What follows belongs to an exercise in optimizing a design on an open flow for a short achievable clock period and few clock cycles; a production flow would make more cautious choices. Where RTL was checked, it was by simulation tests only, not by an equivalence proof against the original. Some runs may be left out. An edit can pass the tests and still lose a function that they never use. No functional check of the RTL was part of run 2.

File: design/flow/design.v
module MUX(input [31:0]a,input [31:0]b, input crl,output [31:0]c);
reg [31:0]temp;
always @(*)
begin 
 if(crl==0)
 temp=a;
 else
 temp=b;
end
assign c=temp;
endmodule
module MUXfour(input [31:0]a,input [31:0]b, input crl,output [4:0]c);
reg  [4:0] temp1;
reg  [4:0] temp2;
reg  [4:0] temp;
always @(*)
begin 
 temp1 [4:0] =a[20:16];
 temp2 [4:0] =b[15:11];
 if(crl==0)
 temp=temp1;
 else
 temp=temp2;
end
assign c=temp;
endmodule
module SHL2(input [31:0] a,input [31:0] pcn, output[31:0]b); 
reg [31:0] an;
always@(*)
begin
 an[25:0]=a[25:0];
 an[31:26]=pcn[31:26];
end
 assign b=an;
endmodule
module sixteentodou(input [31:0]a,output [31:0]b);
reg [31:0]ac;
integer i;
always @(a)
begin
ac[15:0]=a[15:0];
if (a[15]==0)
 for (i=16;i<=31;i=i+1)
  ac[i]=0;
else
 for (i=16;i<=31;i=i+1)
  ac[i]=1;
end
assign b=ac;
endmodule
module alu(
        input [31:0] a,         
        input [31:0] b,         
        input [5:0] aluc,     
        output [31:0] r,     
        output zero,
        output carry,
        output negative,
        output overflow);
    parameter Addu    =    4'b0000;     
    parameter Add    =    4'b0010;     
    parameter Subu    =    4'b0001;     
    parameter Sub    =    4'b0011;     
    parameter And    =    4'b0100;     
    parameter Or    =    4'b0101;     
    parameter Xor    =    4'b0110;     
    parameter Nor    =    4'b0111;     
    parameter Lui1    =    4'b1000;     
    parameter Lui2    =    4'b1001;     
    parameter Slt    =    4'b1011;     
    parameter Sltu    =    4'b1010;     
    parameter Sra    =    4'b1100;     
    parameter Sll    =    4'b1110;     
    parameter Srl    =    4'b1101;     
    parameter Divu   = 6'b010000;     
    parameter Multu   = 6'b010001;     
    parameter bits=31;
    parameter ENABLE=1,DISABLE=0;
    reg [32:0] result;
    wire signed [31:0] sa=a,sb=b;
    always@(*)begin
        case(aluc)
            Addu: begin
                result=a+b;
            end
            Subu: begin
                result=a-b;
            end
            Add: begin
                result=sa+sb;
            end
            Sub: begin
                result=sa-sb;
            end
            Sra: begin
                if(a==0) {result[31:0],result[32]}={b,1'b0};
                else {result[31:0],result[32]}=sb>>>(a-1);
            end
            Srl: begin
                if(a==0) {result[31:0],result[32]}={b,1'b0};
                else {result[31:0],result[32]}=b>>(a-1);
            end
            Sll: begin
                result=b<<a;
            end
            And: begin
                result=a&b;
            end
            Or: begin
                result=a|b;
            end
            Xor: begin
                result=a^b;
            end
            Nor: begin
                result=~(a|b);
            end
            Sltu: begin
                result=a<b?1:0;
            end
            Slt: begin
                result=sa<sb?1:0;
            end
            Lui1,Lui2: result = {b[15:0], 16'b0};
            Divu:begin 
                 result=(b==0)?33'h0ffffffff:a/b;
            end 
            Multu:begin 
                 result=a*b;   
            end
            default:
                result=a+b;
        endcase
    end
    assign r=result[31:0];
    assign carry = result[32]; 
    assign zero=(a==b)?1:0;
    assign negative=result[31];
    assign overflow=result[32];
endmodule
module RF(
        input clk,
        input we,
        input [4:0] raddr1,
        input [4:0] raddr2,
        input [4:0] waddr,
        input [31:0] wdata,
        output [31:0] rdata1,
        output [31:0] rdata2
        );
    reg [31:0] data [0:31];
    reg [31:0] a1,a2;
    always@(posedge clk) 
    begin
            if(we) data[waddr]<=wdata;
    end
    always@(*)
    begin
    a1=data[raddr1];
    a2=data[raddr2];
    end
    assign rdata1=a1;
    assign rdata2=a2;
endmodule
module CU(input [31:0] c,output regdst,output jump,output regwr,output bne,output branch,output memtoreg,output [5:0]aluop,output memwr,output memrd,output alusrc);
    parameter    
                ADDU    =   6'b100001, 
                SUBU    =   6'b100011,
                ADD     =   6'b100000,
                SUB     =   6'b100010,
                AND     =   6'b100100,
                OR      =   6'b100101,
                XOR     =   6'b100110,
                NOR     =   6'b100111,
                SLT     =   6'b101010,
                SLTU    =   6'b101011,
                SRL     =   6'b000010,
                SRA     =   6'b000011,
                SLL     =   6'b000000,
                SLLV    =   6'b000100,
                SRLV    =   6'b000110,
                SRAV    =   6'b000111,
                JR      =   6'b001000,
                JALR    =   6'b001001,
                MULT    =    6'b011000,
                MULTU   =   6'b011001,
                DIV     =   6'b011010,
                DIVU    =   6'b011011,
                MFHI    =   6'b010000,
                MFLO    =   6'b010010,
                MTHI    =   6'b010001,
                MTLO    =   6'b010011,
                BREAK   =   6'b001101,
                SYSCALL =   6'b001100,
                TEQ     =   6'b110100,
                CLZ        =   6'b100000,
                MUL        =   6'b000010,
                BLTZ    =   5'b00000,
                BGEZ    =   5'b00001,
                ERET    =   6'b011000,   
                MFC0    =   5'b00000,    
                MTC0    =   5'b00100,
                ADDI    =   6'b001000,
                ADDIU   =   6'b001001,
                ANDI    =   6'b001100,
                ORI     =   6'b001101,
                XORI    =   6'b001110,
                LW      =   6'b100011,
                SW      =   6'b101011,
                BEQ     =   6'b000100,
                BNE     =   6'b000101,
                BLEZ    =   6'b000110,
                BGTZ    =   6'b000111,
                SLTI    =   6'b001010,
                SLTIU   =   6'b001011,
                LUI     =   6'b001111,
                J       =   6'b000010,
                JAL     =   6'b000011,
                LB      =   6'b100000, 
                LBU     =   6'b100100, 
                LH      =   6'b100001, 
                LHU     =   6'b100101, 
                SB      =   6'b101000, 
                SH      =   6'b101001, 
                SPECIAL =   6'b000000,
                SPECIAL2=    6'b011100,
                REGIMM  =   6'b000001,
                COP0    =   6'b010000; 
    parameter   _ADDU   =   4'b0000;     
    parameter   _ADD    =   4'b0010;     
    parameter   _SUBU   =   4'b0001;     
    parameter   _SUB    =   4'b0011;     
    parameter   _AND    =   4'b0100;     
    parameter   _OR     =   4'b0101;     
    parameter   _XOR    =   4'b0110;     
    parameter   _NOR    =   4'b0111;     
    parameter   _LUI    =   4'b1000;     
    parameter   _SLT    =   4'b1011;     
    parameter   _SLTU   =   4'b1010;     
    parameter   _SRA    =   4'b1100;     
    parameter   _SLL    =   4'b1110;     
    parameter   _SRL    =   4'b1101;     
    parameter   _DIVU   = 6'b010000;
    parameter   _MULTU   = 6'b010001;
    parameter    _SYSCALL=   4'b1000,
                _BREAK    =   4'b1001,
                _TEQ    =   4'b1101;
reg c1,c2,c3,c4,c5,c6,c8,c9,c14;
reg[5:0]c7;
reg [5:0]o;
reg [5:0]mo,suanshu;
   always @(*)
   begin
   suanshu=0;
   o[5:0]=c[31:26];
   mo[5:0]=c[5:0];
   if(o==0)
   begin
      o=mo;
      suanshu=1;
   end
   c14=0;
   c1=0;c2=0;c3=0;c4=0;c5=0;c6=0;c7=0;c8=0;c9=0;
if(suanshu==0)
begin
c14=0;
   case(o)
LW:begin c1=0; c3=1;c4=1;c5=1;c6=0;c8=1;c9=0;c2=0;c7=_ADD;end 
SW,SB,SH:begin c1=1; c3=0;c4=1;c5=0;c6=1;c8=1;c9=0;c2=0;c7=_ADD;end 
BEQ:begin c1=0; c3=0;c4=0;c5=0;c6=0;c8=1;c9=1;c2=0;c7=_SUB;end
BNE:begin c1=0; c3=0;c4=0;c5=0;c6=0;c8=1;c9=0;c2=0;c7=_SUB;c14=1;end
J:begin c1=0; c3=0;c4=1;c5=0;c6=0;c8=1;c9=0;c2=1;c7=_ADD;end
ADDI:begin c1=0; c3=1;c4=1;c5=0;c6=0;c8=0;c9=0;c2=0;c7=_ADD;end
ANDI:begin c1=0; c3=1;c4=1;c5=0;c6=0;c8=0;c9=0;c2=0;c7=_AND;end
ORI:begin c1=0; c3=1;c4=1;c5=0;c6=0;c8=0;c9=0;c2=0;c7=_OR;end
XORI:begin c1=0; c3=1;c4=1;c5=0;c6=0;c8=0;c9=0;c2=0;c7=_XOR;end
SLTI:begin c1=0; c3=1;c4=1;c5=0;c6=0;c8=0;c9=0;c2=0;c7=_SLT;end
SLTIU:begin c1=0; c3=1;c4=1;c5=0;c6=0;c8=0;c9=0;c2=0;c7=_SLTU;end
ADDIU:begin c1=0; c3=1;c4=1;c5=0;c6=0;c8=0;c9=0;c2=0;c7=_ADDU;end
   endcase
end
else
begin
c14=0;
   case(o)
ADD:begin c1=1; c3=1;c4=0;c5=0;c6=0;c8=0;c9=0;c2=0;c7=_ADD;end
ADDU:begin c1=1; c3=1;c4=0;c5=0;c6=0;c8=0;c9=0;c2=0;c7=_ADDU;end
SUB:begin c1=1; c3=1;c4=0;c5=0;c6=0;c8=0;c9=0;c2=0;c7=_SUB;end
AND:begin c1=1; c3=1;c4=0;c5=0;c6=0;c8=0;c9=0;c2=0;c7=_AND;end
OR:begin c1=1; c3=1;c4=0;c5=0;c6=0;c8=0;c9=0;c2=0;c7=_OR;end
SLT:begin c1=1; c3=1;c4=0;c5=0;c6=0;c8=0;c9=0;c2=0;c7=_SLT;end
XOR:begin c1=1; c3=1;c4=0;c5=0;c6=0;c8=0;c9=0;c2=0;c7=_XOR;end 
NOR:begin c1=1; c3=1;c4=0;c5=0;c6=0;c8=0;c9=0;c2=0;c7=_NOR;end
SLTU:begin c1=1; c3=1;c4=0;c5=0;c6=0;c8=0;c9=0;c2=0;c7=_SLTU;end
SUBU:begin c1=1; c3=1;c4=0;c5=0;c6=0;c8=0;c9=0;c2=0;c7=_SUBU;end
SRAV:begin c1=1; c3=1;c4=0;c5=0;c6=0;c8=0;c9=0;c2=0;c7=_SRA;end
SLLV:begin c1=1; c3=1;c4=0;c5=0;c6=0;c8=0;c9=0;c2=0;c7=_SLL;end
SRLV:begin c1=1; c3=1;c4=0;c5=0;c6=0;c8=0;c9=0;c2=0;c7=_SRL;end
DIVU:begin c1=1; c3=1;c4=0;c5=0;c6=0;c8=0;c9=0;c2=0;c7=_DIVU;end
MULTU:begin c1=1; c3=1;c4=0;c5=0;c6=0;c8=0;c9=0;c2=0;c7=_MULTU;end
   endcase
end
   end
assign regdst=c1;
assign jump=c2;
assign regwr=c3;
assign alusrc=c4;
assign memrd=c5;
assign memwr=c6;
assign aluop=c7;
assign memtoreg=c8;
assign branch=c9;
assign bne=c14;
endmodule
module pca(
    input clk, 
    input rst, 
    input [31:0] data_in,
    output [31:0] data_out
    );
    reg [31:0] data;
    always @(posedge clk) begin
        if(rst) data<=32'h00000000;         
        else begin
             data<=data_in;         
        end
    end
    assign data_out    =   data;
endmodule
module sc_cpu(
    input         clk,
    input         rst,
    output [31:0] imem_addr,
    input  [31:0] imem_rdata,
    output [31:0] dmem_addr,
    output [31:0] dmem_wdata,
    output        dmem_we,
    output [3:0]  dmem_be,
    input  [31:0] dmem_rdata
    );
localparam K   = 8;              
localparam NCH = (32 + K - 1) / K;
reg        valid;                
reg [31:0] ir;                   
reg [31:0] pc1;                  
reg [31:0] opa, opb;             
reg [31:0] rf [0:31];
wire [5:0]  op  = ir[31:26];
wire [5:0]  fn  = ir[5:0];
wire [31:0] imm = {{16{ir[15]}}, ir[15:0]};
wire        rty = (op == 6'b000000);
wire f_add  = rty & (fn == 6'b100000 | fn == 6'b100001);
wire f_sub  = rty & (fn == 6'b100010 | fn == 6'b100011);
wire f_and  = rty & (fn == 6'b100100);
wire f_or   = rty & (fn == 6'b100101);
wire f_xor  = rty & (fn == 6'b100110);
wire f_nor  = rty & (fn == 6'b100111);
wire f_slt  = rty & (fn == 6'b101010);
wire f_sltu = rty & (fn == 6'b101011);
wire f_sllv = rty & (fn == 6'b000100);
wire f_srlv = rty & (fn == 6'b000110);
wire f_srav = rty & (fn == 6'b000111);
wire f_mul  = rty & (fn == 6'b011001);
wire f_div  = rty & (fn == 6'b011011);
wire i_add  = (op == 6'b001000 | op == 6'b001001);
wire i_and  = (op == 6'b001100);
wire i_or   = (op == 6'b001101);
wire i_xor  = (op == 6'b001110);
wire i_slt  = (op == 6'b001010);
wire i_sltu = (op == 6'b001011);
wire i_lw   = (op == 6'b100011);
wire i_sw   = (op == 6'b101011);
wire i_sb   = (op == 6'b101000);
wire i_sh   = (op == 6'b101001);
wire i_beq  = (op == 6'b000100);
wire i_bne  = (op == 6'b000101);
wire i_j    = (op == 6'b000010);
wire r_wr = f_add | f_sub | f_and | f_or | f_xor | f_nor | f_slt | f_sltu |
            f_sllv | f_srlv | f_srav | f_mul | f_div;
wire i_wr = i_add | i_and | i_or | i_xor | i_slt | i_sltu | i_lw;
wire [31:0] bsel = rty ? opb : imm;
wire [31:0] sum  = opa + bsel;
wire [31:0] dif  = opa - opb;
wire        lt_s = {~opa[31], opa[30:0]} < {~bsel[31], bsel[30:0]};
wire        lt_u = opa < bsel;
wire        big  = |opa[31:5];
wire [31:0] shl  = big ? 32'd0 : (opb << opa[4:0]);
wire [31:0] shr  = big ? 32'd0 : (opb >> opa[4:0]);
wire signed [31:0] sopb = opb;
wire [31:0] sra0 = sopb >>> opa[4:0];
wire [31:0] sra  = big ? {32{opb[31]}} : sra0;
wire [31:0] prod = opa * opb;
wire [31:0] quo;
wire [31:0] alu =
      ({32{f_add | i_add}}   & sum)
    | ({32{f_sub}}           & dif)
    | ({32{f_and | i_and}}   & (opa & bsel))
    | ({32{f_or  | i_or}}    & (opa | bsel))
    | ({32{f_xor | i_xor}}   & (opa ^ bsel))
    | ({32{f_nor}}           & ~(opa | bsel))
    | ({32{f_slt | i_slt}}   & {31'd0, lt_s})
    | ({32{f_sltu | i_sltu}} & {31'd0, lt_u})
    | ({32{f_sllv}}          & shl)
    | ({32{f_srlv}}          & shr)
    | ({32{f_srav}}          & sra)
    | ({32{f_mul}}           & prod)
    | ({32{f_div}}           & quo);
reg           dbusy;             
reg [31:0]    drem;              
reg [31:0]    dq;                
reg [31:0]    dnum;              
reg [2:0]     dch;               
reg [31:0]    opb_d_r;           
wire [31:0]   opb_d = dbusy ? opb_d_r : opb;
reg [NCH-1:0] dz;                
reg [2:0]     dtop;              
reg [31:0]    d_rem0;            
reg [K-1:0]   d_bits;            
reg [2:0]     d_c;               
reg [31:0]    d_rem;             
reg [K-1:0]   d_qb;              
reg [32:0]    d_t, d_s;
integer       c, i;
always @* begin
    for (c = 0; c < NCH; c = c + 1)
        dz[c] = ({32'd0, opa} >> (c * K)) < {32'd0, opb};
    dtop = 3'd0;
    for (c = 0; c < NCH; c = c + 1)
        if (!dz[c]) dtop = c;
    if (dbusy) begin
        d_c    = dch;
        d_rem0 = drem;
        d_bits = {64'd0, dnum} >> (dch * K);
    end else begin
        d_c    = dtop;
        d_rem0 = {32'd0, opa} >> ((dtop + 1) * K);
        d_bits = {64'd0, opa} >> (dtop * K);
    end
    d_rem = d_rem0;
    for (i = K - 1; i >= 0; i = i - 1) begin
        d_t = {d_rem, d_bits[i]};
        d_s = d_t - {1'b0, opb_d};
        d_qb[i] = ~d_s[32];
        d_rem = d_s[32] ? d_t[31:0] : d_s[31:0];
    end
end
wire [31:0] d_q    = ((dbusy ? dq : 32'd0) << K) | d_qb;
wire        d_zero = (opb == 32'd0);
wire        d_done = dbusy ? (dch == 3'd0) : (d_zero | dz[0] | (dtop == 3'd0));
assign quo = dbusy ? d_q : d_zero ? 32'hFFFFFFFF : dz[0] ? 32'd0 : d_q;
wire stall = valid & f_div & ~d_done;
always @(posedge clk) begin
    if (rst) begin
        dbusy <= 1'b0;
    end else if (stall) begin
        dbusy   <= 1'b1;
        drem    <= d_rem;
        dq      <= d_q;
        dch     <= d_c - 3'd1;
        if (!dbusy) begin
            dnum    <= opa;
            opb_d_r <= opb;
        end
    end else begin
        dbusy <= 1'b0;
    end
end
wire        eq    = (opa == opb);
wire        take  = valid & ((i_beq & eq) | (i_bne & ~eq));
wire        jump  = valid & i_j;
wire [31:0] npc   = jump ? {pc1[31:26], ir[25:0]} : take ? (pc1 + imm) : pc1;
assign imem_addr = npc;
assign dmem_addr  = opa + imm;
assign dmem_wdata = opb;
assign dmem_we    = valid & (i_sw | i_sb | i_sh);
assign dmem_be    = i_sb ? 4'b0001 : i_sh ? 4'b0011 : 4'b1111;
wire        wen   = valid & (r_wr | i_wr) & ~stall;
wire [4:0]  wa    = rty ? ir[15:11] : ir[20:16];
wire [31:0] wdata = i_lw ? dmem_rdata : alu;
always @(posedge clk)
    if (wen) rf[wa] <= wdata;
wire [4:0] nrs = imem_rdata[25:21];
wire [4:0] nrt = imem_rdata[20:16];
always @(posedge clk) begin
    if (rst) begin
        valid <= 1'b0;
        pc1   <= 32'd0;
    end else if (!stall) begin
        valid <= 1'b1;
        pc1   <= npc + 32'd1;
    end
    if (!stall) begin
        ir  <= imem_rdata;
        opa <= (wen && wa == nrs) ? wdata : rf[nrs];
        opb <= (wen && wa == nrt) ? wdata : rf[nrt];
    end
end
endmodule
File: design/flow/run.sh
#!/bin/bash
# synth_recipe.tcl (not shown) runs the flow's synth.tcl, then flattens the netlist and writes it again
# the make line also repeats each setting of config.mk as NAME=value (left out here)
make -C /OpenROAD-flow-scripts/flow DESIGN_CONFIG=/design/flow/config.mk WORK_HOME=/design/flow/orfs CLKGATE_MAP_FILE= SYNTH_SCRIPT=/design/flow/synth_recipe.tcl finish
File: design/flow/config.mk
export PLATFORM = sky130hd
export DESIGN_NAME = sc_cpu
export DESIGN_NICKNAME = sc_cpu
export VERILOG_FILES = /design/flow/design.v
export SDC_FILE = /design/flow/constraint.sdc
export NUM_CORES = 4
export LEC_CHECK = 0
export CAP_MARGIN = 20
export CORE_MARGIN = 2
export CORE_UTILIZATION = 40
export SLEW_MARGIN = 20
File: design/flow/constraint.sdc
create_clock -name core_clock -period 135.0 [get_ports {clk}]
set_input_delay 27.0000 -clock core_clock [delete_from_list [all_inputs] [get_ports {clk}]]
set_output_delay 27.0000 -clock core_clock [all_outputs]
set_load 0.01 [all_outputs]
==> results.yml, run 1 <==
final_layout:
  regMostFlops: "rf"
  clk_share_pct: 3.823
  largest_reg_flops: 1024
worst_setup_path:
  reg2reg_to: "rf[11][0]"
  arrival_ns: 38.29
  slowest_stage: "nor2b_2"
  critPathMaxFanout: 40
  cp_num_cells: 139
cts:
  cts_buffer_depth: 3
  cts_max_level: 4
  cts_setup_buffers: 0
synth:
  ys_ff_latch: 1277
  synth_adder_area_share_pct: 16.04
  synth_mux_area_share_pct: 18.71
  synth_area_leaders: "edfxtp_1 (36%), mux4_2 (14%), fa_1 (8.1%), ha_1 (7.9%), inv_1 (3.1%)"
  synth_xor_area_share_pct: 3.515
  synth_top_area_cell: "edfxtp_1"
global_route:
  first_global_vias: 78472
  gr-total-overflow: 0
placed_design:
  place_inst: 12364
  dp_slack_ns: 97.91
sta:
  hold_viol_final: 0
  worst_pin_slew_ns: 1.332
outcome:
  outcome: "no timing/DRC/antenna violations"
min_path:
  holdPathStages: 2
Testbench counts for the RTL of run 1, summed over its fixed seeds: cycles 17,415.
**Run 1: close-up of the layout**

Window x 244 to 269, y 244 to 269 µm. Cells in gray, sequential cells in the stronger gray; small squares are vias.
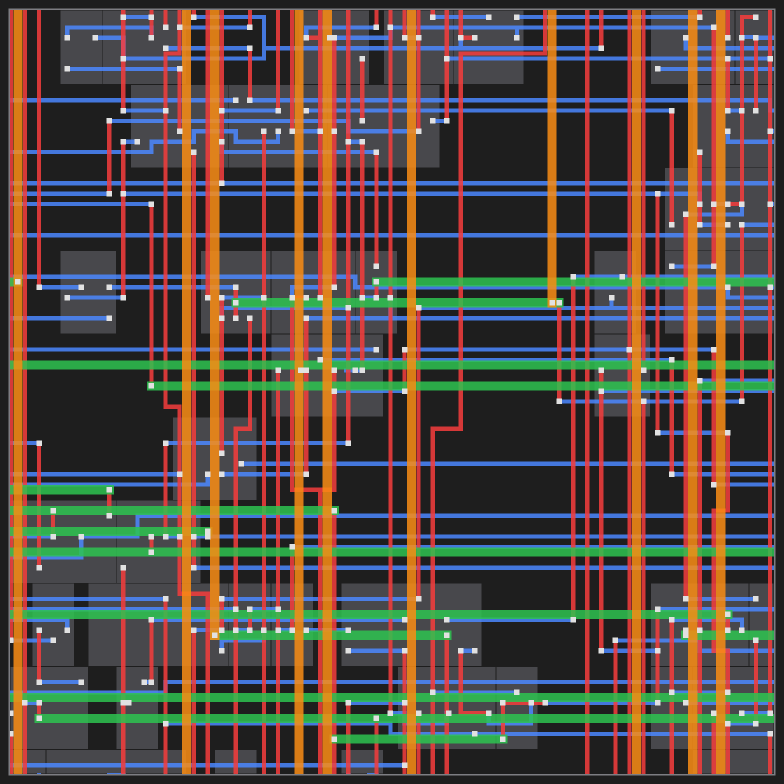
legend:
  orange:
    layer: M4
  blue:
    layer: M1
  red:
    layer: M2
  green:
    layer: M3
most frequent: nor2_1 (4), ha_1 (4), nand2_1 (3)
cells with their middle in the window: 35
sequential cells in the window: 0

**Run 1: I/O pins on the die edge**

The bar under the picture is 200 µm long. Pins as bars across the die edge, other pins in gray.
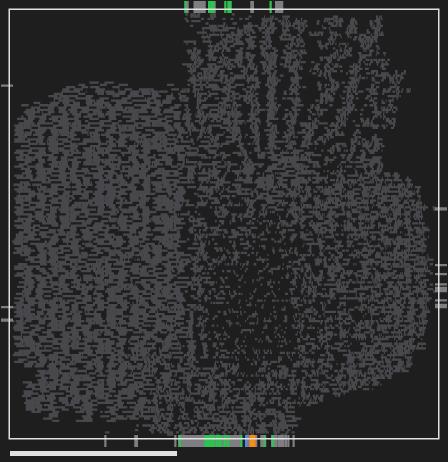
legend:
  blue:
    port: dmem_we
    pins: 1
    direction: output
    edge: south
  green:
    port: dmem_rdata
    pins: 32
    direction: input
    edge: 19 south, 13 north
  orange:
    port: dmem_be
    pins: 4
    direction: output
    edge: south
all pins by edge: 111 south, 40 north, 12 east, 4 west

**Run 1: the metal 3 layer**

The bar under the picture is 200 µm long.
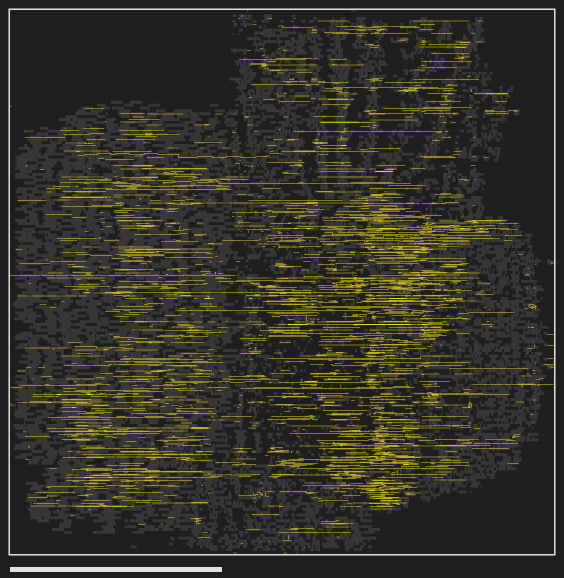
share of all routed wire: 8.7%
wire length on this layer: 35.2 mm
longest straight run: 269 µm
main direction: horizontal
WL final: 403,300 µm
detailed-route via count: 78,860
met3 usage: 5.111%

--- run 2 (changed files replaced; the others as in run 1) ---
==> design/flow/design.v <==
module MUX(input [31:0]a,input [31:0]b, input crl,output [31:0]c);
reg [31:0]temp;
always @(*)
begin 
 if(crl==0)
 temp=a;
 else
 temp=b;
end
assign c=temp;
endmodule
module MUXfour(input [31:0]a,input [31:0]b, input crl,output [4:0]c);
reg  [4:0] temp1;
reg  [4:0] temp2;
reg  [4:0] temp;
always @(*)
begin 
 temp1 [4:0] =a[20:16];
 temp2 [4:0] =b[15:11];
 if(crl==0)
 temp=temp1;
 else
 temp=temp2;
end
assign c=temp;
endmodule
module SHL2(input [31:0] a,input [31:0] pcn, output[31:0]b); 
reg [31:0] an;
always@(*)
begin
 an[25:0]=a[25:0];
 an[31:26]=pcn[31:26];
end
 assign b=an;
endmodule
module sixteentodou(input [31:0]a,output [31:0]b);
reg [31:0]ac;
integer i;
always @(a)
begin
ac[15:0]=a[15:0];
if (a[15]==0)
 for (i=16;i<=31;i=i+1)
  ac[i]=0;
else
 for (i=16;i<=31;i=i+1)
  ac[i]=1;
end
assign b=ac;
endmodule
module alu(
        input [31:0] a,         
        input [31:0] b,         
        input [5:0] aluc,     
        output [31:0] r,     
        output zero,
        output carry,
        output negative,
        output overflow);
    parameter Addu    =    4'b0000;     
    parameter Add    =    4'b0010;     
    parameter Subu    =    4'b0001;     
    parameter Sub    =    4'b0011;     
    parameter And    =    4'b0100;     
    parameter Or    =    4'b0101;     
    parameter Xor    =    4'b0110;     
    parameter Nor    =    4'b0111;     
    parameter Lui1    =    4'b1000;     
    parameter Lui2    =    4'b1001;     
    parameter Slt    =    4'b1011;     
    parameter Sltu    =    4'b1010;     
    parameter Sra    =    4'b1100;     
    parameter Sll    =    4'b1110;     
    parameter Srl    =    4'b1101;     
    parameter Divu   = 6'b010000;     
    parameter Multu   = 6'b010001;     
    parameter bits=31;
    parameter ENABLE=1,DISABLE=0;
    reg [32:0] result;
    wire signed [31:0] sa=a,sb=b;
    always@(*)begin
        case(aluc)
            Addu: begin
                result=a+b;
            end
            Subu: begin
                result=a-b;
            end
            Add: begin
                result=sa+sb;
            end
            Sub: begin
                result=sa-sb;
            end
            Sra: begin
                if(a==0) {result[31:0],result[32]}={b,1'b0};
                else {result[31:0],result[32]}=sb>>>(a-1);
            end
            Srl: begin
                if(a==0) {result[31:0],result[32]}={b,1'b0};
                else {result[31:0],result[32]}=b>>(a-1);
            end
            Sll: begin
                result=b<<a;
            end
            And: begin
                result=a&b;
            end
            Or: begin
                result=a|b;
            end
            Xor: begin
                result=a^b;
            end
            Nor: begin
                result=~(a|b);
            end
            Sltu: begin
                result=a<b?1:0;
            end
            Slt: begin
                result=sa<sb?1:0;
            end
            Lui1,Lui2: result = {b[15:0], 16'b0};
            Divu:begin 
                 result=(b==0)?33'h0ffffffff:a/b;
            end 
            Multu:begin 
                 result=a*b;   
            end
            default:
                result=a+b;
        endcase
    end
    assign r=result[31:0];
    assign carry = result[32]; 
    assign zero=(a==b)?1:0;
    assign negative=result[31];
    assign overflow=result[32];
endmodule
module RF(
        input clk,
        input we,
        input [4:0] raddr1,
        input [4:0] raddr2,
        input [4:0] waddr,
        input [31:0] wdata,
        output [31:0] rdata1,
        output [31:0] rdata2
        );
    reg [31:0] data [0:31];
    reg [31:0] a1,a2;
    always@(posedge clk) 
    begin
            if(we) data[waddr]<=wdata;
    end
    always@(*)
    begin
    a1=data[raddr1];
    a2=data[raddr2];
    end
    assign rdata1=a1;
    assign rdata2=a2;
endmodule
module CU(input [31:0] c,output regdst,output jump,output regwr,output bne,output branch,output memtoreg,output [5:0]aluop,output memwr,output memrd,output alusrc);
    parameter    
                ADDU    =   6'b100001, 
                SUBU    =   6'b100011,
                ADD     =   6'b100000,
                SUB     =   6'b100010,
                AND     =   6'b100100,
                OR      =   6'b100101,
                XOR     =   6'b100110,
                NOR     =   6'b100111,
                SLT     =   6'b101010,
                SLTU    =   6'b101011,
                SRL     =   6'b000010,
                SRA     =   6'b000011,
                SLL     =   6'b000000,
                SLLV    =   6'b000100,
                SRLV    =   6'b000110,
                SRAV    =   6'b000111,
                JR      =   6'b001000,
                JALR    =   6'b001001,
                MULT    =    6'b011000,
                MULTU   =   6'b011001,
                DIV     =   6'b011010,
                DIVU    =   6'b011011,
                MFHI    =   6'b010000,
                MFLO    =   6'b010010,
                MTHI    =   6'b010001,
                MTLO    =   6'b010011,
                BREAK   =   6'b001101,
                SYSCALL =   6'b001100,
                TEQ     =   6'b110100,
                CLZ        =   6'b100000,
                MUL        =   6'b000010,
                BLTZ    =   5'b00000,
                BGEZ    =   5'b00001,
                ERET    =   6'b011000,   
                MFC0    =   5'b00000,    
                MTC0    =   5'b00100,
                ADDI    =   6'b001000,
                ADDIU   =   6'b001001,
                ANDI    =   6'b001100,
                ORI     =   6'b001101,
                XORI    =   6'b001110,
                LW      =   6'b100011,
                SW      =   6'b101011,
                BEQ     =   6'b000100,
                BNE     =   6'b000101,
                BLEZ    =   6'b000110,
                BGTZ    =   6'b000111,
                SLTI    =   6'b001010,
                SLTIU   =   6'b001011,
                LUI     =   6'b001111,
                J       =   6'b000010,
                JAL     =   6'b000011,
                LB      =   6'b100000, 
                LBU     =   6'b100100, 
                LH      =   6'b100001, 
                LHU     =   6'b100101, 
                SB      =   6'b101000, 
                SH      =   6'b101001, 
                SPECIAL =   6'b000000,
                SPECIAL2=    6'b011100,
                REGIMM  =   6'b000001,
                COP0    =   6'b010000; 
    parameter   _ADDU   =   4'b0000;     
    parameter   _ADD    =   4'b0010;     
    parameter   _SUBU   =   4'b0001;     
    parameter   _SUB    =   4'b0011;     
    parameter   _AND    =   4'b0100;     
    parameter   _OR     =   4'b0101;     
    parameter   _XOR    =   4'b0110;     
    parameter   _NOR    =   4'b0111;     
    parameter   _LUI    =   4'b1000;     
    parameter   _SLT    =   4'b1011;     
    parameter   _SLTU   =   4'b1010;     
    parameter   _SRA    =   4'b1100;     
    parameter   _SLL    =   4'b1110;     
    parameter   _SRL    =   4'b1101;     
    parameter   _DIVU   = 6'b010000;
    parameter   _MULTU   = 6'b010001;
    parameter    _SYSCALL=   4'b1000,
                _BREAK    =   4'b1001,
                _TEQ    =   4'b1101;
reg c1,c2,c3,c4,c5,c6,c8,c9,c14;
reg[5:0]c7;
reg [5:0]o;
reg [5:0]mo,suanshu;
   always @(*)
   begin
   suanshu=0;
   o[5:0]=c[31:26];
   mo[5:0]=c[5:0];
   if(o==0)
   begin
      o=mo;
      suanshu=1;
   end
   c14=0;
   c1=0;c2=0;c3=0;c4=0;c5=0;c6=0;c7=0;c8=0;c9=0;
if(suanshu==0)
begin
c14=0;
   case(o)
LW:begin c1=0; c3=1;c4=1;c5=1;c6=0;c8=1;c9=0;c2=0;c7=_ADD;end 
SW,SB,SH:begin c1=1; c3=0;c4=1;c5=0;c6=1;c8=1;c9=0;c2=0;c7=_ADD;end 
BEQ:begin c1=0; c3=0;c4=0;c5=0;c6=0;c8=1;c9=1;c2=0;c7=_SUB;end
BNE:begin c1=0; c3=0;c4=0;c5=0;c6=0;c8=1;c9=0;c2=0;c7=_SUB;c14=1;end
J:begin c1=0; c3=0;c4=1;c5=0;c6=0;c8=1;c9=0;c2=1;c7=_ADD;end
ADDI:begin c1=0; c3=1;c4=1;c5=0;c6=0;c8=0;c9=0;c2=0;c7=_ADD;end
ANDI:begin c1=0; c3=1;c4=1;c5=0;c6=0;c8=0;c9=0;c2=0;c7=_AND;end
ORI:begin c1=0; c3=1;c4=1;c5=0;c6=0;c8=0;c9=0;c2=0;c7=_OR;end
XORI:begin c1=0; c3=1;c4=1;c5=0;c6=0;c8=0;c9=0;c2=0;c7=_XOR;end
SLTI:begin c1=0; c3=1;c4=1;c5=0;c6=0;c8=0;c9=0;c2=0;c7=_SLT;end
SLTIU:begin c1=0; c3=1;c4=1;c5=0;c6=0;c8=0;c9=0;c2=0;c7=_SLTU;end
ADDIU:begin c1=0; c3=1;c4=1;c5=0;c6=0;c8=0;c9=0;c2=0;c7=_ADDU;end
   endcase
end
else
begin
c14=0;
   case(o)
ADD:begin c1=1; c3=1;c4=0;c5=0;c6=0;c8=0;c9=0;c2=0;c7=_ADD;end
ADDU:begin c1=1; c3=1;c4=0;c5=0;c6=0;c8=0;c9=0;c2=0;c7=_ADDU;end
SUB:begin c1=1; c3=1;c4=0;c5=0;c6=0;c8=0;c9=0;c2=0;c7=_SUB;end
AND:begin c1=1; c3=1;c4=0;c5=0;c6=0;c8=0;c9=0;c2=0;c7=_AND;end
OR:begin c1=1; c3=1;c4=0;c5=0;c6=0;c8=0;c9=0;c2=0;c7=_OR;end
SLT:begin c1=1; c3=1;c4=0;c5=0;c6=0;c8=0;c9=0;c2=0;c7=_SLT;end
XOR:begin c1=1; c3=1;c4=0;c5=0;c6=0;c8=0;c9=0;c2=0;c7=_XOR;end 
NOR:begin c1=1; c3=1;c4=0;c5=0;c6=0;c8=0;c9=0;c2=0;c7=_NOR;end
SLTU:begin c1=1; c3=1;c4=0;c5=0;c6=0;c8=0;c9=0;c2=0;c7=_SLTU;end
SUBU:begin c1=1; c3=1;c4=0;c5=0;c6=0;c8=0;c9=0;c2=0;c7=_SUBU;end
SRAV:begin c1=1; c3=1;c4=0;c5=0;c6=0;c8=0;c9=0;c2=0;c7=_SRA;end
SLLV:begin c1=1; c3=1;c4=0;c5=0;c6=0;c8=0;c9=0;c2=0;c7=_SLL;end
SRLV:begin c1=1; c3=1;c4=0;c5=0;c6=0;c8=0;c9=0;c2=0;c7=_SRL;end
DIVU:begin c1=1; c3=1;c4=0;c5=0;c6=0;c8=0;c9=0;c2=0;c7=_DIVU;end
MULTU:begin c1=1; c3=1;c4=0;c5=0;c6=0;c8=0;c9=0;c2=0;c7=_MULTU;end
   endcase
end
   end
assign regdst=c1;
assign jump=c2;
assign regwr=c3;
assign alusrc=c4;
assign memrd=c5;
assign memwr=c6;
assign aluop=c7;
assign memtoreg=c8;
assign branch=c9;
assign bne=c14;
endmodule
module pca(
    input clk, 
    input rst, 
    input [31:0] data_in,
    output [31:0] data_out
    );
    reg [31:0] data;
    always @(posedge clk) begin
        if(rst) data<=32'h00000000;         
        else begin
             data<=data_in;         
        end
    end
    assign data_out    =   data;
endmodule
module sc_cpu(
    input         clk,
    input         rst,
    output [31:0] imem_addr,
    input  [31:0] imem_rdata,
    output [31:0] dmem_addr,
    output [31:0] dmem_wdata,
    output        dmem_we,
    output [3:0]  dmem_be,
    input  [31:0] dmem_rdata
    );
wire [31:0] s1,s2,s3,s4,s5,s7,s9,s10,s11,s12,s13,s14,s15,s16;
wire [4:0] s6;
wire [5:0] c7;
wire c1,c2,c3,c4,c5,c6,c8,c9,c10,c11,c12,c13,c14,c15;
assign c11=c9&c10;
assign c12=~c10;
assign c13=c14&c12;
assign c15=c11|c13;
assign imem_addr=s1;
assign s4=imem_rdata;
assign dmem_addr=s14;
assign dmem_wdata=s10;
assign dmem_we=c6;
assign dmem_be=(s4[31:26]==6'b101000)?4'b0001:
               (s4[31:26]==6'b101001)?4'b0011:4'b1111;
assign s15=dmem_rdata;
pca pc1(.clk(clk),.rst(rst),.data_in(s2),.data_out(s1));
alu alu1(.a(32'd1),.b(s1),.r(s3),.aluc(6'd0));
alu alu2(.a(s3),.b(s5),.r(s9),.aluc(6'd0));
alu alu3(.a(s11),.b(s13),.aluc(c7),.r(s14),.zero(c10));
sixteentodou se1(.a(s4),.b(s5));
MUXfour mux1(.a(s4),.b(s4),.crl(c1),.c(s6));
MUX     mux2(.a(s10),.b(s5),.crl(c4),.c(s13));
MUX     mux3(.a(s14),.b(s15),.crl(c8),.c(s12));
MUX     mux4(.a(s3),.b(s9),.crl(c15),.c(s16));
MUX     mux5(.a(s16),.b(s7),.crl(c2),.c(s2));
SHL2    shl(.a(s4),.b(s7),.pcn(s3));
RF   rf(.we(c3),.raddr1(s4[25:21]),.raddr2(s4[20:16]),.waddr(s6),.wdata(s12),.rdata1(s11),.rdata2(s10),.clk(clk));
CU   cu(.c(s4),.regdst(c1),.jump(c2),.regwr(c3),.alusrc(c4),.memrd(c5),.memwr(c6),.aluop(c7),.memtoreg(c8),.branch(c9),.bne(c14));
endmodule
**Run 2: close-up of the layout**

Window x 255 to 280, y 255 to 280 µm. Cells in gray, sequential cells in the stronger gray; small squares are vias.
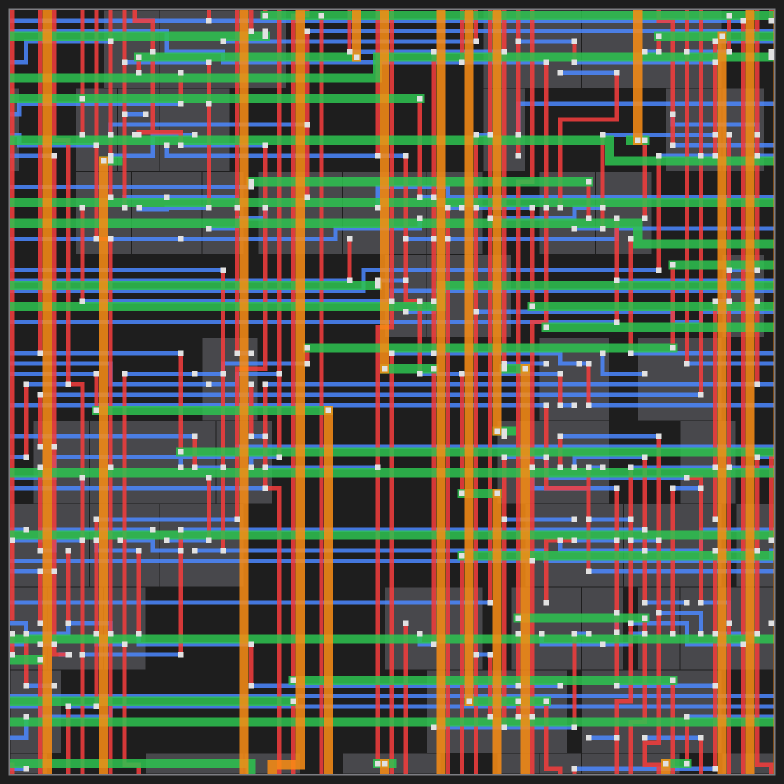
legend:
  orange:
    layer: M4
  blue:
    layer: M1
  green:
    layer: M3
  red:
    layer: M2
most frequent: nand2_1 (6), o21ai_0 (4), buf_4 (4)
cells with their middle in the window: 44
sequential cells in the window: 0

**Run 2: path with the least slack**

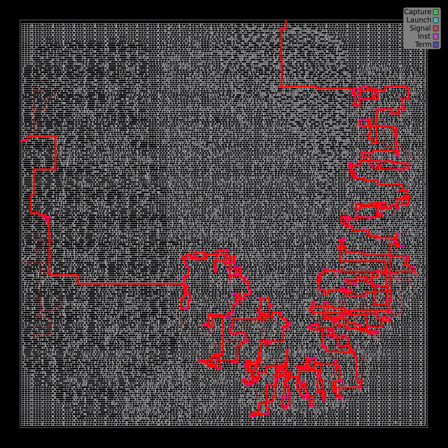
fin cells: 16,491
Core Util, Final: 46.74%

==> run 2 against run 1 <==
Compared with the run above:
- wire length grew 43%
- worst setup slack lost 94 ns
- still clean on timing, DRC and antenna
- via count grew 37%
- first-iteration DRC count grew 31%
- cell count grew 31%
- sequential share of layout area shrank 9.2 points
==> results.yml, run 2 <==
outcome:
  outcome: "no timing/DRC/antenna violations"
worst_setup_path:
  cp_num_cells: 380
  r2r_cells: 383
  slowest_stage: "nand3_1"
  arrival_ns: 104.42
  critPathMaxFanout: 36
  reg2reg_to: "rf.data[30][0]"
sta:
  finClkSkew_ns: 0.04306
  hold_viol_final: 0
  worst_pin_slew_ns: 1.327
  slew_headroom_pct: 10.74
synth:
  synth_xor_area_share_pct: 4.473
  synthArstFlopShare_pct: 0
  synth_area_leaders: "edfxtp_1 (27%), ha_1 (9.4%), fa_1 (7.3%), mux4_2 (6.9%), mux2i_1 (4.9%)"
  synth_top_area_cell: "edfxtp_1"
  synth_mux_area_share_pct: 14.55
  ys_ff_latch: 1056
  synth_adder_area_share_pct: 16.69
  yosysUniqueCellTypes: 130
global_route:
  grt_max_degree: 80
  gr-total-overflow: 0
  first_global_vias: 105557
  use_met3_pct: 7.877
final_layout:
  drive_above_1_share_pct: 19.15
  regMostFlops: "rf.data"
floorplanning:
  initial_core_util_pct: 40.30
  die_x_um: 535.0
placed_design:
  dp_slack_ns: -1.131
  place_inst: 16230
cts:
  cts_buffer_depth: 3
  cts_setup_buffers: 7
  cts_max_level: 3
route:
  via_count: 107907
  finalWirelength_um: 576600
  top_layer_used: "met5"
min_path:
  holdPathStages: 3
  hp-start: "pc1.data[0]"
  worstHoldEndpoint: "pc1.data[0]"
run:
  drv_cap: 0
**Run 2: hierarchy map of the flops**

The bar under the picture is 200 µm long.
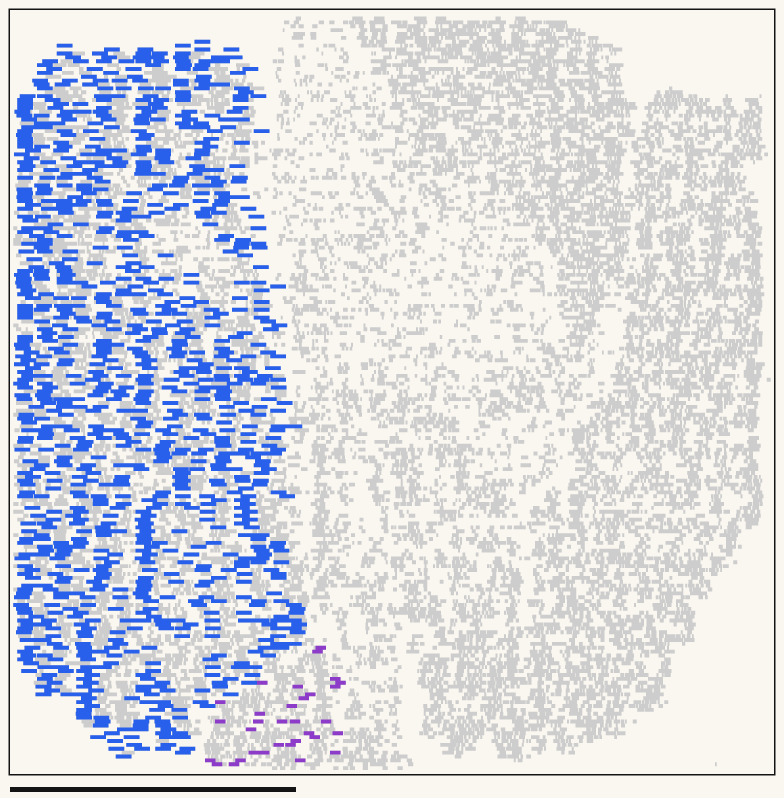
legend:
  purple:
    scope: pc1
    placed_flops: 32
  blue:
    scope: rf
    placed_flops: 1,024

--- run 3 (changed files replaced; the others as in run 2) ---
removed: design/flow/run.sh
==> design/flow/design.v <==
module MUX(input [31:0]a,input [31:0]b, input crl,output [31:0]c);
reg [31:0]temp;
always @(*)
begin 
 if(crl==0)
 temp=a;
 else
 temp=b;
end
assign c=temp;
endmodule
module MUXfour(input [31:0]a,input [31:0]b, input crl,output [4:0]c);
reg  [4:0] temp1;
reg  [4:0] temp2;
reg  [4:0] temp;
always @(*)
begin 
 temp1 [4:0] =a[20:16];
 temp2 [4:0] =b[15:11];
 if(crl==0)
 temp=temp1;
 else
 temp=temp2;
end
assign c=temp;
endmodule
module SHL2(input [31:0] a,input [31:0] pcn, output[31:0]b); 
reg [31:0] an;
always@(*)
begin
 an[25:0]=a[25:0];
 an[31:26]=pcn[31:26];
end
 assign b=an;
endmodule
module sixteentodou(input [31:0]a,output [31:0]b);
reg [31:0]ac;
integer i;
always @(a)
begin
ac[15:0]=a[15:0];
if (a[15]==0)
 for (i=16;i<=31;i=i+1)
  ac[i]=0;
else
 for (i=16;i<=31;i=i+1)
  ac[i]=1;
end
assign b=ac;
endmodule
module alu(
        input [31:0] a,         
        input [31:0] b,         
        input [5:0] aluc,     
        output [31:0] r,     
        output zero,
        output carry,
        output negative,
        output overflow);
    parameter Addu    =    4'b0000;     
    parameter Add    =    4'b0010;     
    parameter Subu    =    4'b0001;     
    parameter Sub    =    4'b0011;     
    parameter And    =    4'b0100;     
    parameter Or    =    4'b0101;     
    parameter Xor    =    4'b0110;     
    parameter Nor    =    4'b0111;     
    parameter Lui1    =    4'b1000;     
    parameter Lui2    =    4'b1001;     
    parameter Slt    =    4'b1011;     
    parameter Sltu    =    4'b1010;     
    parameter Sra    =    4'b1100;     
    parameter Sll    =    4'b1110;     
    parameter Srl    =    4'b1101;     
    parameter Divu   = 6'b010000;     
    parameter Multu   = 6'b010001;     
    parameter bits=31;
    parameter ENABLE=1,DISABLE=0;
    reg [32:0] result;
    wire signed [31:0] sa=a,sb=b;
    always@(*)begin
        case(aluc)
            Addu: begin
                result=a+b;
            end
            Subu: begin
                result=a-b;
            end
            Add: begin
                result=sa+sb;
            end
            Sub: begin
                result=sa-sb;
            end
            Sra: begin
                if(a==0) {result[31:0],result[32]}={b,1'b0};
                else {result[31:0],result[32]}=sb>>>(a-1);
            end
            Srl: begin
                if(a==0) {result[31:0],result[32]}={b,1'b0};
                else {result[31:0],result[32]}=b>>(a-1);
            end
            Sll: begin
                result=b<<a;
            end
            And: begin
                result=a&b;
            end
            Or: begin
                result=a|b;
            end
            Xor: begin
                result=a^b;
            end
            Nor: begin
                result=~(a|b);
            end
            Sltu: begin
                result=a<b?1:0;
            end
            Slt: begin
                result=sa<sb?1:0;
            end
            Lui1,Lui2: result = {b[15:0], 16'b0};
            Divu:begin 
                 result=(b==0)?33'h0ffffffff:a/b;
            end 
            Multu:begin 
                 result=a*b;   
            end
            default:
                result=a+b;
        endcase
    end
    assign r=result[31:0];
    assign carry = result[32]; 
    assign zero=(a==b)?1:0;
    assign negative=result[31];
    assign overflow=result[32];
endmodule
module RF(
        input clk,
        input we,
        input [4:0] raddr1,
        input [4:0] raddr2,
        input [4:0] waddr,
        input [31:0] wdata,
        output [31:0] rdata1,
        output [31:0] rdata2
        );
    reg [31:0] data [0:31];
    reg [31:0] a1,a2;
    always@(posedge clk) 
    begin
            if(we) data[waddr]<=wdata;
    end
    always@(*)
    begin
    a1=data[raddr1];
    a2=data[raddr2];
    end
    assign rdata1=a1;
    assign rdata2=a2;
endmodule
module CU(input [31:0] c,output regdst,output jump,output regwr,output bne,output branch,output memtoreg,output [5:0]aluop,output memwr,output memrd,output alusrc);
    parameter    
                ADDU    =   6'b100001, 
                SUBU    =   6'b100011,
                ADD     =   6'b100000,
                SUB     =   6'b100010,
                AND     =   6'b100100,
                OR      =   6'b100101,
                XOR     =   6'b100110,
                NOR     =   6'b100111,
                SLT     =   6'b101010,
                SLTU    =   6'b101011,
                SRL     =   6'b000010,
                SRA     =   6'b000011,
                SLL     =   6'b000000,
                SLLV    =   6'b000100,
                SRLV    =   6'b000110,
                SRAV    =   6'b000111,
                JR      =   6'b001000,
                JALR    =   6'b001001,
                MULT    =    6'b011000,
                MULTU   =   6'b011001,
                DIV     =   6'b011010,
                DIVU    =   6'b011011,
                MFHI    =   6'b010000,
                MFLO    =   6'b010010,
                MTHI    =   6'b010001,
                MTLO    =   6'b010011,
                BREAK   =   6'b001101,
                SYSCALL =   6'b001100,
                TEQ     =   6'b110100,
                CLZ        =   6'b100000,
                MUL        =   6'b000010,
                BLTZ    =   5'b00000,
                BGEZ    =   5'b00001,
                ERET    =   6'b011000,   
                MFC0    =   5'b00000,    
                MTC0    =   5'b00100,
                ADDI    =   6'b001000,
                ADDIU   =   6'b001001,
                ANDI    =   6'b001100,
                ORI     =   6'b001101,
                XORI    =   6'b001110,
                LW      =   6'b100011,
                SW      =   6'b101011,
                BEQ     =   6'b000100,
                BNE     =   6'b000101,
                BLEZ    =   6'b000110,
                BGTZ    =   6'b000111,
                SLTI    =   6'b001010,
                SLTIU   =   6'b001011,
                LUI     =   6'b001111,
                J       =   6'b000010,
                JAL     =   6'b000011,
                LB      =   6'b100000, 
                LBU     =   6'b100100, 
                LH      =   6'b100001, 
                LHU     =   6'b100101, 
                SB      =   6'b101000, 
                SH      =   6'b101001, 
                SPECIAL =   6'b000000,
                SPECIAL2=    6'b011100,
                REGIMM  =   6'b000001,
                COP0    =   6'b010000; 
    parameter   _ADDU   =   4'b0000;     
    parameter   _ADD    =   4'b0010;     
    parameter   _SUBU   =   4'b0001;     
    parameter   _SUB    =   4'b0011;     
    parameter   _AND    =   4'b0100;     
    parameter   _OR     =   4'b0101;     
    parameter   _XOR    =   4'b0110;     
    parameter   _NOR    =   4'b0111;     
    parameter   _LUI    =   4'b1000;     
    parameter   _SLT    =   4'b1011;     
    parameter   _SLTU   =   4'b1010;     
    parameter   _SRA    =   4'b1100;     
    parameter   _SLL    =   4'b1110;     
    parameter   _SRL    =   4'b1101;     
    parameter   _DIVU   = 6'b010000;
    parameter   _MULTU   = 6'b010001;
    parameter    _SYSCALL=   4'b1000,
                _BREAK    =   4'b1001,
                _TEQ    =   4'b1101;
reg c1,c2,c3,c4,c5,c6,c8,c9,c14;
reg[5:0]c7;
reg [5:0]o;
reg [5:0]mo,suanshu;
   always @(*)
   begin
   suanshu=0;
   o[5:0]=c[31:26];
   mo[5:0]=c[5:0];
   if(o==0)
   begin
      o=mo;
      suanshu=1;
   end
   c14=0;
   c1=0;c2=0;c3=0;c4=0;c5=0;c6=0;c7=0;c8=0;c9=0;
if(suanshu==0)
begin
c14=0;
   case(o)
LW:begin c1=0; c3=1;c4=1;c5=1;c6=0;c8=1;c9=0;c2=0;c7=_ADD;end 
SW,SB,SH:begin c1=1; c3=0;c4=1;c5=0;c6=1;c8=1;c9=0;c2=0;c7=_ADD;end 
BEQ:begin c1=0; c3=0;c4=0;c5=0;c6=0;c8=1;c9=1;c2=0;c7=_SUB;end
BNE:begin c1=0; c3=0;c4=0;c5=0;c6=0;c8=1;c9=0;c2=0;c7=_SUB;c14=1;end
J:begin c1=0; c3=0;c4=1;c5=0;c6=0;c8=1;c9=0;c2=1;c7=_ADD;end
ADDI:begin c1=0; c3=1;c4=1;c5=0;c6=0;c8=0;c9=0;c2=0;c7=_ADD;end
ANDI:begin c1=0; c3=1;c4=1;c5=0;c6=0;c8=0;c9=0;c2=0;c7=_AND;end
ORI:begin c1=0; c3=1;c4=1;c5=0;c6=0;c8=0;c9=0;c2=0;c7=_OR;end
XORI:begin c1=0; c3=1;c4=1;c5=0;c6=0;c8=0;c9=0;c2=0;c7=_XOR;end
SLTI:begin c1=0; c3=1;c4=1;c5=0;c6=0;c8=0;c9=0;c2=0;c7=_SLT;end
SLTIU:begin c1=0; c3=1;c4=1;c5=0;c6=0;c8=0;c9=0;c2=0;c7=_SLTU;end
ADDIU:begin c1=0; c3=1;c4=1;c5=0;c6=0;c8=0;c9=0;c2=0;c7=_ADDU;end
   endcase
end
else
begin
c14=0;
   case(o)
ADD:begin c1=1; c3=1;c4=0;c5=0;c6=0;c8=0;c9=0;c2=0;c7=_ADD;end
ADDU:begin c1=1; c3=1;c4=0;c5=0;c6=0;c8=0;c9=0;c2=0;c7=_ADDU;end
SUB:begin c1=1; c3=1;c4=0;c5=0;c6=0;c8=0;c9=0;c2=0;c7=_SUB;end
AND:begin c1=1; c3=1;c4=0;c5=0;c6=0;c8=0;c9=0;c2=0;c7=_AND;end
OR:begin c1=1; c3=1;c4=0;c5=0;c6=0;c8=0;c9=0;c2=0;c7=_OR;end
SLT:begin c1=1; c3=1;c4=0;c5=0;c6=0;c8=0;c9=0;c2=0;c7=_SLT;end
XOR:begin c1=1; c3=1;c4=0;c5=0;c6=0;c8=0;c9=0;c2=0;c7=_XOR;end 
NOR:begin c1=1; c3=1;c4=0;c5=0;c6=0;c8=0;c9=0;c2=0;c7=_NOR;end
SLTU:begin c1=1; c3=1;c4=0;c5=0;c6=0;c8=0;c9=0;c2=0;c7=_SLTU;end
SUBU:begin c1=1; c3=1;c4=0;c5=0;c6=0;c8=0;c9=0;c2=0;c7=_SUBU;end
SRAV:begin c1=1; c3=1;c4=0;c5=0;c6=0;c8=0;c9=0;c2=0;c7=_SRA;end
SLLV:begin c1=1; c3=1;c4=0;c5=0;c6=0;c8=0;c9=0;c2=0;c7=_SLL;end
SRLV:begin c1=1; c3=1;c4=0;c5=0;c6=0;c8=0;c9=0;c2=0;c7=_SRL;end
DIVU:begin c1=1; c3=1;c4=0;c5=0;c6=0;c8=0;c9=0;c2=0;c7=_DIVU;end
MULTU:begin c1=1; c3=1;c4=0;c5=0;c6=0;c8=0;c9=0;c2=0;c7=_MULTU;end
   endcase
end
   end
assign regdst=c1;
assign jump=c2;
assign regwr=c3;
assign alusrc=c4;
assign memrd=c5;
assign memwr=c6;
assign aluop=c7;
assign memtoreg=c8;
assign branch=c9;
assign bne=c14;
endmodule
module pca(
    input clk, 
    input rst, 
    input [31:0] data_in,
    output [31:0] data_out
    );
    reg [31:0] data;
    always @(posedge clk) begin
        if(rst) data<=32'h00000000;         
        else begin
             data<=data_in;         
        end
    end
    assign data_out    =   data;
endmodule
module sc_cpu(
    input         clk,
    input         rst,
    output [31:0] imem_addr,
    input  [31:0] imem_rdata,
    output [31:0] dmem_addr,
    output [31:0] dmem_wdata,
    output        dmem_we,
    output [3:0]  dmem_be,
    input  [31:0] dmem_rdata
    );
localparam K = 7;                
reg          valid;              
reg [31:0]   ir;                 
reg [31:0]   opa, opb;           
reg [31:0]   aeq, ane;           
reg [1023:0] rf;                 
reg          mwe;                
reg          mld;                
reg [4:0]    mrt;                
reg [31:0]   ma;                 
reg [31:0]   mwd;                
reg [3:0]    mbe;                
reg        dpend;                
reg [4:0]  pd;                   
reg [31:0] drem;                 
reg [31:0] dq;                   
reg [31:0] dnum;                 
reg [31:0] dden;                 
reg [2:0]  dch;                  
genvar g;
generate for (g = 0; g < 4; g = g + 1) begin : g_npc
    cpu_npc u_npc(.a(opa), .b(opb), .aeq(aeq[g*8 +: 8]), .ane(ane[g*8 +: 8]),
        .npc(imem_addr[g*8 +: 8]));
end endgenerate
assign dmem_addr  = ma;
assign dmem_wdata = mwd;
assign dmem_we    = mwe;
assign dmem_be    = mbe;
wire [5:0]  op  = ir[31:26];
wire [5:0]  fn  = ir[5:0];
wire        rty = (op == 6'b000000);
wire f_div  = rty & (fn == 6'b011011);
wire i_lw   = (op == 6'b100011);
wire i_sw   = (op == 6'b101011);
wire i_sb   = (op == 6'b101000);
wire i_sh   = (op == 6'b101001);
wire        regwr;
wire [31:0] alu;
wire        d_zero, d_small;
wire [2:0]  d_top;
wire [31:0] d_rem0;
cpu_divstart #(.K(K)) u_dst(.a(opa), .b(opb), .zero(d_zero), .lt(d_small),
    .top(d_top), .rem0(d_rem0));
cpu_alu u_alu(.ir(ir), .opa(opa), .opb(opb), .quo({32{d_zero}}), .regwr(regwr), .r(alu));
wire        ddisp = valid & f_div & ~d_zero & ~d_small;    
wire [4:0]  wa    = rty ? ir[15:11] : ir[20:16];
wire        wen   = valid & regwr & ~i_lw & ~ddisp;
wire [31:0] addr;
cpu_agen u_agen(.a(opa), .imm(ir[15:0]), .addr(addr));
always @(posedge clk) begin
    if (rst) begin
        mwe <= 1'b0;
        mld <= 1'b0;
    end else begin
        mwe <= valid & (i_sw | i_sb | i_sh);
        mld <= valid & i_lw;
    end
    mrt <= ir[20:16];
    ma  <= addr;
    mwd <= opb;
    mbe <= i_sb ? 4'b0001 : i_sh ? 4'b0011 : 4'b1111;
end
wire [63:0]  dbits = {32'd0, dnum} >> (dch * K);
wire [31:0]  e_rem;
wire [K-1:0] e_qb;
cpu_divsteps #(.K(K)) u_steps(.rem0(drem), .bits(dbits[K-1:0]), .den(dden), .rem(e_rem), .qb(e_qb));
wire [63:0]  e_qs  = {32'd0, dq} << K;
wire [31:0]  e_q   = e_qs[31:0] | {{(32-K){1'b0}}, e_qb};
wire         dwr   = dpend & (dch == 3'd0);
always @(posedge clk) begin
    if (rst)
        dpend <= 1'b0;
    else if (ddisp)
        dpend <= 1'b1;
    else if (dwr)
        dpend <= 1'b0;
    if (ddisp) begin
        dnum <= opa;
        dden <= opb;
        drem <= d_rem0;
        dq   <= 32'd0;
        dch  <= d_top;
        pd   <= wa;
    end else begin
        drem <= e_rem;
        dq   <= e_q;
        dch  <= dch - 3'd1;
    end
end
reg [1023:0] rfx;                
integer      j;
always @* begin
    for (j = 0; j < 32; j = j + 1)
        if (mld && mrt == j && !(wen && wa == j))
            rfx[j*32 +: 32] = dmem_rdata;
        else if (wen && wa == j)
            rfx[j*32 +: 32] = alu;
        else if (dwr && pd == j)
            rfx[j*32 +: 32] = e_q;
        else
            rfx[j*32 +: 32] = rf[j*32 +: 32];
end
always @(posedge clk)
    rf <= rfx;
wire [31:0] opa_n, opb_n, aeq_n, ane_n;
cpu_rfread u_rda(.sel(imem_rdata[25:21]), .rfv(rfx), .q(opa_n));
cpu_rfread u_rdb(.sel(imem_rdata[20:16]), .rfv(rfx), .q(opb_n));
cpu_pre u_pre(.ins(imem_rdata), .pc1(imem_addr + 32'd1), .aeq(aeq_n), .ane(ane_n));
wire [4:0]  nrs    = imem_rdata[25:21];
wire [4:0]  nrt    = imem_rdata[20:16];
wire        dbusy  = (dpend & ~dwr) | ddisp;
wire [4:0]  dreg   = ddisp ? wa : pd;
wire        dwait  = dbusy & ((nrs == dreg) | (nrt == dreg) | (imem_rdata[15:11] == dreg) |
                              (imem_rdata[31:26] == 6'b000000 & imem_rdata[5:0] == 6'b011011));
wire [5:0]  nop    = imem_rdata[31:26];
wire        nrdt   = (nop == 6'b000000) | (nop == 6'b000100) | (nop == 6'b000101) |
                     (nop == 6'b101011) | (nop == 6'b101000) | (nop == 6'b101001);
wire        lwait  = valid & i_lw & ((nrs == ir[20:16]) | (nrdt & nrt == ir[20:16]));
wire        replay = dwait | lwait;
always @(posedge clk) begin
    if (rst) begin
        valid <= 1'b0;
        aeq   <= 32'd0;
        ane   <= 32'd0;
    end else if (replay) begin
        valid <= 1'b0;
        aeq   <= imem_addr;
        ane   <= imem_addr;
    end else begin
        valid <= 1'b1;
        aeq   <= aeq_n;
        ane   <= ane_n;
    end
    ir  <= imem_rdata;
    opa <= opa_n;
    opb <= opb_n;
end
endmodule
module cpu_npc(
    input  [31:0] a,
    input  [31:0] b,
    input  [7:0]  aeq,
    input  [7:0]  ane,
    output [7:0]  npc
    );
assign npc = (a == b) ? aeq : ane;
endmodule
module cpu_agen(
    input  [31:0] a,
    input  [15:0] imm,
    output [31:0] addr
    );
assign addr = a + {{16{imm[15]}}, imm};
endmodule
module cpu_pre(
    input  [31:0] ins,
    input  [31:0] pc1,
    output [31:0] aeq,
    output [31:0] ane
    );
wire [5:0]  op   = ins[31:26];
wire [31:0] imm  = {{16{ins[15]}}, ins[15:0]};
wire [31:0] nt   = (op == 6'b000010) ? {pc1[31:26], ins[25:0]} : pc1;
wire [31:0] bt   = pc1 + imm;
assign aeq  = (op == 6'b000100) ? bt : nt;
assign ane  = (op == 6'b000101) ? bt : nt;
endmodule
module cpu_rfread(
    input  [4:0]    sel,
    input  [1023:0] rfv,
    output [31:0]   q
    );
wire [31:0] hot;
cpu_dec5 u_dec(.sel(sel), .hot(hot));
genvar b, x;
generate for (b = 0; b < 32; b = b + 1) begin : g_bit
    wire [31:0] col;
    for (x = 0; x < 32; x = x + 1) begin : g_reg
        assign col[x] = rfv[x*32 + b];
    end
    cpu_andor32 u_ao(.en(hot), .d(col), .q(q[b]));
end endgenerate
endmodule
module cpu_dec5(
    input  [4:0]  sel,
    output [31:0] hot
    );
assign hot = 32'd1 << sel;
endmodule
module cpu_andor32(
    input  [31:0] en,
    input  [31:0] d,
    output        q
    );
assign q = |(en & d);
endmodule
module cpu_alu(
    input  [31:0] ir,
    input  [31:0] opa,
    input  [31:0] opb,
    input  [31:0] quo,
    output        regwr,
    output [31:0] r
    );
wire [5:0]  op  = ir[31:26];
wire [5:0]  fn  = ir[5:0];
wire [31:0] imm = {{16{ir[15]}}, ir[15:0]};
wire        rty = (op == 6'b000000);
wire f_add  = rty & (fn == 6'b100000 | fn == 6'b100001);
wire f_sub  = rty & (fn == 6'b100010 | fn == 6'b100011);
wire f_and  = rty & (fn == 6'b100100);
wire f_or   = rty & (fn == 6'b100101);
wire f_xor  = rty & (fn == 6'b100110);
wire f_nor  = rty & (fn == 6'b100111);
wire f_slt  = rty & (fn == 6'b101010);
wire f_sltu = rty & (fn == 6'b101011);
wire f_sllv = rty & (fn == 6'b000100);
wire f_srlv = rty & (fn == 6'b000110);
wire f_srav = rty & (fn == 6'b000111);
wire f_mul  = rty & (fn == 6'b011001);
wire f_div  = rty & (fn == 6'b011011);
wire i_add  = (op == 6'b001000 | op == 6'b001001);
wire i_and  = (op == 6'b001100);
wire i_or   = (op == 6'b001101);
wire i_xor  = (op == 6'b001110);
wire i_slt  = (op == 6'b001010);
wire i_sltu = (op == 6'b001011);
wire i_lw   = (op == 6'b100011);
assign regwr = f_add | f_sub | f_and | f_or | f_xor | f_nor | f_slt | f_sltu |
               f_sllv | f_srlv | f_srav | f_mul | f_div |
               i_add | i_and | i_or | i_xor | i_slt | i_sltu | i_lw;
wire [31:0] bsel = rty ? opb : imm;
wire [31:0] sum  = opa + bsel;
wire [31:0] dif  = opa - opb;
wire        lt_s = {~opa[31], opa[30:0]} < {~bsel[31], bsel[30:0]};
wire        lt_u = opa < bsel;
wire        big  = |opa[31:5];
wire signed [31:0] sopb = opb;
wire [31:0] shl  = big ? 32'd0 : (opb << opa[4:0]);
wire [31:0] shr  = big ? 32'd0 : (opb >> opa[4:0]);
wire [31:0] sra0 = sopb >>> opa[4:0];
wire [31:0] sra  = big ? {32{opb[31]}} : sra0;
wire [31:0] prod = opa * opb;
assign r =
      ({32{f_add | i_add}}   & sum)
    | ({32{f_sub}}           & dif)
    | ({32{f_and | i_and}}   & (opa & bsel))
    | ({32{f_or  | i_or}}    & (opa | bsel))
    | ({32{f_xor | i_xor}}   & (opa ^ bsel))
    | ({32{f_nor}}           & ~(opa | bsel))
    | ({32{f_slt | i_slt}}   & {31'd0, lt_s})
    | ({32{f_sltu | i_sltu}} & {31'd0, lt_u})
    | ({32{f_sllv}}          & shl)
    | ({32{f_srlv}}          & shr)
    | ({32{f_srav}}          & sra)
    | ({32{f_mul}}           & prod)
    | ({32{f_div}}           & quo);
endmodule
module cpu_divstart #(parameter K = 8) (
    input  [31:0] a,
    input  [31:0] b,
    output        zero,
    output        lt,
    output [2:0]  top,
    output [31:0] rem0
    );
localparam NCH = (32 + K - 1) / K;
reg [NCH-1:0] z;                 
reg [2:0]     t;
reg [63:0]    sh;
integer       c;
always @* begin
    for (c = 0; c < NCH; c = c + 1) begin
        sh   = {32'd0, a} >> (c * K);
        z[c] = sh[32:0] < {1'b0, b};
    end
    t = 3'd0;
    for (c = 0; c < NCH; c = c + 1)
        if (!z[c]) t = c[2:0];
    sh = {32'd0, a} >> ((t + 1) * K);
end
assign zero  = (b == 32'd0);
assign lt    = z[0];
assign top   = t;
assign rem0  = sh[31:0];
endmodule
module cpu_divsteps #(parameter K = 8) (
    input  [31:0]  rem0,
    input  [K-1:0] bits,
    input  [31:0]  den,
    output [31:0]  rem,
    output [K-1:0] qb
    );
reg [31:0]  r;
reg [K-1:0] q;
reg [32:0]  t, s;
integer     i;
always @* begin
    r = rem0;
    for (i = K - 1; i >= 0; i = i - 1) begin
        t    = {r, bits[i]};
        s    = t - {1'b0, den};
        q[i] = ~s[32];
        r    = s[32] ? t[31:0] : s[31:0];
    end
end
assign rem = r;
assign qb  = q;
endmodule
==> design/flow/flow/run.sh <==
#!/bin/bash
# The standard layout (standard.sh) with three changes to how it is made:
# - ORFS's timing repair is asked for 106 ns of setup slack, so it works on
#   every path longer than 29 ns (the constraints and clock period stay
#   the standard flow's);
# - repair may swap a cell for one of another footprint;
# - every port gets a buf_8 as its buffer.
set -o pipefail
bash standard.sh SETUP_SLACK_MARGIN=106 MATCH_CELL_FOOTPRINT=0 \
    "BUFFER_PORTS_ARGS=-buffer_cell sky130_fd_sc_hd__buf_8" finish > standard.log 2>&1
==> design/flow/standard.sh <==
#!/bin/bash
# synth_recipe.tcl (not shown) runs the flow's synth.tcl, then flattens the netlist and writes it again
# the make line also repeats each setting of config.mk as NAME=value (left out here)
make -C /OpenROAD-flow-scripts/flow DESIGN_CONFIG=/design/flow/config.mk WORK_HOME=/design/flow/orfs CLKGATE_MAP_FILE= SYNTH_SCRIPT=/design/flow/synth_recipe.tcl "${@:-finish}"
==> design/flow/config.mk <==
export PLATFORM = sky130hd
export DESIGN_NAME = sc_cpu
export DESIGN_NICKNAME = sc_cpu
export VERILOG_FILES = /design/flow/design.v
export SDC_FILE = /design/flow/constraint.sdc
export NUM_CORES = 4
export LEC_CHECK = 0
export CAP_MARGIN = 25
export CORE_MARGIN = 2
export CORE_UTILIZATION = 40
export SLEW_MARGIN = 30
export SYNTH_HIERARCHICAL = 1
**Run 3: close-up of the layout**

Window x 270 to 295, y 270 to 295 µm. Cells in gray, sequential cells in the stronger gray; small squares are vias.
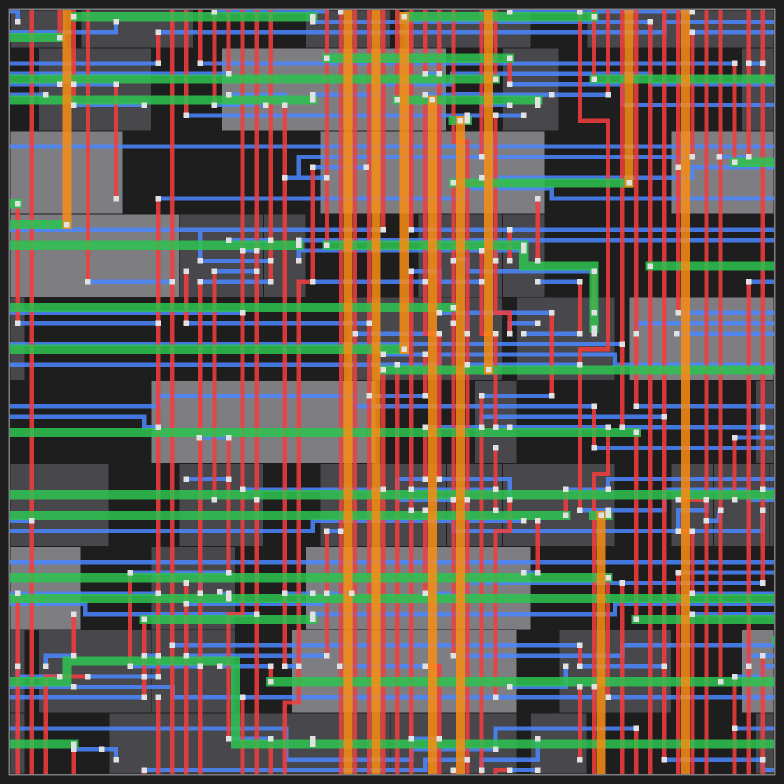
legend:
  blue:
    layer: M1
  red:
    layer: M2
  green:
    layer: M3
  orange:
    layer: M4
netlist names of flops here include: rf (8)
sequential cells in the window: 8
cells with their middle in the window: 31
most frequent: dfxtp_1 (8), mux2i_1 (5), nand2_1 (3)

**Run 3: the metal 3 layer**

The bar under the picture is 200 µm long.
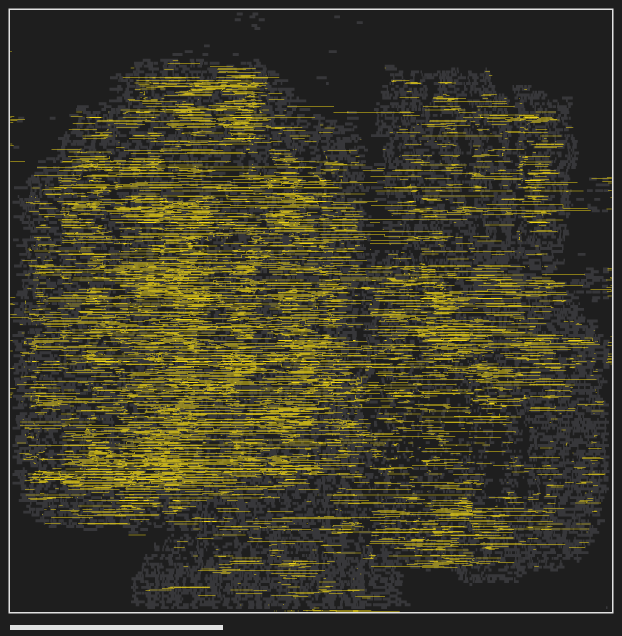
wire length on this layer: 78.5 mm
main direction: horizontal
share of all routed wire: 13%
longest straight run: 210 µm
detailed-route via count: 129,276
met3 usage: 11.50%
WL final: 621,800 µm

==> run 3 against run 2 <==
Compared with the run above:
- sequential share of layout area is 3.9 points lower
- die area is 12% higher
- highest routed layer unchanged
- fmax grew to 4.4 times the previous value
==> results.yml, run 3 <==
cts:
  cts_max_level: 4
  cts_buffer_depth: 4
  cts_setup_buffers: 66
placed_design:
  dp_slack_ns: 104.00
  routabilityCongestion: 1.052
  place_inst: 19170
min_path:
  holdPathStages: 0
  worstHoldEndpoint: "mrt[4]"
worst_setup_path:
  critPathMaxFanout: 8
  reg2reg_to: "opa[0]"
  slowest_stage: "dfxtp_4"
  r2r_cells: 120
  arrival_ns: 2.99
  cp_num_cells: 7
sta:
  worst_pin_slew_ns: 1.263
  finClkSkew_ns: 0.09358
  slew_headroom_pct: 15.60
  hold_viol_final: 0
floorplanning:
  initial_core_util_pct: 40.13
  die_x_um: 565.4
route:
  drt_pass1_iterations: 10
  top_layer_used: "met5"
outcome:
  outcome: "no timing/DRC/antenna violations"
global_route:
  gr-total-overflow: 0
  grt_max_degree: 100
  antenna_found_initial: 42
  first_global_vias: 118485
run:
  drv_cap: 0
final_layout:
  drive_above_1_share_pct: 14.52
Testbench counts for the RTL of run 3, summed over its fixed seeds: cycles 17,379.
**Run 3: path with the least slack**

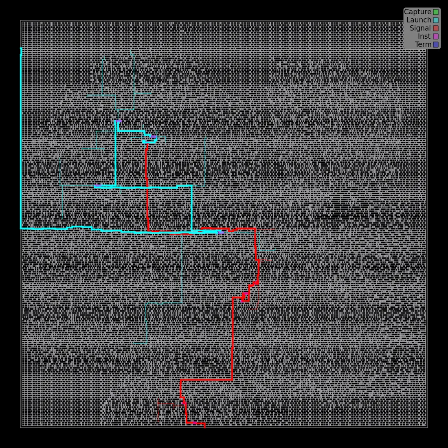
fin cells: 19,638
Sum Neg Setup Slack: 0 ns
Core Util, Final: 45.12%

==> inputs of run 4 (changes only) <==
--- a/design/flow/design.v
+++ b/design/flow/design.v
@@ -345,2 +345,3 @@
 reg [31:0]   aeq, ane;           
+reg [7:0]    eqg;                
 reg [1023:0] rf;                 
@@ -361,3 +362,3 @@
 generate for (g = 0; g < 4; g = g + 1) begin : g_npc
-    cpu_npc u_npc(.a(opa), .b(opb), .aeq(aeq[g*8 +: 8]), .ane(ane[g*8 +: 8]),
+    cpu_npc u_npc(.eqg(eqg), .aeq(aeq[g*8 +: 8]), .ane(ane[g*8 +: 8]),
         .npc(imem_addr[g*8 +: 8]));
@@ -447,2 +448,4 @@
 cpu_rfread u_rdb(.sel(imem_rdata[20:16]), .rfv(rfx), .q(opb_n));
+wire [7:0]  eqg_n;
+cpu_eqg u_eqg(.a(opa_n), .b(opb_n), .eqg(eqg_n));
 cpu_pre u_pre(.ins(imem_rdata), .pc1(imem_addr + 32'd1), .aeq(aeq_n), .ane(ane_n));
@@ -476,2 +479,3 @@
     opb <= opb_n;
+    eqg <= eqg_n;
 end
@@ -479,4 +483,3 @@
 module cpu_npc(
-    input  [31:0] a,
-    input  [31:0] b,
+    input  [7:0]  eqg,
     input  [7:0]  aeq,
@@ -485,3 +488,13 @@
     );
-assign npc = (a == b) ? aeq : ane;
+assign npc = (&eqg) ? aeq : ane;
+endmodule
+module cpu_eqg(
+    input  [31:0] a,
+    input  [31:0] b,
+    output [7:0]  eqg
+    );
+genvar k;
+generate for (k = 0; k < 8; k = k + 1) begin : g_k
+    assign eqg[k] = (a[k*4 +: 4] == b[k*4 +: 4]);
+end endgenerate
 endmodule
@@ -512,2 +525,16 @@
     );
+genvar y, x;
+generate for (y = 0; y < 4; y = y + 1) begin : g_byte
+    wire [255:0] v;
+    for (x = 0; x < 32; x = x + 1) begin : g_reg
+        assign v[x*8 +: 8] = rfv[x*32 + y*8 +: 8];
+    end
+    cpu_rfread8 u_rd(.sel(sel), .rfv(v), .q(q[y*8 +: 8]));
+end endgenerate
+endmodule
+module cpu_rfread8(
+    input  [4:0]   sel,
+    input  [255:0] rfv,
+    output [7:0]   q
+    );
 wire [31:0] hot;
@@ -515,6 +542,6 @@
 genvar b, x;
-generate for (b = 0; b < 32; b = b + 1) begin : g_bit
+generate for (b = 0; b < 8; b = b + 1) begin : g_bit
     wire [31:0] col;
     for (x = 0; x < 32; x = x + 1) begin : g_reg
-        assign col[x] = rfv[x*32 + b];
+        assign col[x] = rfv[x*8 + b];
     end
@@ -534,3 +561,13 @@
     );
-assign q = |(en & d);
+wire n0, n1;
+cpu_nor16 u_lo(.en(en[15:0]), .d(d[15:0]), .n(n0));
+cpu_nor16 u_hi(.en(en[31:16]), .d(d[31:16]), .n(n1));
+assign q = ~(n0 & n1);
+endmodule
+module cpu_nor16(
+    input  [15:0] en,
+    input  [15:0] d,
+    output        n
+    );
+assign n = ~|(en & d);
 endmodule
==> design/flow/flow/run.sh (replaced) <==
#!/bin/bash
# The standard layout (standard.sh) with three changes to how it is made:
# - ORFS's timing repair is asked for 108 ns of setup slack, so it works on
#   every path longer than 27 ns (the constraints and clock period stay
#   the standard flow's);
# - repair may swap a cell for one of another footprint;
# - every port gets a buf_8 as its buffer.
set -o pipefail
bash standard.sh SETUP_SLACK_MARGIN=108 MATCH_CELL_FOOTPRINT=0 \
    "BUFFER_PORTS_ARGS=-buffer_cell sky130_fd_sc_hd__buf_8" finish > standard.log 2>&1
**Run 4: path with the least slack**

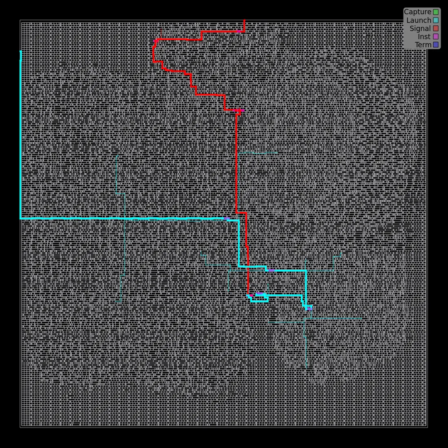
final setup margin: 105.70 ns
Tmin final: 29.30 ns
fin cells: 20,110
Core Util, Final: 49.17%

**Run 4: I/O pins on the die edge**

The bar under the picture is 200 µm long. Pins as bars across the die edge, other pins in gray.
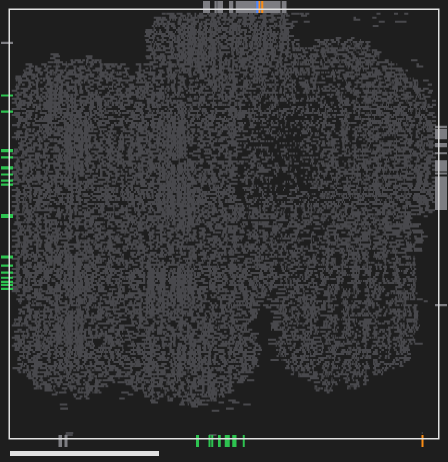
legend:
  blue:
    port: dmem_we
    pins: 1
    direction: output
    edge: north
  orange:
    port: dmem_be
    pins: 4
    direction: output
    edge: 3 north, 1 south
  green:
    port: dmem_rdata
    pins: 32
    direction: input
    edge: 20 west, 12 south
all pins by edge: 74 north, 54 east, 21 west, 18 south
Die X: 574.9 µm
Port Buf Inserts: 165
Die Ht: 574.9 µm

==> run 4 against run 3 <==
Compared with the run above:
- via count grew 1.3%
- cell count rose by 2.4%
- worst hold slack gained 0.0065 ns
- die area up 3.4%
- area after synthesis up 3.4%
- global-route usage fell by 0.61 points
- critical endpoint is now imem_addr[23]
==> results.yml, run 4 <==
sta:
  clock.fmax_ghz: 0.03413
  slew_headroom_pct: 23.39
  hold_viol_final: 0
  fin_tns_setup_ns: 0
  worst_pin_slew_ns: 1.144
  finClkSkew_ns: 0.1168
global_route:
  use_met3_pct: 11.58
  first_global_vias: 121689
  gr-total-overflow: 0
  grt_max_degree: 100
  antenna_found_initial: 45
outcome:
  outcome: "no timing/DRC/antenna violations"
route:
  via_count: 130946
  drt_pass1_iterations: 9
  top_layer_used: "met5"
  finalWirelength_um: 646000
placed_design:
  post_dp_cell_area_mm2: 0.1422
  place_inst: 19247
  dp_slack_ns: 103.13
worst_setup_path:
  worstSetupEndpoint: "imem_addr[23]"
  end_kind: "output pin"
  reg2reg_to: "eqg[0]"
  critPathTopFamily: "flip-flops"
  slowest_stage: "dfxtp_4"
  r2r_cells: 122
  critPathMaxFanout: 8
  cp_num_cells: 5
run:
  drv_cap: 0
final_layout:
  drive_above_1_share_pct: 24.76
  areaGrowthSynthToFinish_pct: 22.30
  seq_cells: 1391
floorplanning:
  io_pins: 167
  initial_core_util_pct: 40.20
min_path:
  worstHoldEndpoint: "dch[0]"
cts:
  cts_setup_buffers: 318
  cts_buffer_depth: 4
  cts_max_level: 4
Testbench counts for the RTL of run 4, summed over its fixed seeds: cycles 17,379.
**Run 4: the metal 3 layer**

The bar under the picture is 200 µm long.
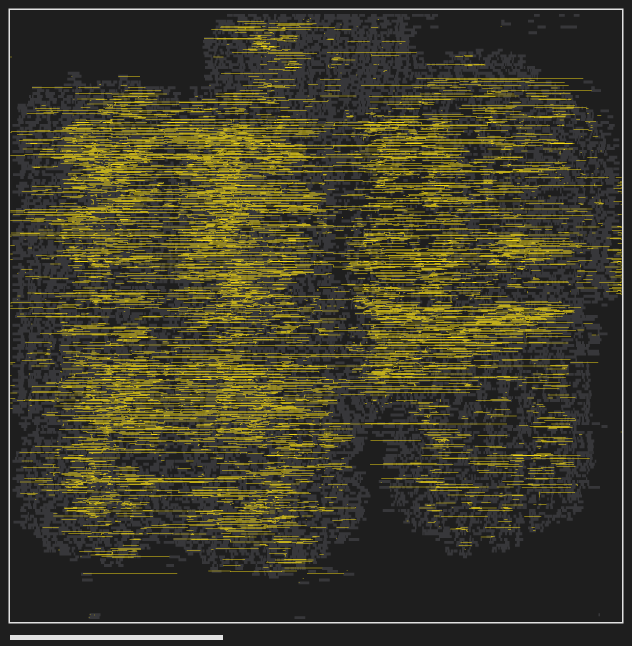
share of all routed wire: 13%
main direction: horizontal

==> inputs of run 5 (changes only) <==
--- a/design/flow/design.v
+++ b/design/flow/design.v
@@ -344,4 +344,4 @@
 reg [31:0]   opa, opb;           
-reg [31:0]   aeq, ane;           
-reg [7:0]    eqg;                
+reg [31:0]   aeqi, anei;         
+reg [3:0]    eqh;                
 reg [1023:0] rf;                 
@@ -361,5 +361,5 @@
 genvar g;
-generate for (g = 0; g < 4; g = g + 1) begin : g_npc
-    cpu_npc u_npc(.eqg(eqg), .aeq(aeq[g*8 +: 8]), .ane(ane[g*8 +: 8]),
-        .npc(imem_addr[g*8 +: 8]));
+generate for (g = 0; g < 8; g = g + 1) begin : g_npc
+    cpu_npc u_npc(.eqh(eqh), .aeqi(aeqi[g*4 +: 4]), .anei(anei[g*4 +: 4]),
+        .npc(imem_addr[g*4 +: 4]));
 end endgenerate
@@ -448,5 +448,7 @@
 cpu_rfread u_rdb(.sel(imem_rdata[20:16]), .rfv(rfx), .q(opb_n));
-wire [7:0]  eqg_n;
-cpu_eqg u_eqg(.a(opa_n), .b(opb_n), .eqg(eqg_n));
-cpu_pre u_pre(.ins(imem_rdata), .pc1(imem_addr + 32'd1), .aeq(aeq_n), .ane(ane_n));
+wire [3:0]  eqh_n;
+cpu_eqh u_eqh(.a(opa_n), .b(opb_n), .eqh(eqh_n));
+wire [31:0] pc1 = imem_addr + 32'd1;
+cpu_pre u_pre(.ins(imem_rdata), .pc1(pc1), .hip(pc1[31:16] + 16'd1), .him(pc1[31:16] - 16'd1),
+    .aeq(aeq_n), .ane(ane_n));
 wire [4:0]  nrs    = imem_rdata[25:21];
@@ -465,12 +467,12 @@
         valid <= 1'b0;
-        aeq   <= 32'd0;
-        ane   <= 32'd0;
+        aeqi  <= ~32'd0;
+        anei  <= ~32'd0;
     end else if (replay) begin
         valid <= 1'b0;
-        aeq   <= imem_addr;
-        ane   <= imem_addr;
+        aeqi  <= ~imem_addr;
+        anei  <= ~imem_addr;
     end else begin
         valid <= 1'b1;
-        aeq   <= aeq_n;
-        ane   <= ane_n;
+        aeqi  <= ~aeq_n;
+        anei  <= ~ane_n;
     end
@@ -479,3 +481,3 @@
     opb <= opb_n;
-    eqg <= eqg_n;
+    eqh <= eqh_n;
 end
@@ -483,17 +485,17 @@
 module cpu_npc(
-    input  [7:0]  eqg,
-    input  [7:0]  aeq,
-    input  [7:0]  ane,
-    output [7:0]  npc
+    input  [3:0]  eqh,
+    input  [3:0]  aeqi,
+    input  [3:0]  anei,
+    output [3:0]  npc
     );
-assign npc = (&eqg) ? aeq : ane;
+assign npc = ~((&eqh) ? aeqi : anei);
 endmodule
-module cpu_eqg(
+module cpu_eqh(
     input  [31:0] a,
     input  [31:0] b,
-    output [7:0]  eqg
+    output [3:0]  eqh
     );
 genvar k;
-generate for (k = 0; k < 8; k = k + 1) begin : g_k
-    assign eqg[k] = (a[k*4 +: 4] == b[k*4 +: 4]);
+generate for (k = 0; k < 4; k = k + 1) begin : g_k
+    assign eqh[k] = (a[k*8 +: 8] == b[k*8 +: 8]);
 end endgenerate
@@ -510,2 +512,4 @@
     input  [31:0] pc1,
+    input  [15:0] hip,
+    input  [15:0] him,
     output [31:0] aeq,
@@ -514,5 +518,6 @@
 wire [5:0]  op   = ins[31:26];
-wire [31:0] imm  = {{16{ins[15]}}, ins[15:0]};
 wire [31:0] nt   = (op == 6'b000010) ? {pc1[31:26], ins[25:0]} : pc1;
-wire [31:0] bt   = pc1 + imm;
+wire [16:0] lo   = {1'b0, pc1[15:0]} + {1'b0, ins[15:0]};
+wire [15:0] hi   = ins[15] ? (lo[16] ? pc1[31:16] : him) : (lo[16] ? hip : pc1[31:16]);
+wire [31:0] bt   = {hi, lo[15:0]};
 assign aeq  = (op == 6'b000100) ? bt : nt;
**Run 5: the metal 3 layer**

The bar under the picture is 200 µm long.
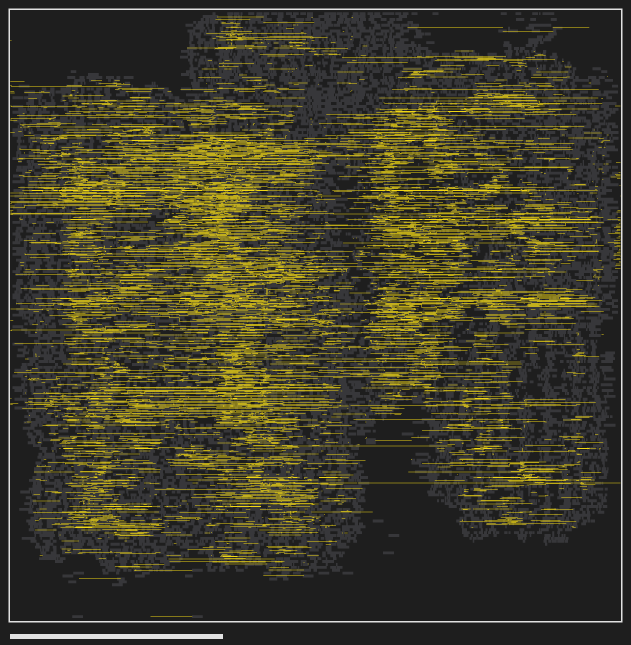
main direction: horizontal
nets with wire on the layer: 2,100
share of all routed wire: 13%
wire length on this layer: 86.3 mm
detailed-route via count: 131,973
met3 usage: 11.93%
WL final: 654,400 µm

**Run 5: I/O pins on the die edge**

The bar under the picture is 200 µm long. Pins as bars across the die edge, other pins in gray.
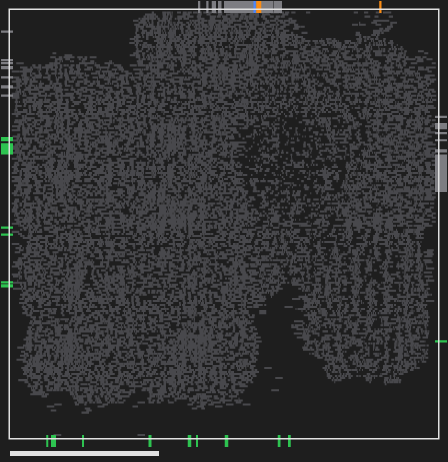
legend:
  orange:
    port: dmem_be
    pins: 4
    direction: output
    edge: north
  blue:
    port: dmem_we
    pins: 1
    direction: output
    edge: north
  green:
    port: dmem_rdata
    pins: 32
    direction: input
    edge: 16 south, 15 west, 1 east
all pins by edge: 81 north, 46 east, 24 west, 16 south

==> run 5 against run 4 <==
Compared with the run above:
- still clean
- wire length up 1.3%
- fmax is 0.26% higher
- register-to-register slack lost 0.13 ns
- count of clock-buffer cells in the layout rose by 5
- global-route usage grew 0.47 points
- synthesized cell count fell by 0.68%
- critical path depth fell by 2
- first-iteration DRC count is 3.0% higher
- worst setup slack gained 0.075 ns
- design area down 2.3%
- flip-flop and latch count is 4 lower
- critical endpoint is now imem_addr[19]
==> results.yml, run 5 <==
sta:
  finClkSkew_ns: 0.09894
  slew_headroom_pct: 23.89
  fin_tns_setup_ns: 0
  clock.fmax_ghz: 0.03421
  hold_viol_final: 0
cts:
  cts_setup_buffers: 228
  cts_buffer_depth: 4
  cts_max_level: 4
worst_setup_path:
  worstSetupEndpoint: "imem_addr[19]"
  end_kind: "output pin"
  r2r_cells: 128
  reg2reg_to: "eqh[0]"
  critPathTopFamily: "flip-flops"
  critPathMaxFanout: 8
final_layout:
  areaGrowthSynthToFinish_pct: 20.10
  drive_above_1_share_pct: 22.02
outcome:
  outcome: "no timing/DRC/antenna violations"
global_route:
  antenna_found_initial: 34
  grt_max_degree: 101
  first_global_vias: 122020
placed_design:
  io_buffer_count: 165
  dp_slack_ns: 101.10
  place_inst: 19125
  post_dp_cell_area_mm2: 0.1408
floorplanning:
  dieHeight_um: 573.3
  initial_core_util_pct: 40.11
  die_x_um: 573.3
route:
  top_layer_used: "met5"
min_path:
  worstHoldEndpoint: "mrt[4]"
Testbench counts for the RTL of run 5, summed over its fixed seeds: cycles 17,379.
**Run 5: path with the least slack**

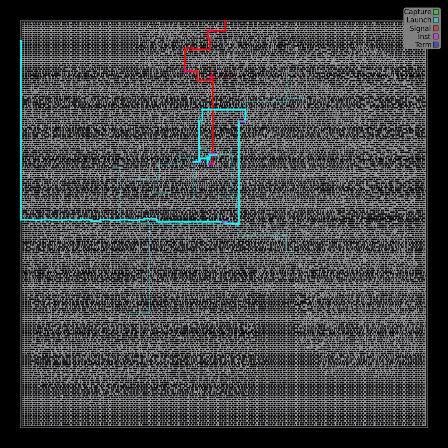
fin cells: 19,843
Tmin final: 29.23 ns
Core Util, Final: 48.17%

==> inputs of run 6 (changes only) <==
--- a/design/flow/design.v
+++ b/design/flow/design.v
@@ -340,3 +340,3 @@
     );
-localparam K = 7;                
+localparam K = 8;                
 reg          valid;              
**Run 6: I/O pins on the die edge**

The bar under the picture is 200 µm long. Pins as bars across the die edge, other pins in gray.
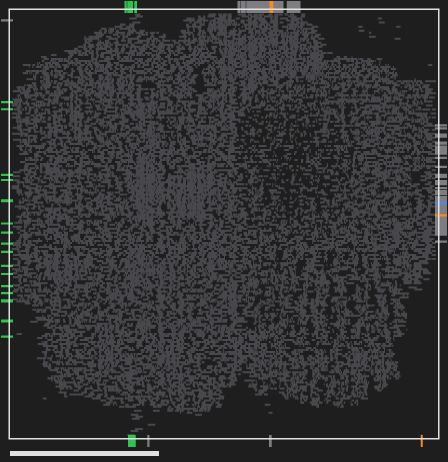
legend:
  blue:
    port: dmem_we
    pins: 1
    direction: output
    edge: east
  green:
    port: dmem_rdata
    pins: 32
    direction: input
    edge: 19 west, 7 south, 6 north
  orange:
    port: dmem_be
    pins: 4
    direction: output
    edge: 2 north, 1 south, 1 east

**Run 6: path with the least slack**

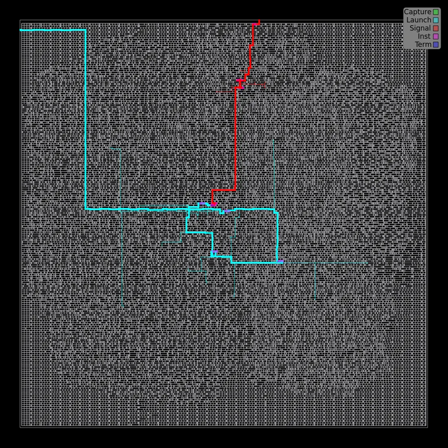
Core Util, Final: 49.17%
final setup margin: 105.81 ns
fin cells: 20,339

==> run 6 against run 5 <==
Compared with the run above:
- area after synthesis up 0.93%
- clock skew is 0.013 ns lower
- critical endpoint is now imem_addr[16]
==> results.yml, run 6 <==
outcome:
  outcome: "no timing/DRC/antenna violations"
route:
  top_layer_used: "met5"
  finalWirelength_um: 646400
  via_count: 132946
  drtIter0Drc: 18121
sta:
  hold_viol_final: 0
  finClkSkew_ns: 0.08635
  finalSetupViolations: 0
  period_minus_slack_ns: 29.19
  clock.fmax_ghz: 0.03425
  slew_headroom_pct: 26.28
  fin_tns_setup_ns: 0
final_layout:
  final_area_mm2: 0.1597
  areaGrowthSynthToFinish_pct: 22.05
  inverters: 749
  drive_above_1_share_pct: 23.35
worst_setup_path:
  r2r_cells: 135
  critPathMaxFanout: 8
  end_kind: "output pin"
  cp_num_cells: 4
  critPathTopFamily: "multiplexers"
floorplanning:
  dieHeight_um: 575.9
  nWellTaps: 4325
  initial_core_util_pct: 40.28
  die_x_um: 575.9
global_route:
  antenna_found_initial: 28
  grt_max_degree: 100
  use_met3_pct: 10.31
  first_global_vias: 122997
cts:
  cts_setup_buffers: 355
  cts_max_level: 4
  cts_buffer_depth: 4
placed_design:
  place_inst: 19428
  io_buffer_count: 165
  post_dp_cell_area_mm2: 0.1422
  dp_slack_ns: 97.74
min_path:
  worstHoldEndpoint: "mrt[1]"
Testbench counts for the RTL of run 6, summed over its fixed seeds: cycles 17,346.
**Run 6: close-up of the layout**

Window x 275 to 300, y 275 to 300 µm. Cells in gray, sequential cells in the stronger gray; small squares are vias.
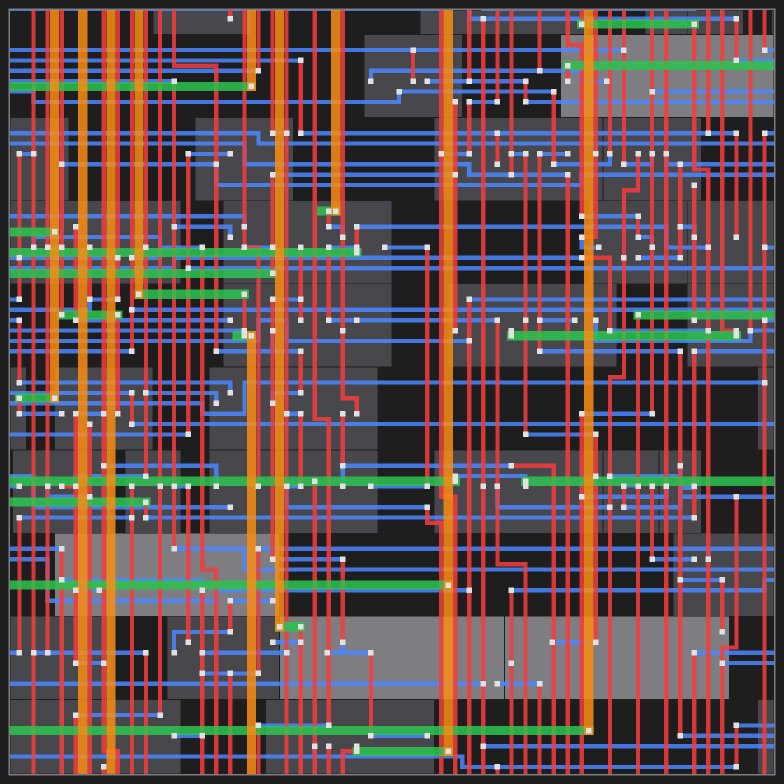
legend:
  green:
    layer: M3
  blue:
    layer: M1
  red:
    layer: M2
  orange:
    layer: M4
most frequent: a221oi_2 (8), a22o_1 (7), dfxtp_1 (4)
netlist names of flops here include: rf (4)
sequential cells in the window: 4
cells with their middle in the window: 30

==> inputs of run 7 (changes only) <==
--- a/design/flow/design.v
+++ b/design/flow/design.v
@@ -345,3 +345,3 @@
 reg [31:0]   aeqi, anei;         
-reg [3:0]    eqh;                
+reg [1:0]    eqh;                
 reg [1023:0] rf;                 
@@ -448,3 +448,3 @@
 cpu_rfread u_rdb(.sel(imem_rdata[20:16]), .rfv(rfx), .q(opb_n));
-wire [3:0]  eqh_n;
+wire [1:0]  eqh_n;
 cpu_eqh u_eqh(.a(opa_n), .b(opb_n), .eqh(eqh_n));
@@ -485,3 +485,3 @@
 module cpu_npc(
-    input  [3:0]  eqh,
+    input  [1:0]  eqh,
     input  [3:0]  aeqi,
@@ -495,8 +495,6 @@
     input  [31:0] b,
-    output [3:0]  eqh
+    output [1:0]  eqh
     );
-genvar k;
-generate for (k = 0; k < 4; k = k + 1) begin : g_k
-    assign eqh[k] = (a[k*8 +: 8] == b[k*8 +: 8]);
-end endgenerate
+assign eqh[0] = (a[15:0] == b[15:0]);
+assign eqh[1] = (a[31:16] == b[31:16]);
 endmodule
**Run 7: path with the least slack**

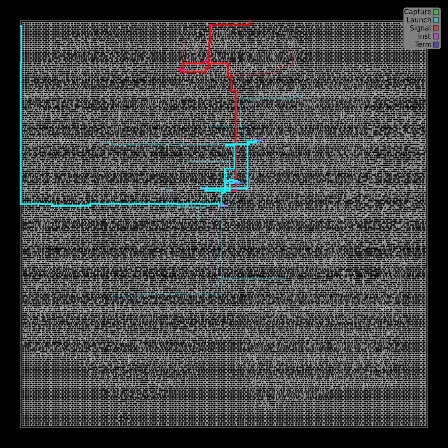
Tmin final: 29.13 ns
fin cells: 20,454
final setup margin: 105.88 ns
Core Util, Final: 49.34%

**Run 7: close-up of the layout**

Window x 276 to 301, y 276 to 301 µm. Cells in gray, sequential cells in the stronger gray; small squares are vias.
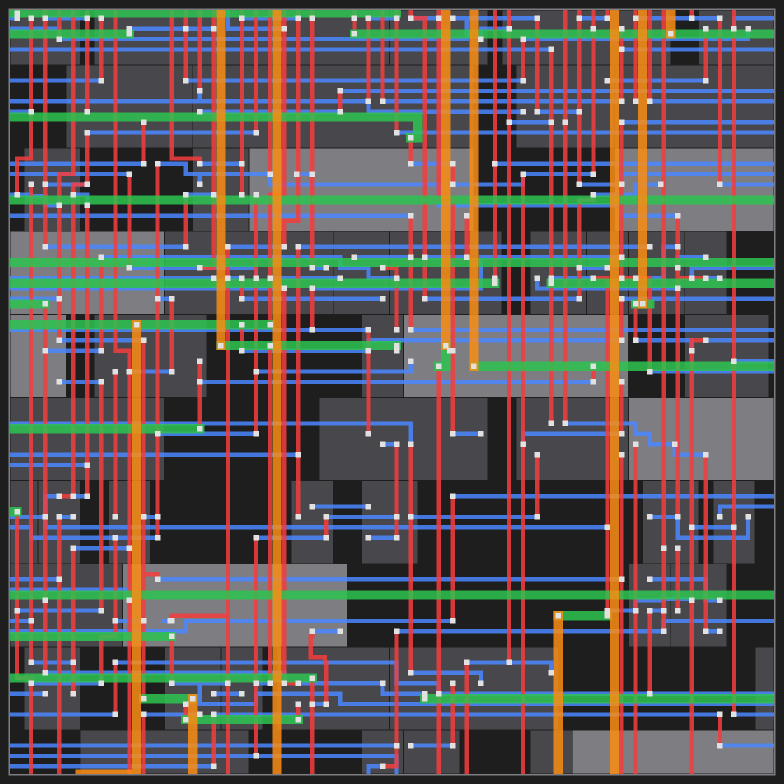
legend:
  orange:
    layer: M4
  green:
    layer: M3
  red:
    layer: M2
  blue:
    layer: M1
netlist names of flops here include: rf (7)
most frequent: o21ai_1 (9), nand2_1 (8), dfxtp_1 (7)
cells with their middle in the window: 47
sequential cells in the window: 7

==> run 7 against run 6 <==
Compared with the run above:
- worst setup slack improved by 0.070 ns
- cell count increased by 0.57%
- largest cell class unchanged
- register-to-register slack got worse by 0.33 ns
- sequential share of layout area decreased by 0.19 points
- clock skew increased by 0.026 ns
- still clean on timing, DRC and antenna
- critical endpoint is now imem_addr[20]
- flip-flop and latch count decreased by 2
==> results.yml, run 7 <==
worst_setup_path:
  critPathTopFamily: "buffers and inverters"
  end_kind: "output pin"
  critPathMaxFanout: 8
  cp_num_cells: 4
  path_class: "reg -> out"
final_layout:
  final_area_mm2: 0.1613
  inverters: 741
  drive_above_1_share_pct: 24.08
  regMostFlops: "rf"
  areaGrowthSynthToFinish_pct: 22.86
route:
  top_layer_used: "met5"
  via_count: 135740
  drtIter0Drc: 19828
floorplanning:
  initial_core_util_pct: 40.16
  nWellTaps: 4346
placed_design:
  post_dp_cell_area_mm2: 0.1429
  io_buffer_count: 165
  dp_slack_ns: 99.79
global_route:
  use_met3_pct: 12.86
  grt_max_degree: 99
  antenna_found_initial: 45
  first_global_vias: 124795
sta:
  fin_tns_setup_ns: 0
  slew_headroom_pct: 26.06
  hold_viol_final: 0
  finClkSkew_ns: 0.1125
cts:
  cts_setup_buffers: 349
  cts_buffer_depth: 4
outcome:
  outcome: "no timing/DRC/antenna violations"
min_path:
  worstHoldEndpoint: "mwd[28]"
Testbench counts for the RTL of run 7, summed over its fixed seeds: cycles 17,346.
**Run 7: I/O pins on the die edge**

The bar under the picture is 200 µm long. Pins as bars across the die edge, other pins in gray.
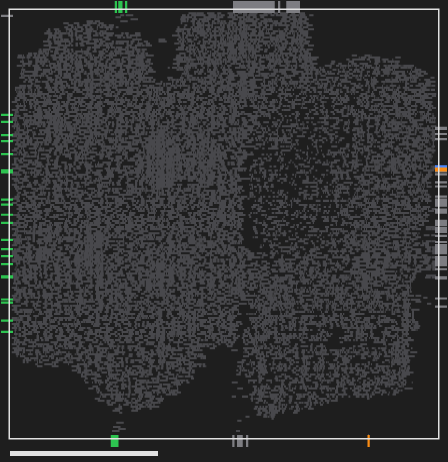
legend:
  orange:
    port: dmem_be
    pins: 4
    direction: output
    edge: 3 east, 1 south
  green:
    port: dmem_rdata
    pins: 32
    direction: input
    edge: 21 west, 6 south, 5 north
  blue:
    port: dmem_we
    pins: 1
    direction: output
    edge: east
all pins by edge: 81 north, 52 east, 22 west, 12 south
Die Ht: 576.9 µm
Die X: 576.9 µm

==> inputs of run 8 (changes only) <==
--- a/design/flow/design.v
+++ b/design/flow/design.v
@@ -345,3 +345,3 @@
 reg [31:0]   aeqi, anei;         
-reg [1:0]    eqh;                
+reg [1:0]    eqh, eqh2;          
 reg [1023:0] rf;                 
@@ -362,3 +362,3 @@
 generate for (g = 0; g < 8; g = g + 1) begin : g_npc
-    cpu_npc u_npc(.eqh(eqh), .aeqi(aeqi[g*4 +: 4]), .anei(anei[g*4 +: 4]),
+    cpu_npc u_npc(.eqh(g < 4 ? eqh : eqh2), .aeqi(aeqi[g*4 +: 4]), .anei(anei[g*4 +: 4]),
         .npc(imem_addr[g*4 +: 4]));
@@ -448,4 +448,5 @@
 cpu_rfread u_rdb(.sel(imem_rdata[20:16]), .rfv(rfx), .q(opb_n));
-wire [1:0]  eqh_n;
+wire [1:0]  eqh_n, eqh2_n;
 cpu_eqh u_eqh(.a(opa_n), .b(opb_n), .eqh(eqh_n));
+cpu_eqh u_eqh2(.a(opa_n), .b(opb_n), .eqh(eqh2_n));
 wire [31:0] pc1 = imem_addr + 32'd1;
@@ -481,3 +482,4 @@
     opb <= opb_n;
-    eqh <= eqh_n;
+    eqh  <= eqh_n;
+    eqh2 <= eqh2_n;
 end
@@ -497,4 +499,16 @@
     );
-assign eqh[0] = (a[15:0] == b[15:0]);
-assign eqh[1] = (a[31:16] == b[31:16]);
+wire [3:0] eqb;
+genvar k;
+generate for (k = 0; k < 4; k = k + 1) begin : g_k
+    cpu_eq8 u_eq(.a(a[k*8 +: 8]), .b(b[k*8 +: 8]), .eq(eqb[k]));
+end endgenerate
+assign eqh[0] = eqb[0] & eqb[1];
+assign eqh[1] = eqb[2] & eqb[3];
+endmodule
+module cpu_eq8(
+    input  [7:0] a,
+    input  [7:0] b,
+    output       eq
+    );
+assign eq = (a == b);
 endmodule
**Run 8: path with the least slack**

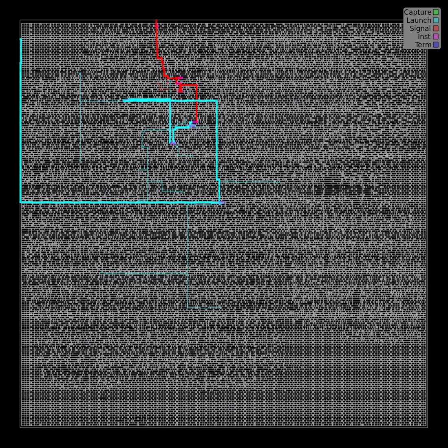
Core Util, Final: 49.40%
final setup margin: 105.99 ns

**Run 8: the metal 3 layer**

The bar under the picture is 200 µm long.
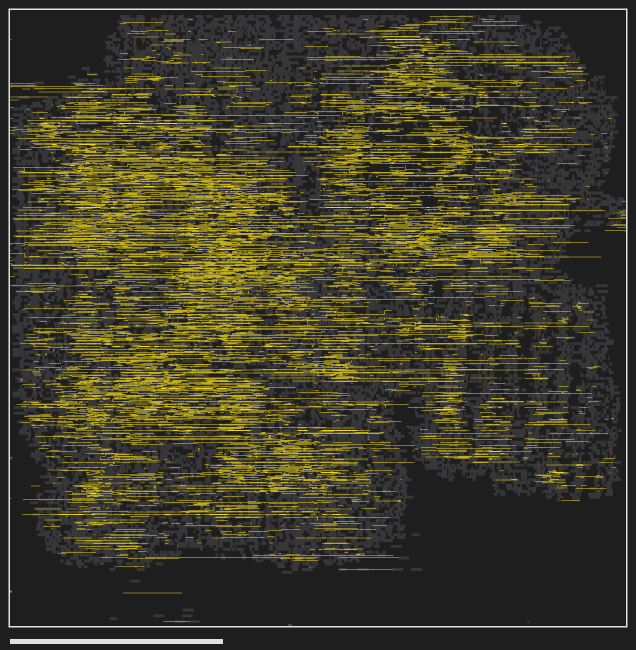
share of all routed wire: 13%
longest straight run: 255 µm

==> run 8 against run 7 <==
Compared with the run above:
- utilization is 0.059 points higher
- register-to-register slack better by 0.13 ns
- highest routed layer unchanged
- flip-flop and latch count increased by 2
- fmax up 0.40%
==> results.yml, run 8 <==
outcome:
  outcome: "no timing/DRC/antenna violations"
sta:
  slew_headroom_pct: 23.41
  period_minus_slack_ns: 29.01
  hold_viol_final: 0
worst_setup_path:
  critPathTopFamily: "flip-flops"
  path_class: "reg -> out"
  critPathMaxFanout: 5
  cp_num_cells: 4
final_layout:
  inverters: 739
  stdcell_count: 20412
  regMostFlops: "rf"
  final_area_mm2: 0.1620
  areaGrowthSynthToFinish_pct: 22.69
floorplanning:
  initial_core_util_pct: 40.26
  nWellTaps: 4346
placed_design:
  post_dp_cell_area_mm2: 0.1435
global_route:
  antenna_found_initial: 34
  first_global_vias: 124407
  use_met3_pct: 12.04
min_path:
  worstHoldEndpoint: "mrt[4]"
route:
  top_layer_used: "met5"
  drtIter0Drc: 18450
  via_count: 135524
cts:
  cts_buffer_depth: 4
Testbench counts for the RTL of run 8, summed over its fixed seeds: cycles 17,346.
**Run 8: I/O pins on the die edge**

The bar under the picture is 200 µm long. Pins as bars across the die edge, other pins in gray.
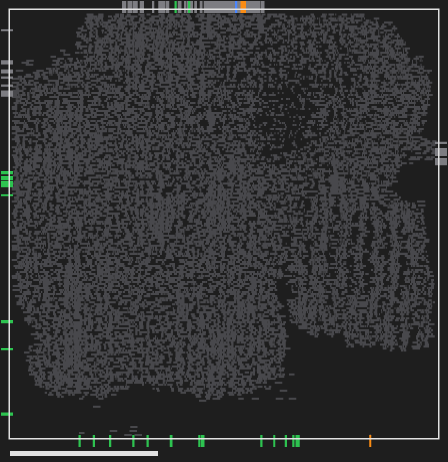
legend:
  blue:
    port: dmem_we
    pins: 1
    direction: output
    edge: north
  orange:
    port: dmem_be
    pins: 4
    direction: output
    edge: 3 north, 1 south
  green:
    port: dmem_rdata
    pins: 32
    direction: input
    edge: 17 south, 13 west, 2 north
Die Ht: 578.5 µm
Die X: 578.5 µm

==> inputs of run 9 (changes only) <==
--- a/design/flow/design.v
+++ b/design/flow/design.v
@@ -345,3 +345,3 @@
 reg [31:0]   aeqi, anei;         
-reg [1:0]    eqh, eqh2;          
+reg [7:0]    eqh;                
 reg [1023:0] rf;                 
@@ -362,3 +362,3 @@
 generate for (g = 0; g < 8; g = g + 1) begin : g_npc
-    cpu_npc u_npc(.eqh(g < 4 ? eqh : eqh2), .aeqi(aeqi[g*4 +: 4]), .anei(anei[g*4 +: 4]),
+    cpu_npc u_npc(.eqh(eqh[(g/2)*2 +: 2]), .aeqi(aeqi[g*4 +: 4]), .anei(anei[g*4 +: 4]),
         .npc(imem_addr[g*4 +: 4]));
@@ -448,5 +448,6 @@
 cpu_rfread u_rdb(.sel(imem_rdata[20:16]), .rfv(rfx), .q(opb_n));
-wire [1:0]  eqh_n, eqh2_n;
-cpu_eqh u_eqh(.a(opa_n), .b(opb_n), .eqh(eqh_n));
-cpu_eqh u_eqh2(.a(opa_n), .b(opb_n), .eqh(eqh2_n));
+wire [7:0]  eqh_n;
+generate for (g = 0; g < 4; g = g + 1) begin : g_eqh
+    cpu_eqh u_eqh(.a(opa_n), .b(opb_n), .eqh(eqh_n[g*2 +: 2]));
+end endgenerate
 wire [31:0] pc1 = imem_addr + 32'd1;
@@ -482,4 +483,3 @@
     opb <= opb_n;
-    eqh  <= eqh_n;
-    eqh2 <= eqh2_n;
+    eqh <= eqh_n;
 end
**Run 9: path with the least slack**

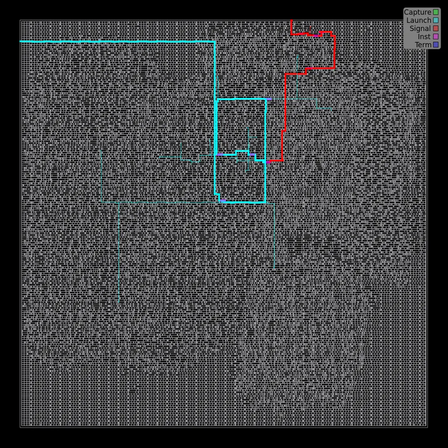
Core Util, Final: 49.30%
Tmin final: 28.95 ns
final setup margin: 106.05 ns

**Run 9: close-up of the layout**

Window x 277 to 302, y 277 to 302 µm. Cells in gray, sequential cells in the stronger gray; small squares are vias.
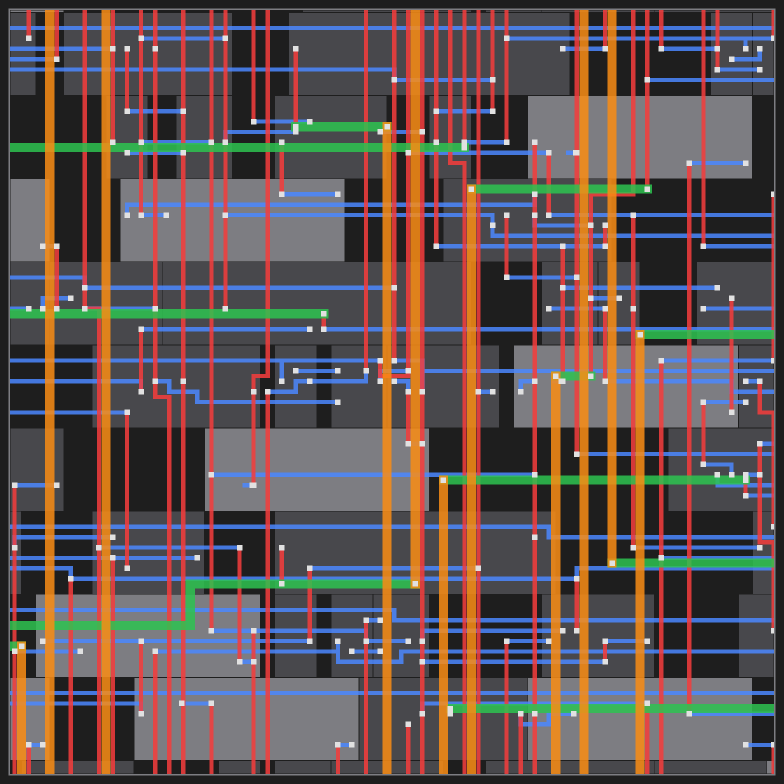
legend:
  orange:
    layer: M4
  red:
    layer: M2
  green:
    layer: M3
  blue:
    layer: M1
sequential cells in the window: 7
cells with their middle in the window: 35
most frequent: dfxtp_1 (7), mux2i_1 (6), nor2_1 (6)
netlist names of flops here include: rf (7)

==> run 9 against run 8 <==
Compared with the run above:
- worst setup slack improved by 0.060 ns
- fmax rose by 0.21%
- cell count rose by 0.33%
- register-to-register slack got worse by 0.14 ns
- global-route usage fell by 0.84 points
- die area barely moved
- count of clock-buffer cells in the layout rose by 33
- clock skew fell by 0.028 ns
- design area rose by 0.28%
- wire length fell by 2.2%
- non-clock buffer count fell by 7
- critical path type unchanged
==> results.yml, run 9 <==
outcome:
  outcome: "no timing/DRC/antenna violations"
placed_design:
  io_buffer_count: 165
  post_dp_cell_area_mm2: 0.1436
  place_inst: 19581
floorplanning:
  die_x_um: 578.7
  nWellTaps: 4366
  initial_core_util_pct: 40.10
  dieArea_mm2: 0.3349
  dieHeight_um: 578.7
  io_pins: 167
worst_setup_path:
  critPathMaxFanout: 4
  path_class: "reg -> out"
  cp_num_cells: 4
  critPathTopFamily: "flip-flops"
  r2r_cells: 134
final_layout:
  stdcell_count: 20480
  final_area_mm2: 0.1624
  multiInputGateArea_mm2: 0.1068
  regMostFlops: "rf"
  areaGrowthSynthToFinish_pct: 22.96
  inverters: 744
min_path:
  hp-class: "reg -> reg"
  worstHoldEndpoint: "mrt[2]"
global_route:
  grt_max_degree: 100
  antenna_found_initial: 39
  first_global_vias: 125150
  use_met3_pct: 12.15
sta:
  hold_viol_final: 0
  finClkSkew_ns: 0.08445
  slew_headroom_pct: 25.11
cts:
  cts_buffer_depth: 4
  cts_max_level: 4
synth:
  synth.yosys.warnings: 9
  synth_area_mm2: 0.1321
route:
  ant_nets: 0
  drtIter0Drc: 17626
  top_layer_used: "met5"
  via_count: 134713
Testbench counts for the RTL of run 9, summed over its fixed seeds: cycles 17,346.
**Run 9: the metal 3 layer**

The bar under the picture is 200 µm long.
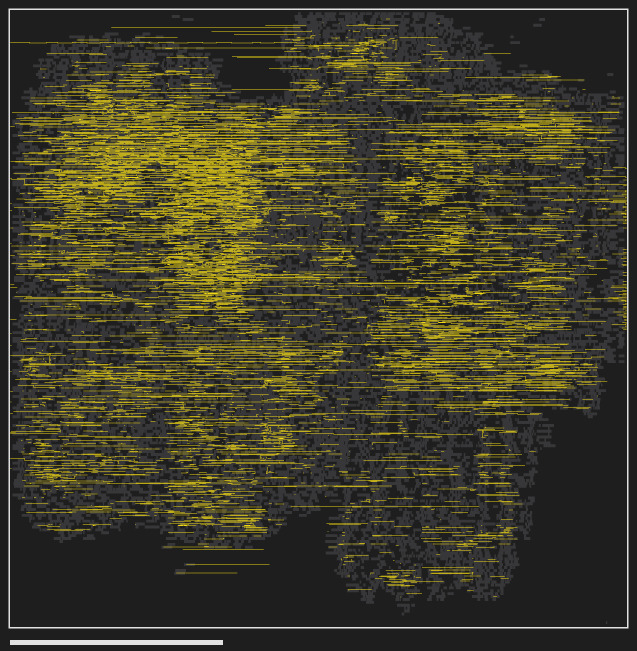
longest straight run: 208 µm
wire length on this layer: 85.5 mm
nets with wire on the layer: 2,145


==> gallery <==
I/O pins on the die edge.
The bar under the picture is 200 µm long. Pins as bars across the die edge, other pins in gray.
image #1
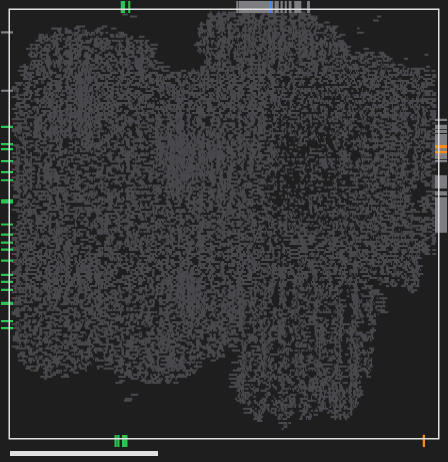
image #2
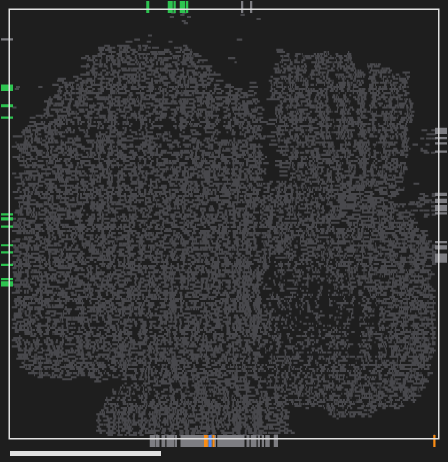
image #3
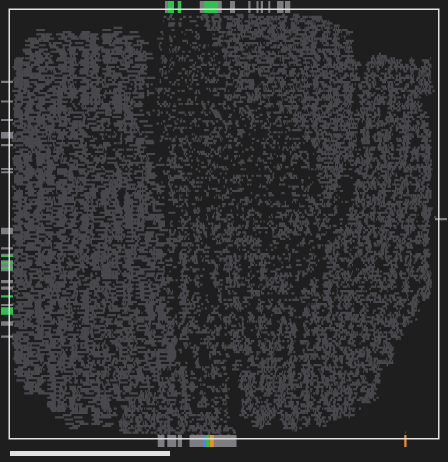
- run 9 = image #1
- run 2 = image #3
- run 3 = image #2

==> port drivers added, routing unchanged <==
Ports are ideal in the flow. The routed layouts listed here were re-timed in OpenROAD.
Step 1 assumes that a clkbuf_16 drives the clock port and a buf_2 every other input.
Step 2, shift: input delay + t, output delay - t, t = (earliest + latest rising clock arrival at the registers) / 2. This alone moves slack from input paths to output paths.
Three values: ideal, step 1, step 2; two values: the first two.
| run | t, ns | slack for setup (ns) | worst setup path after step 2 |
|---|---|---|---|
| run 1 | 0.875 | 97.210 / 97.210 / 97.210 | register to register |
| run 2 | 0.782 | 3.580 / 3.547 / 3.547 | input to output |
| run 3 | 0.962 | 105.008 / 104.896 / 104.799 | input to register |
| run 4 | 0.994 | 105.697 / 105.592 / 104.991 | input to register |
| run 5 | 0.985 | 105.772 / 105.678 / 105.033 | input to register |
| run 6 | 0.984 | 105.805 / 105.685 / 104.964 | input to register |
| run 7 | 1.022 | 105.875 / 105.502 / 104.481 | input to register |
| run 8 | 0.998 | 105.991 / 105.833 / 104.835 | input to register |
| run 9 | 0.989 | 106.051 / 105.817 / 104.828 | input to register |
After both steps setup and hold are still met in every run listed. The setup slack of run 7, which loses most, moves by -0.373 ns with the drivers and by -1.394 ns with both steps.
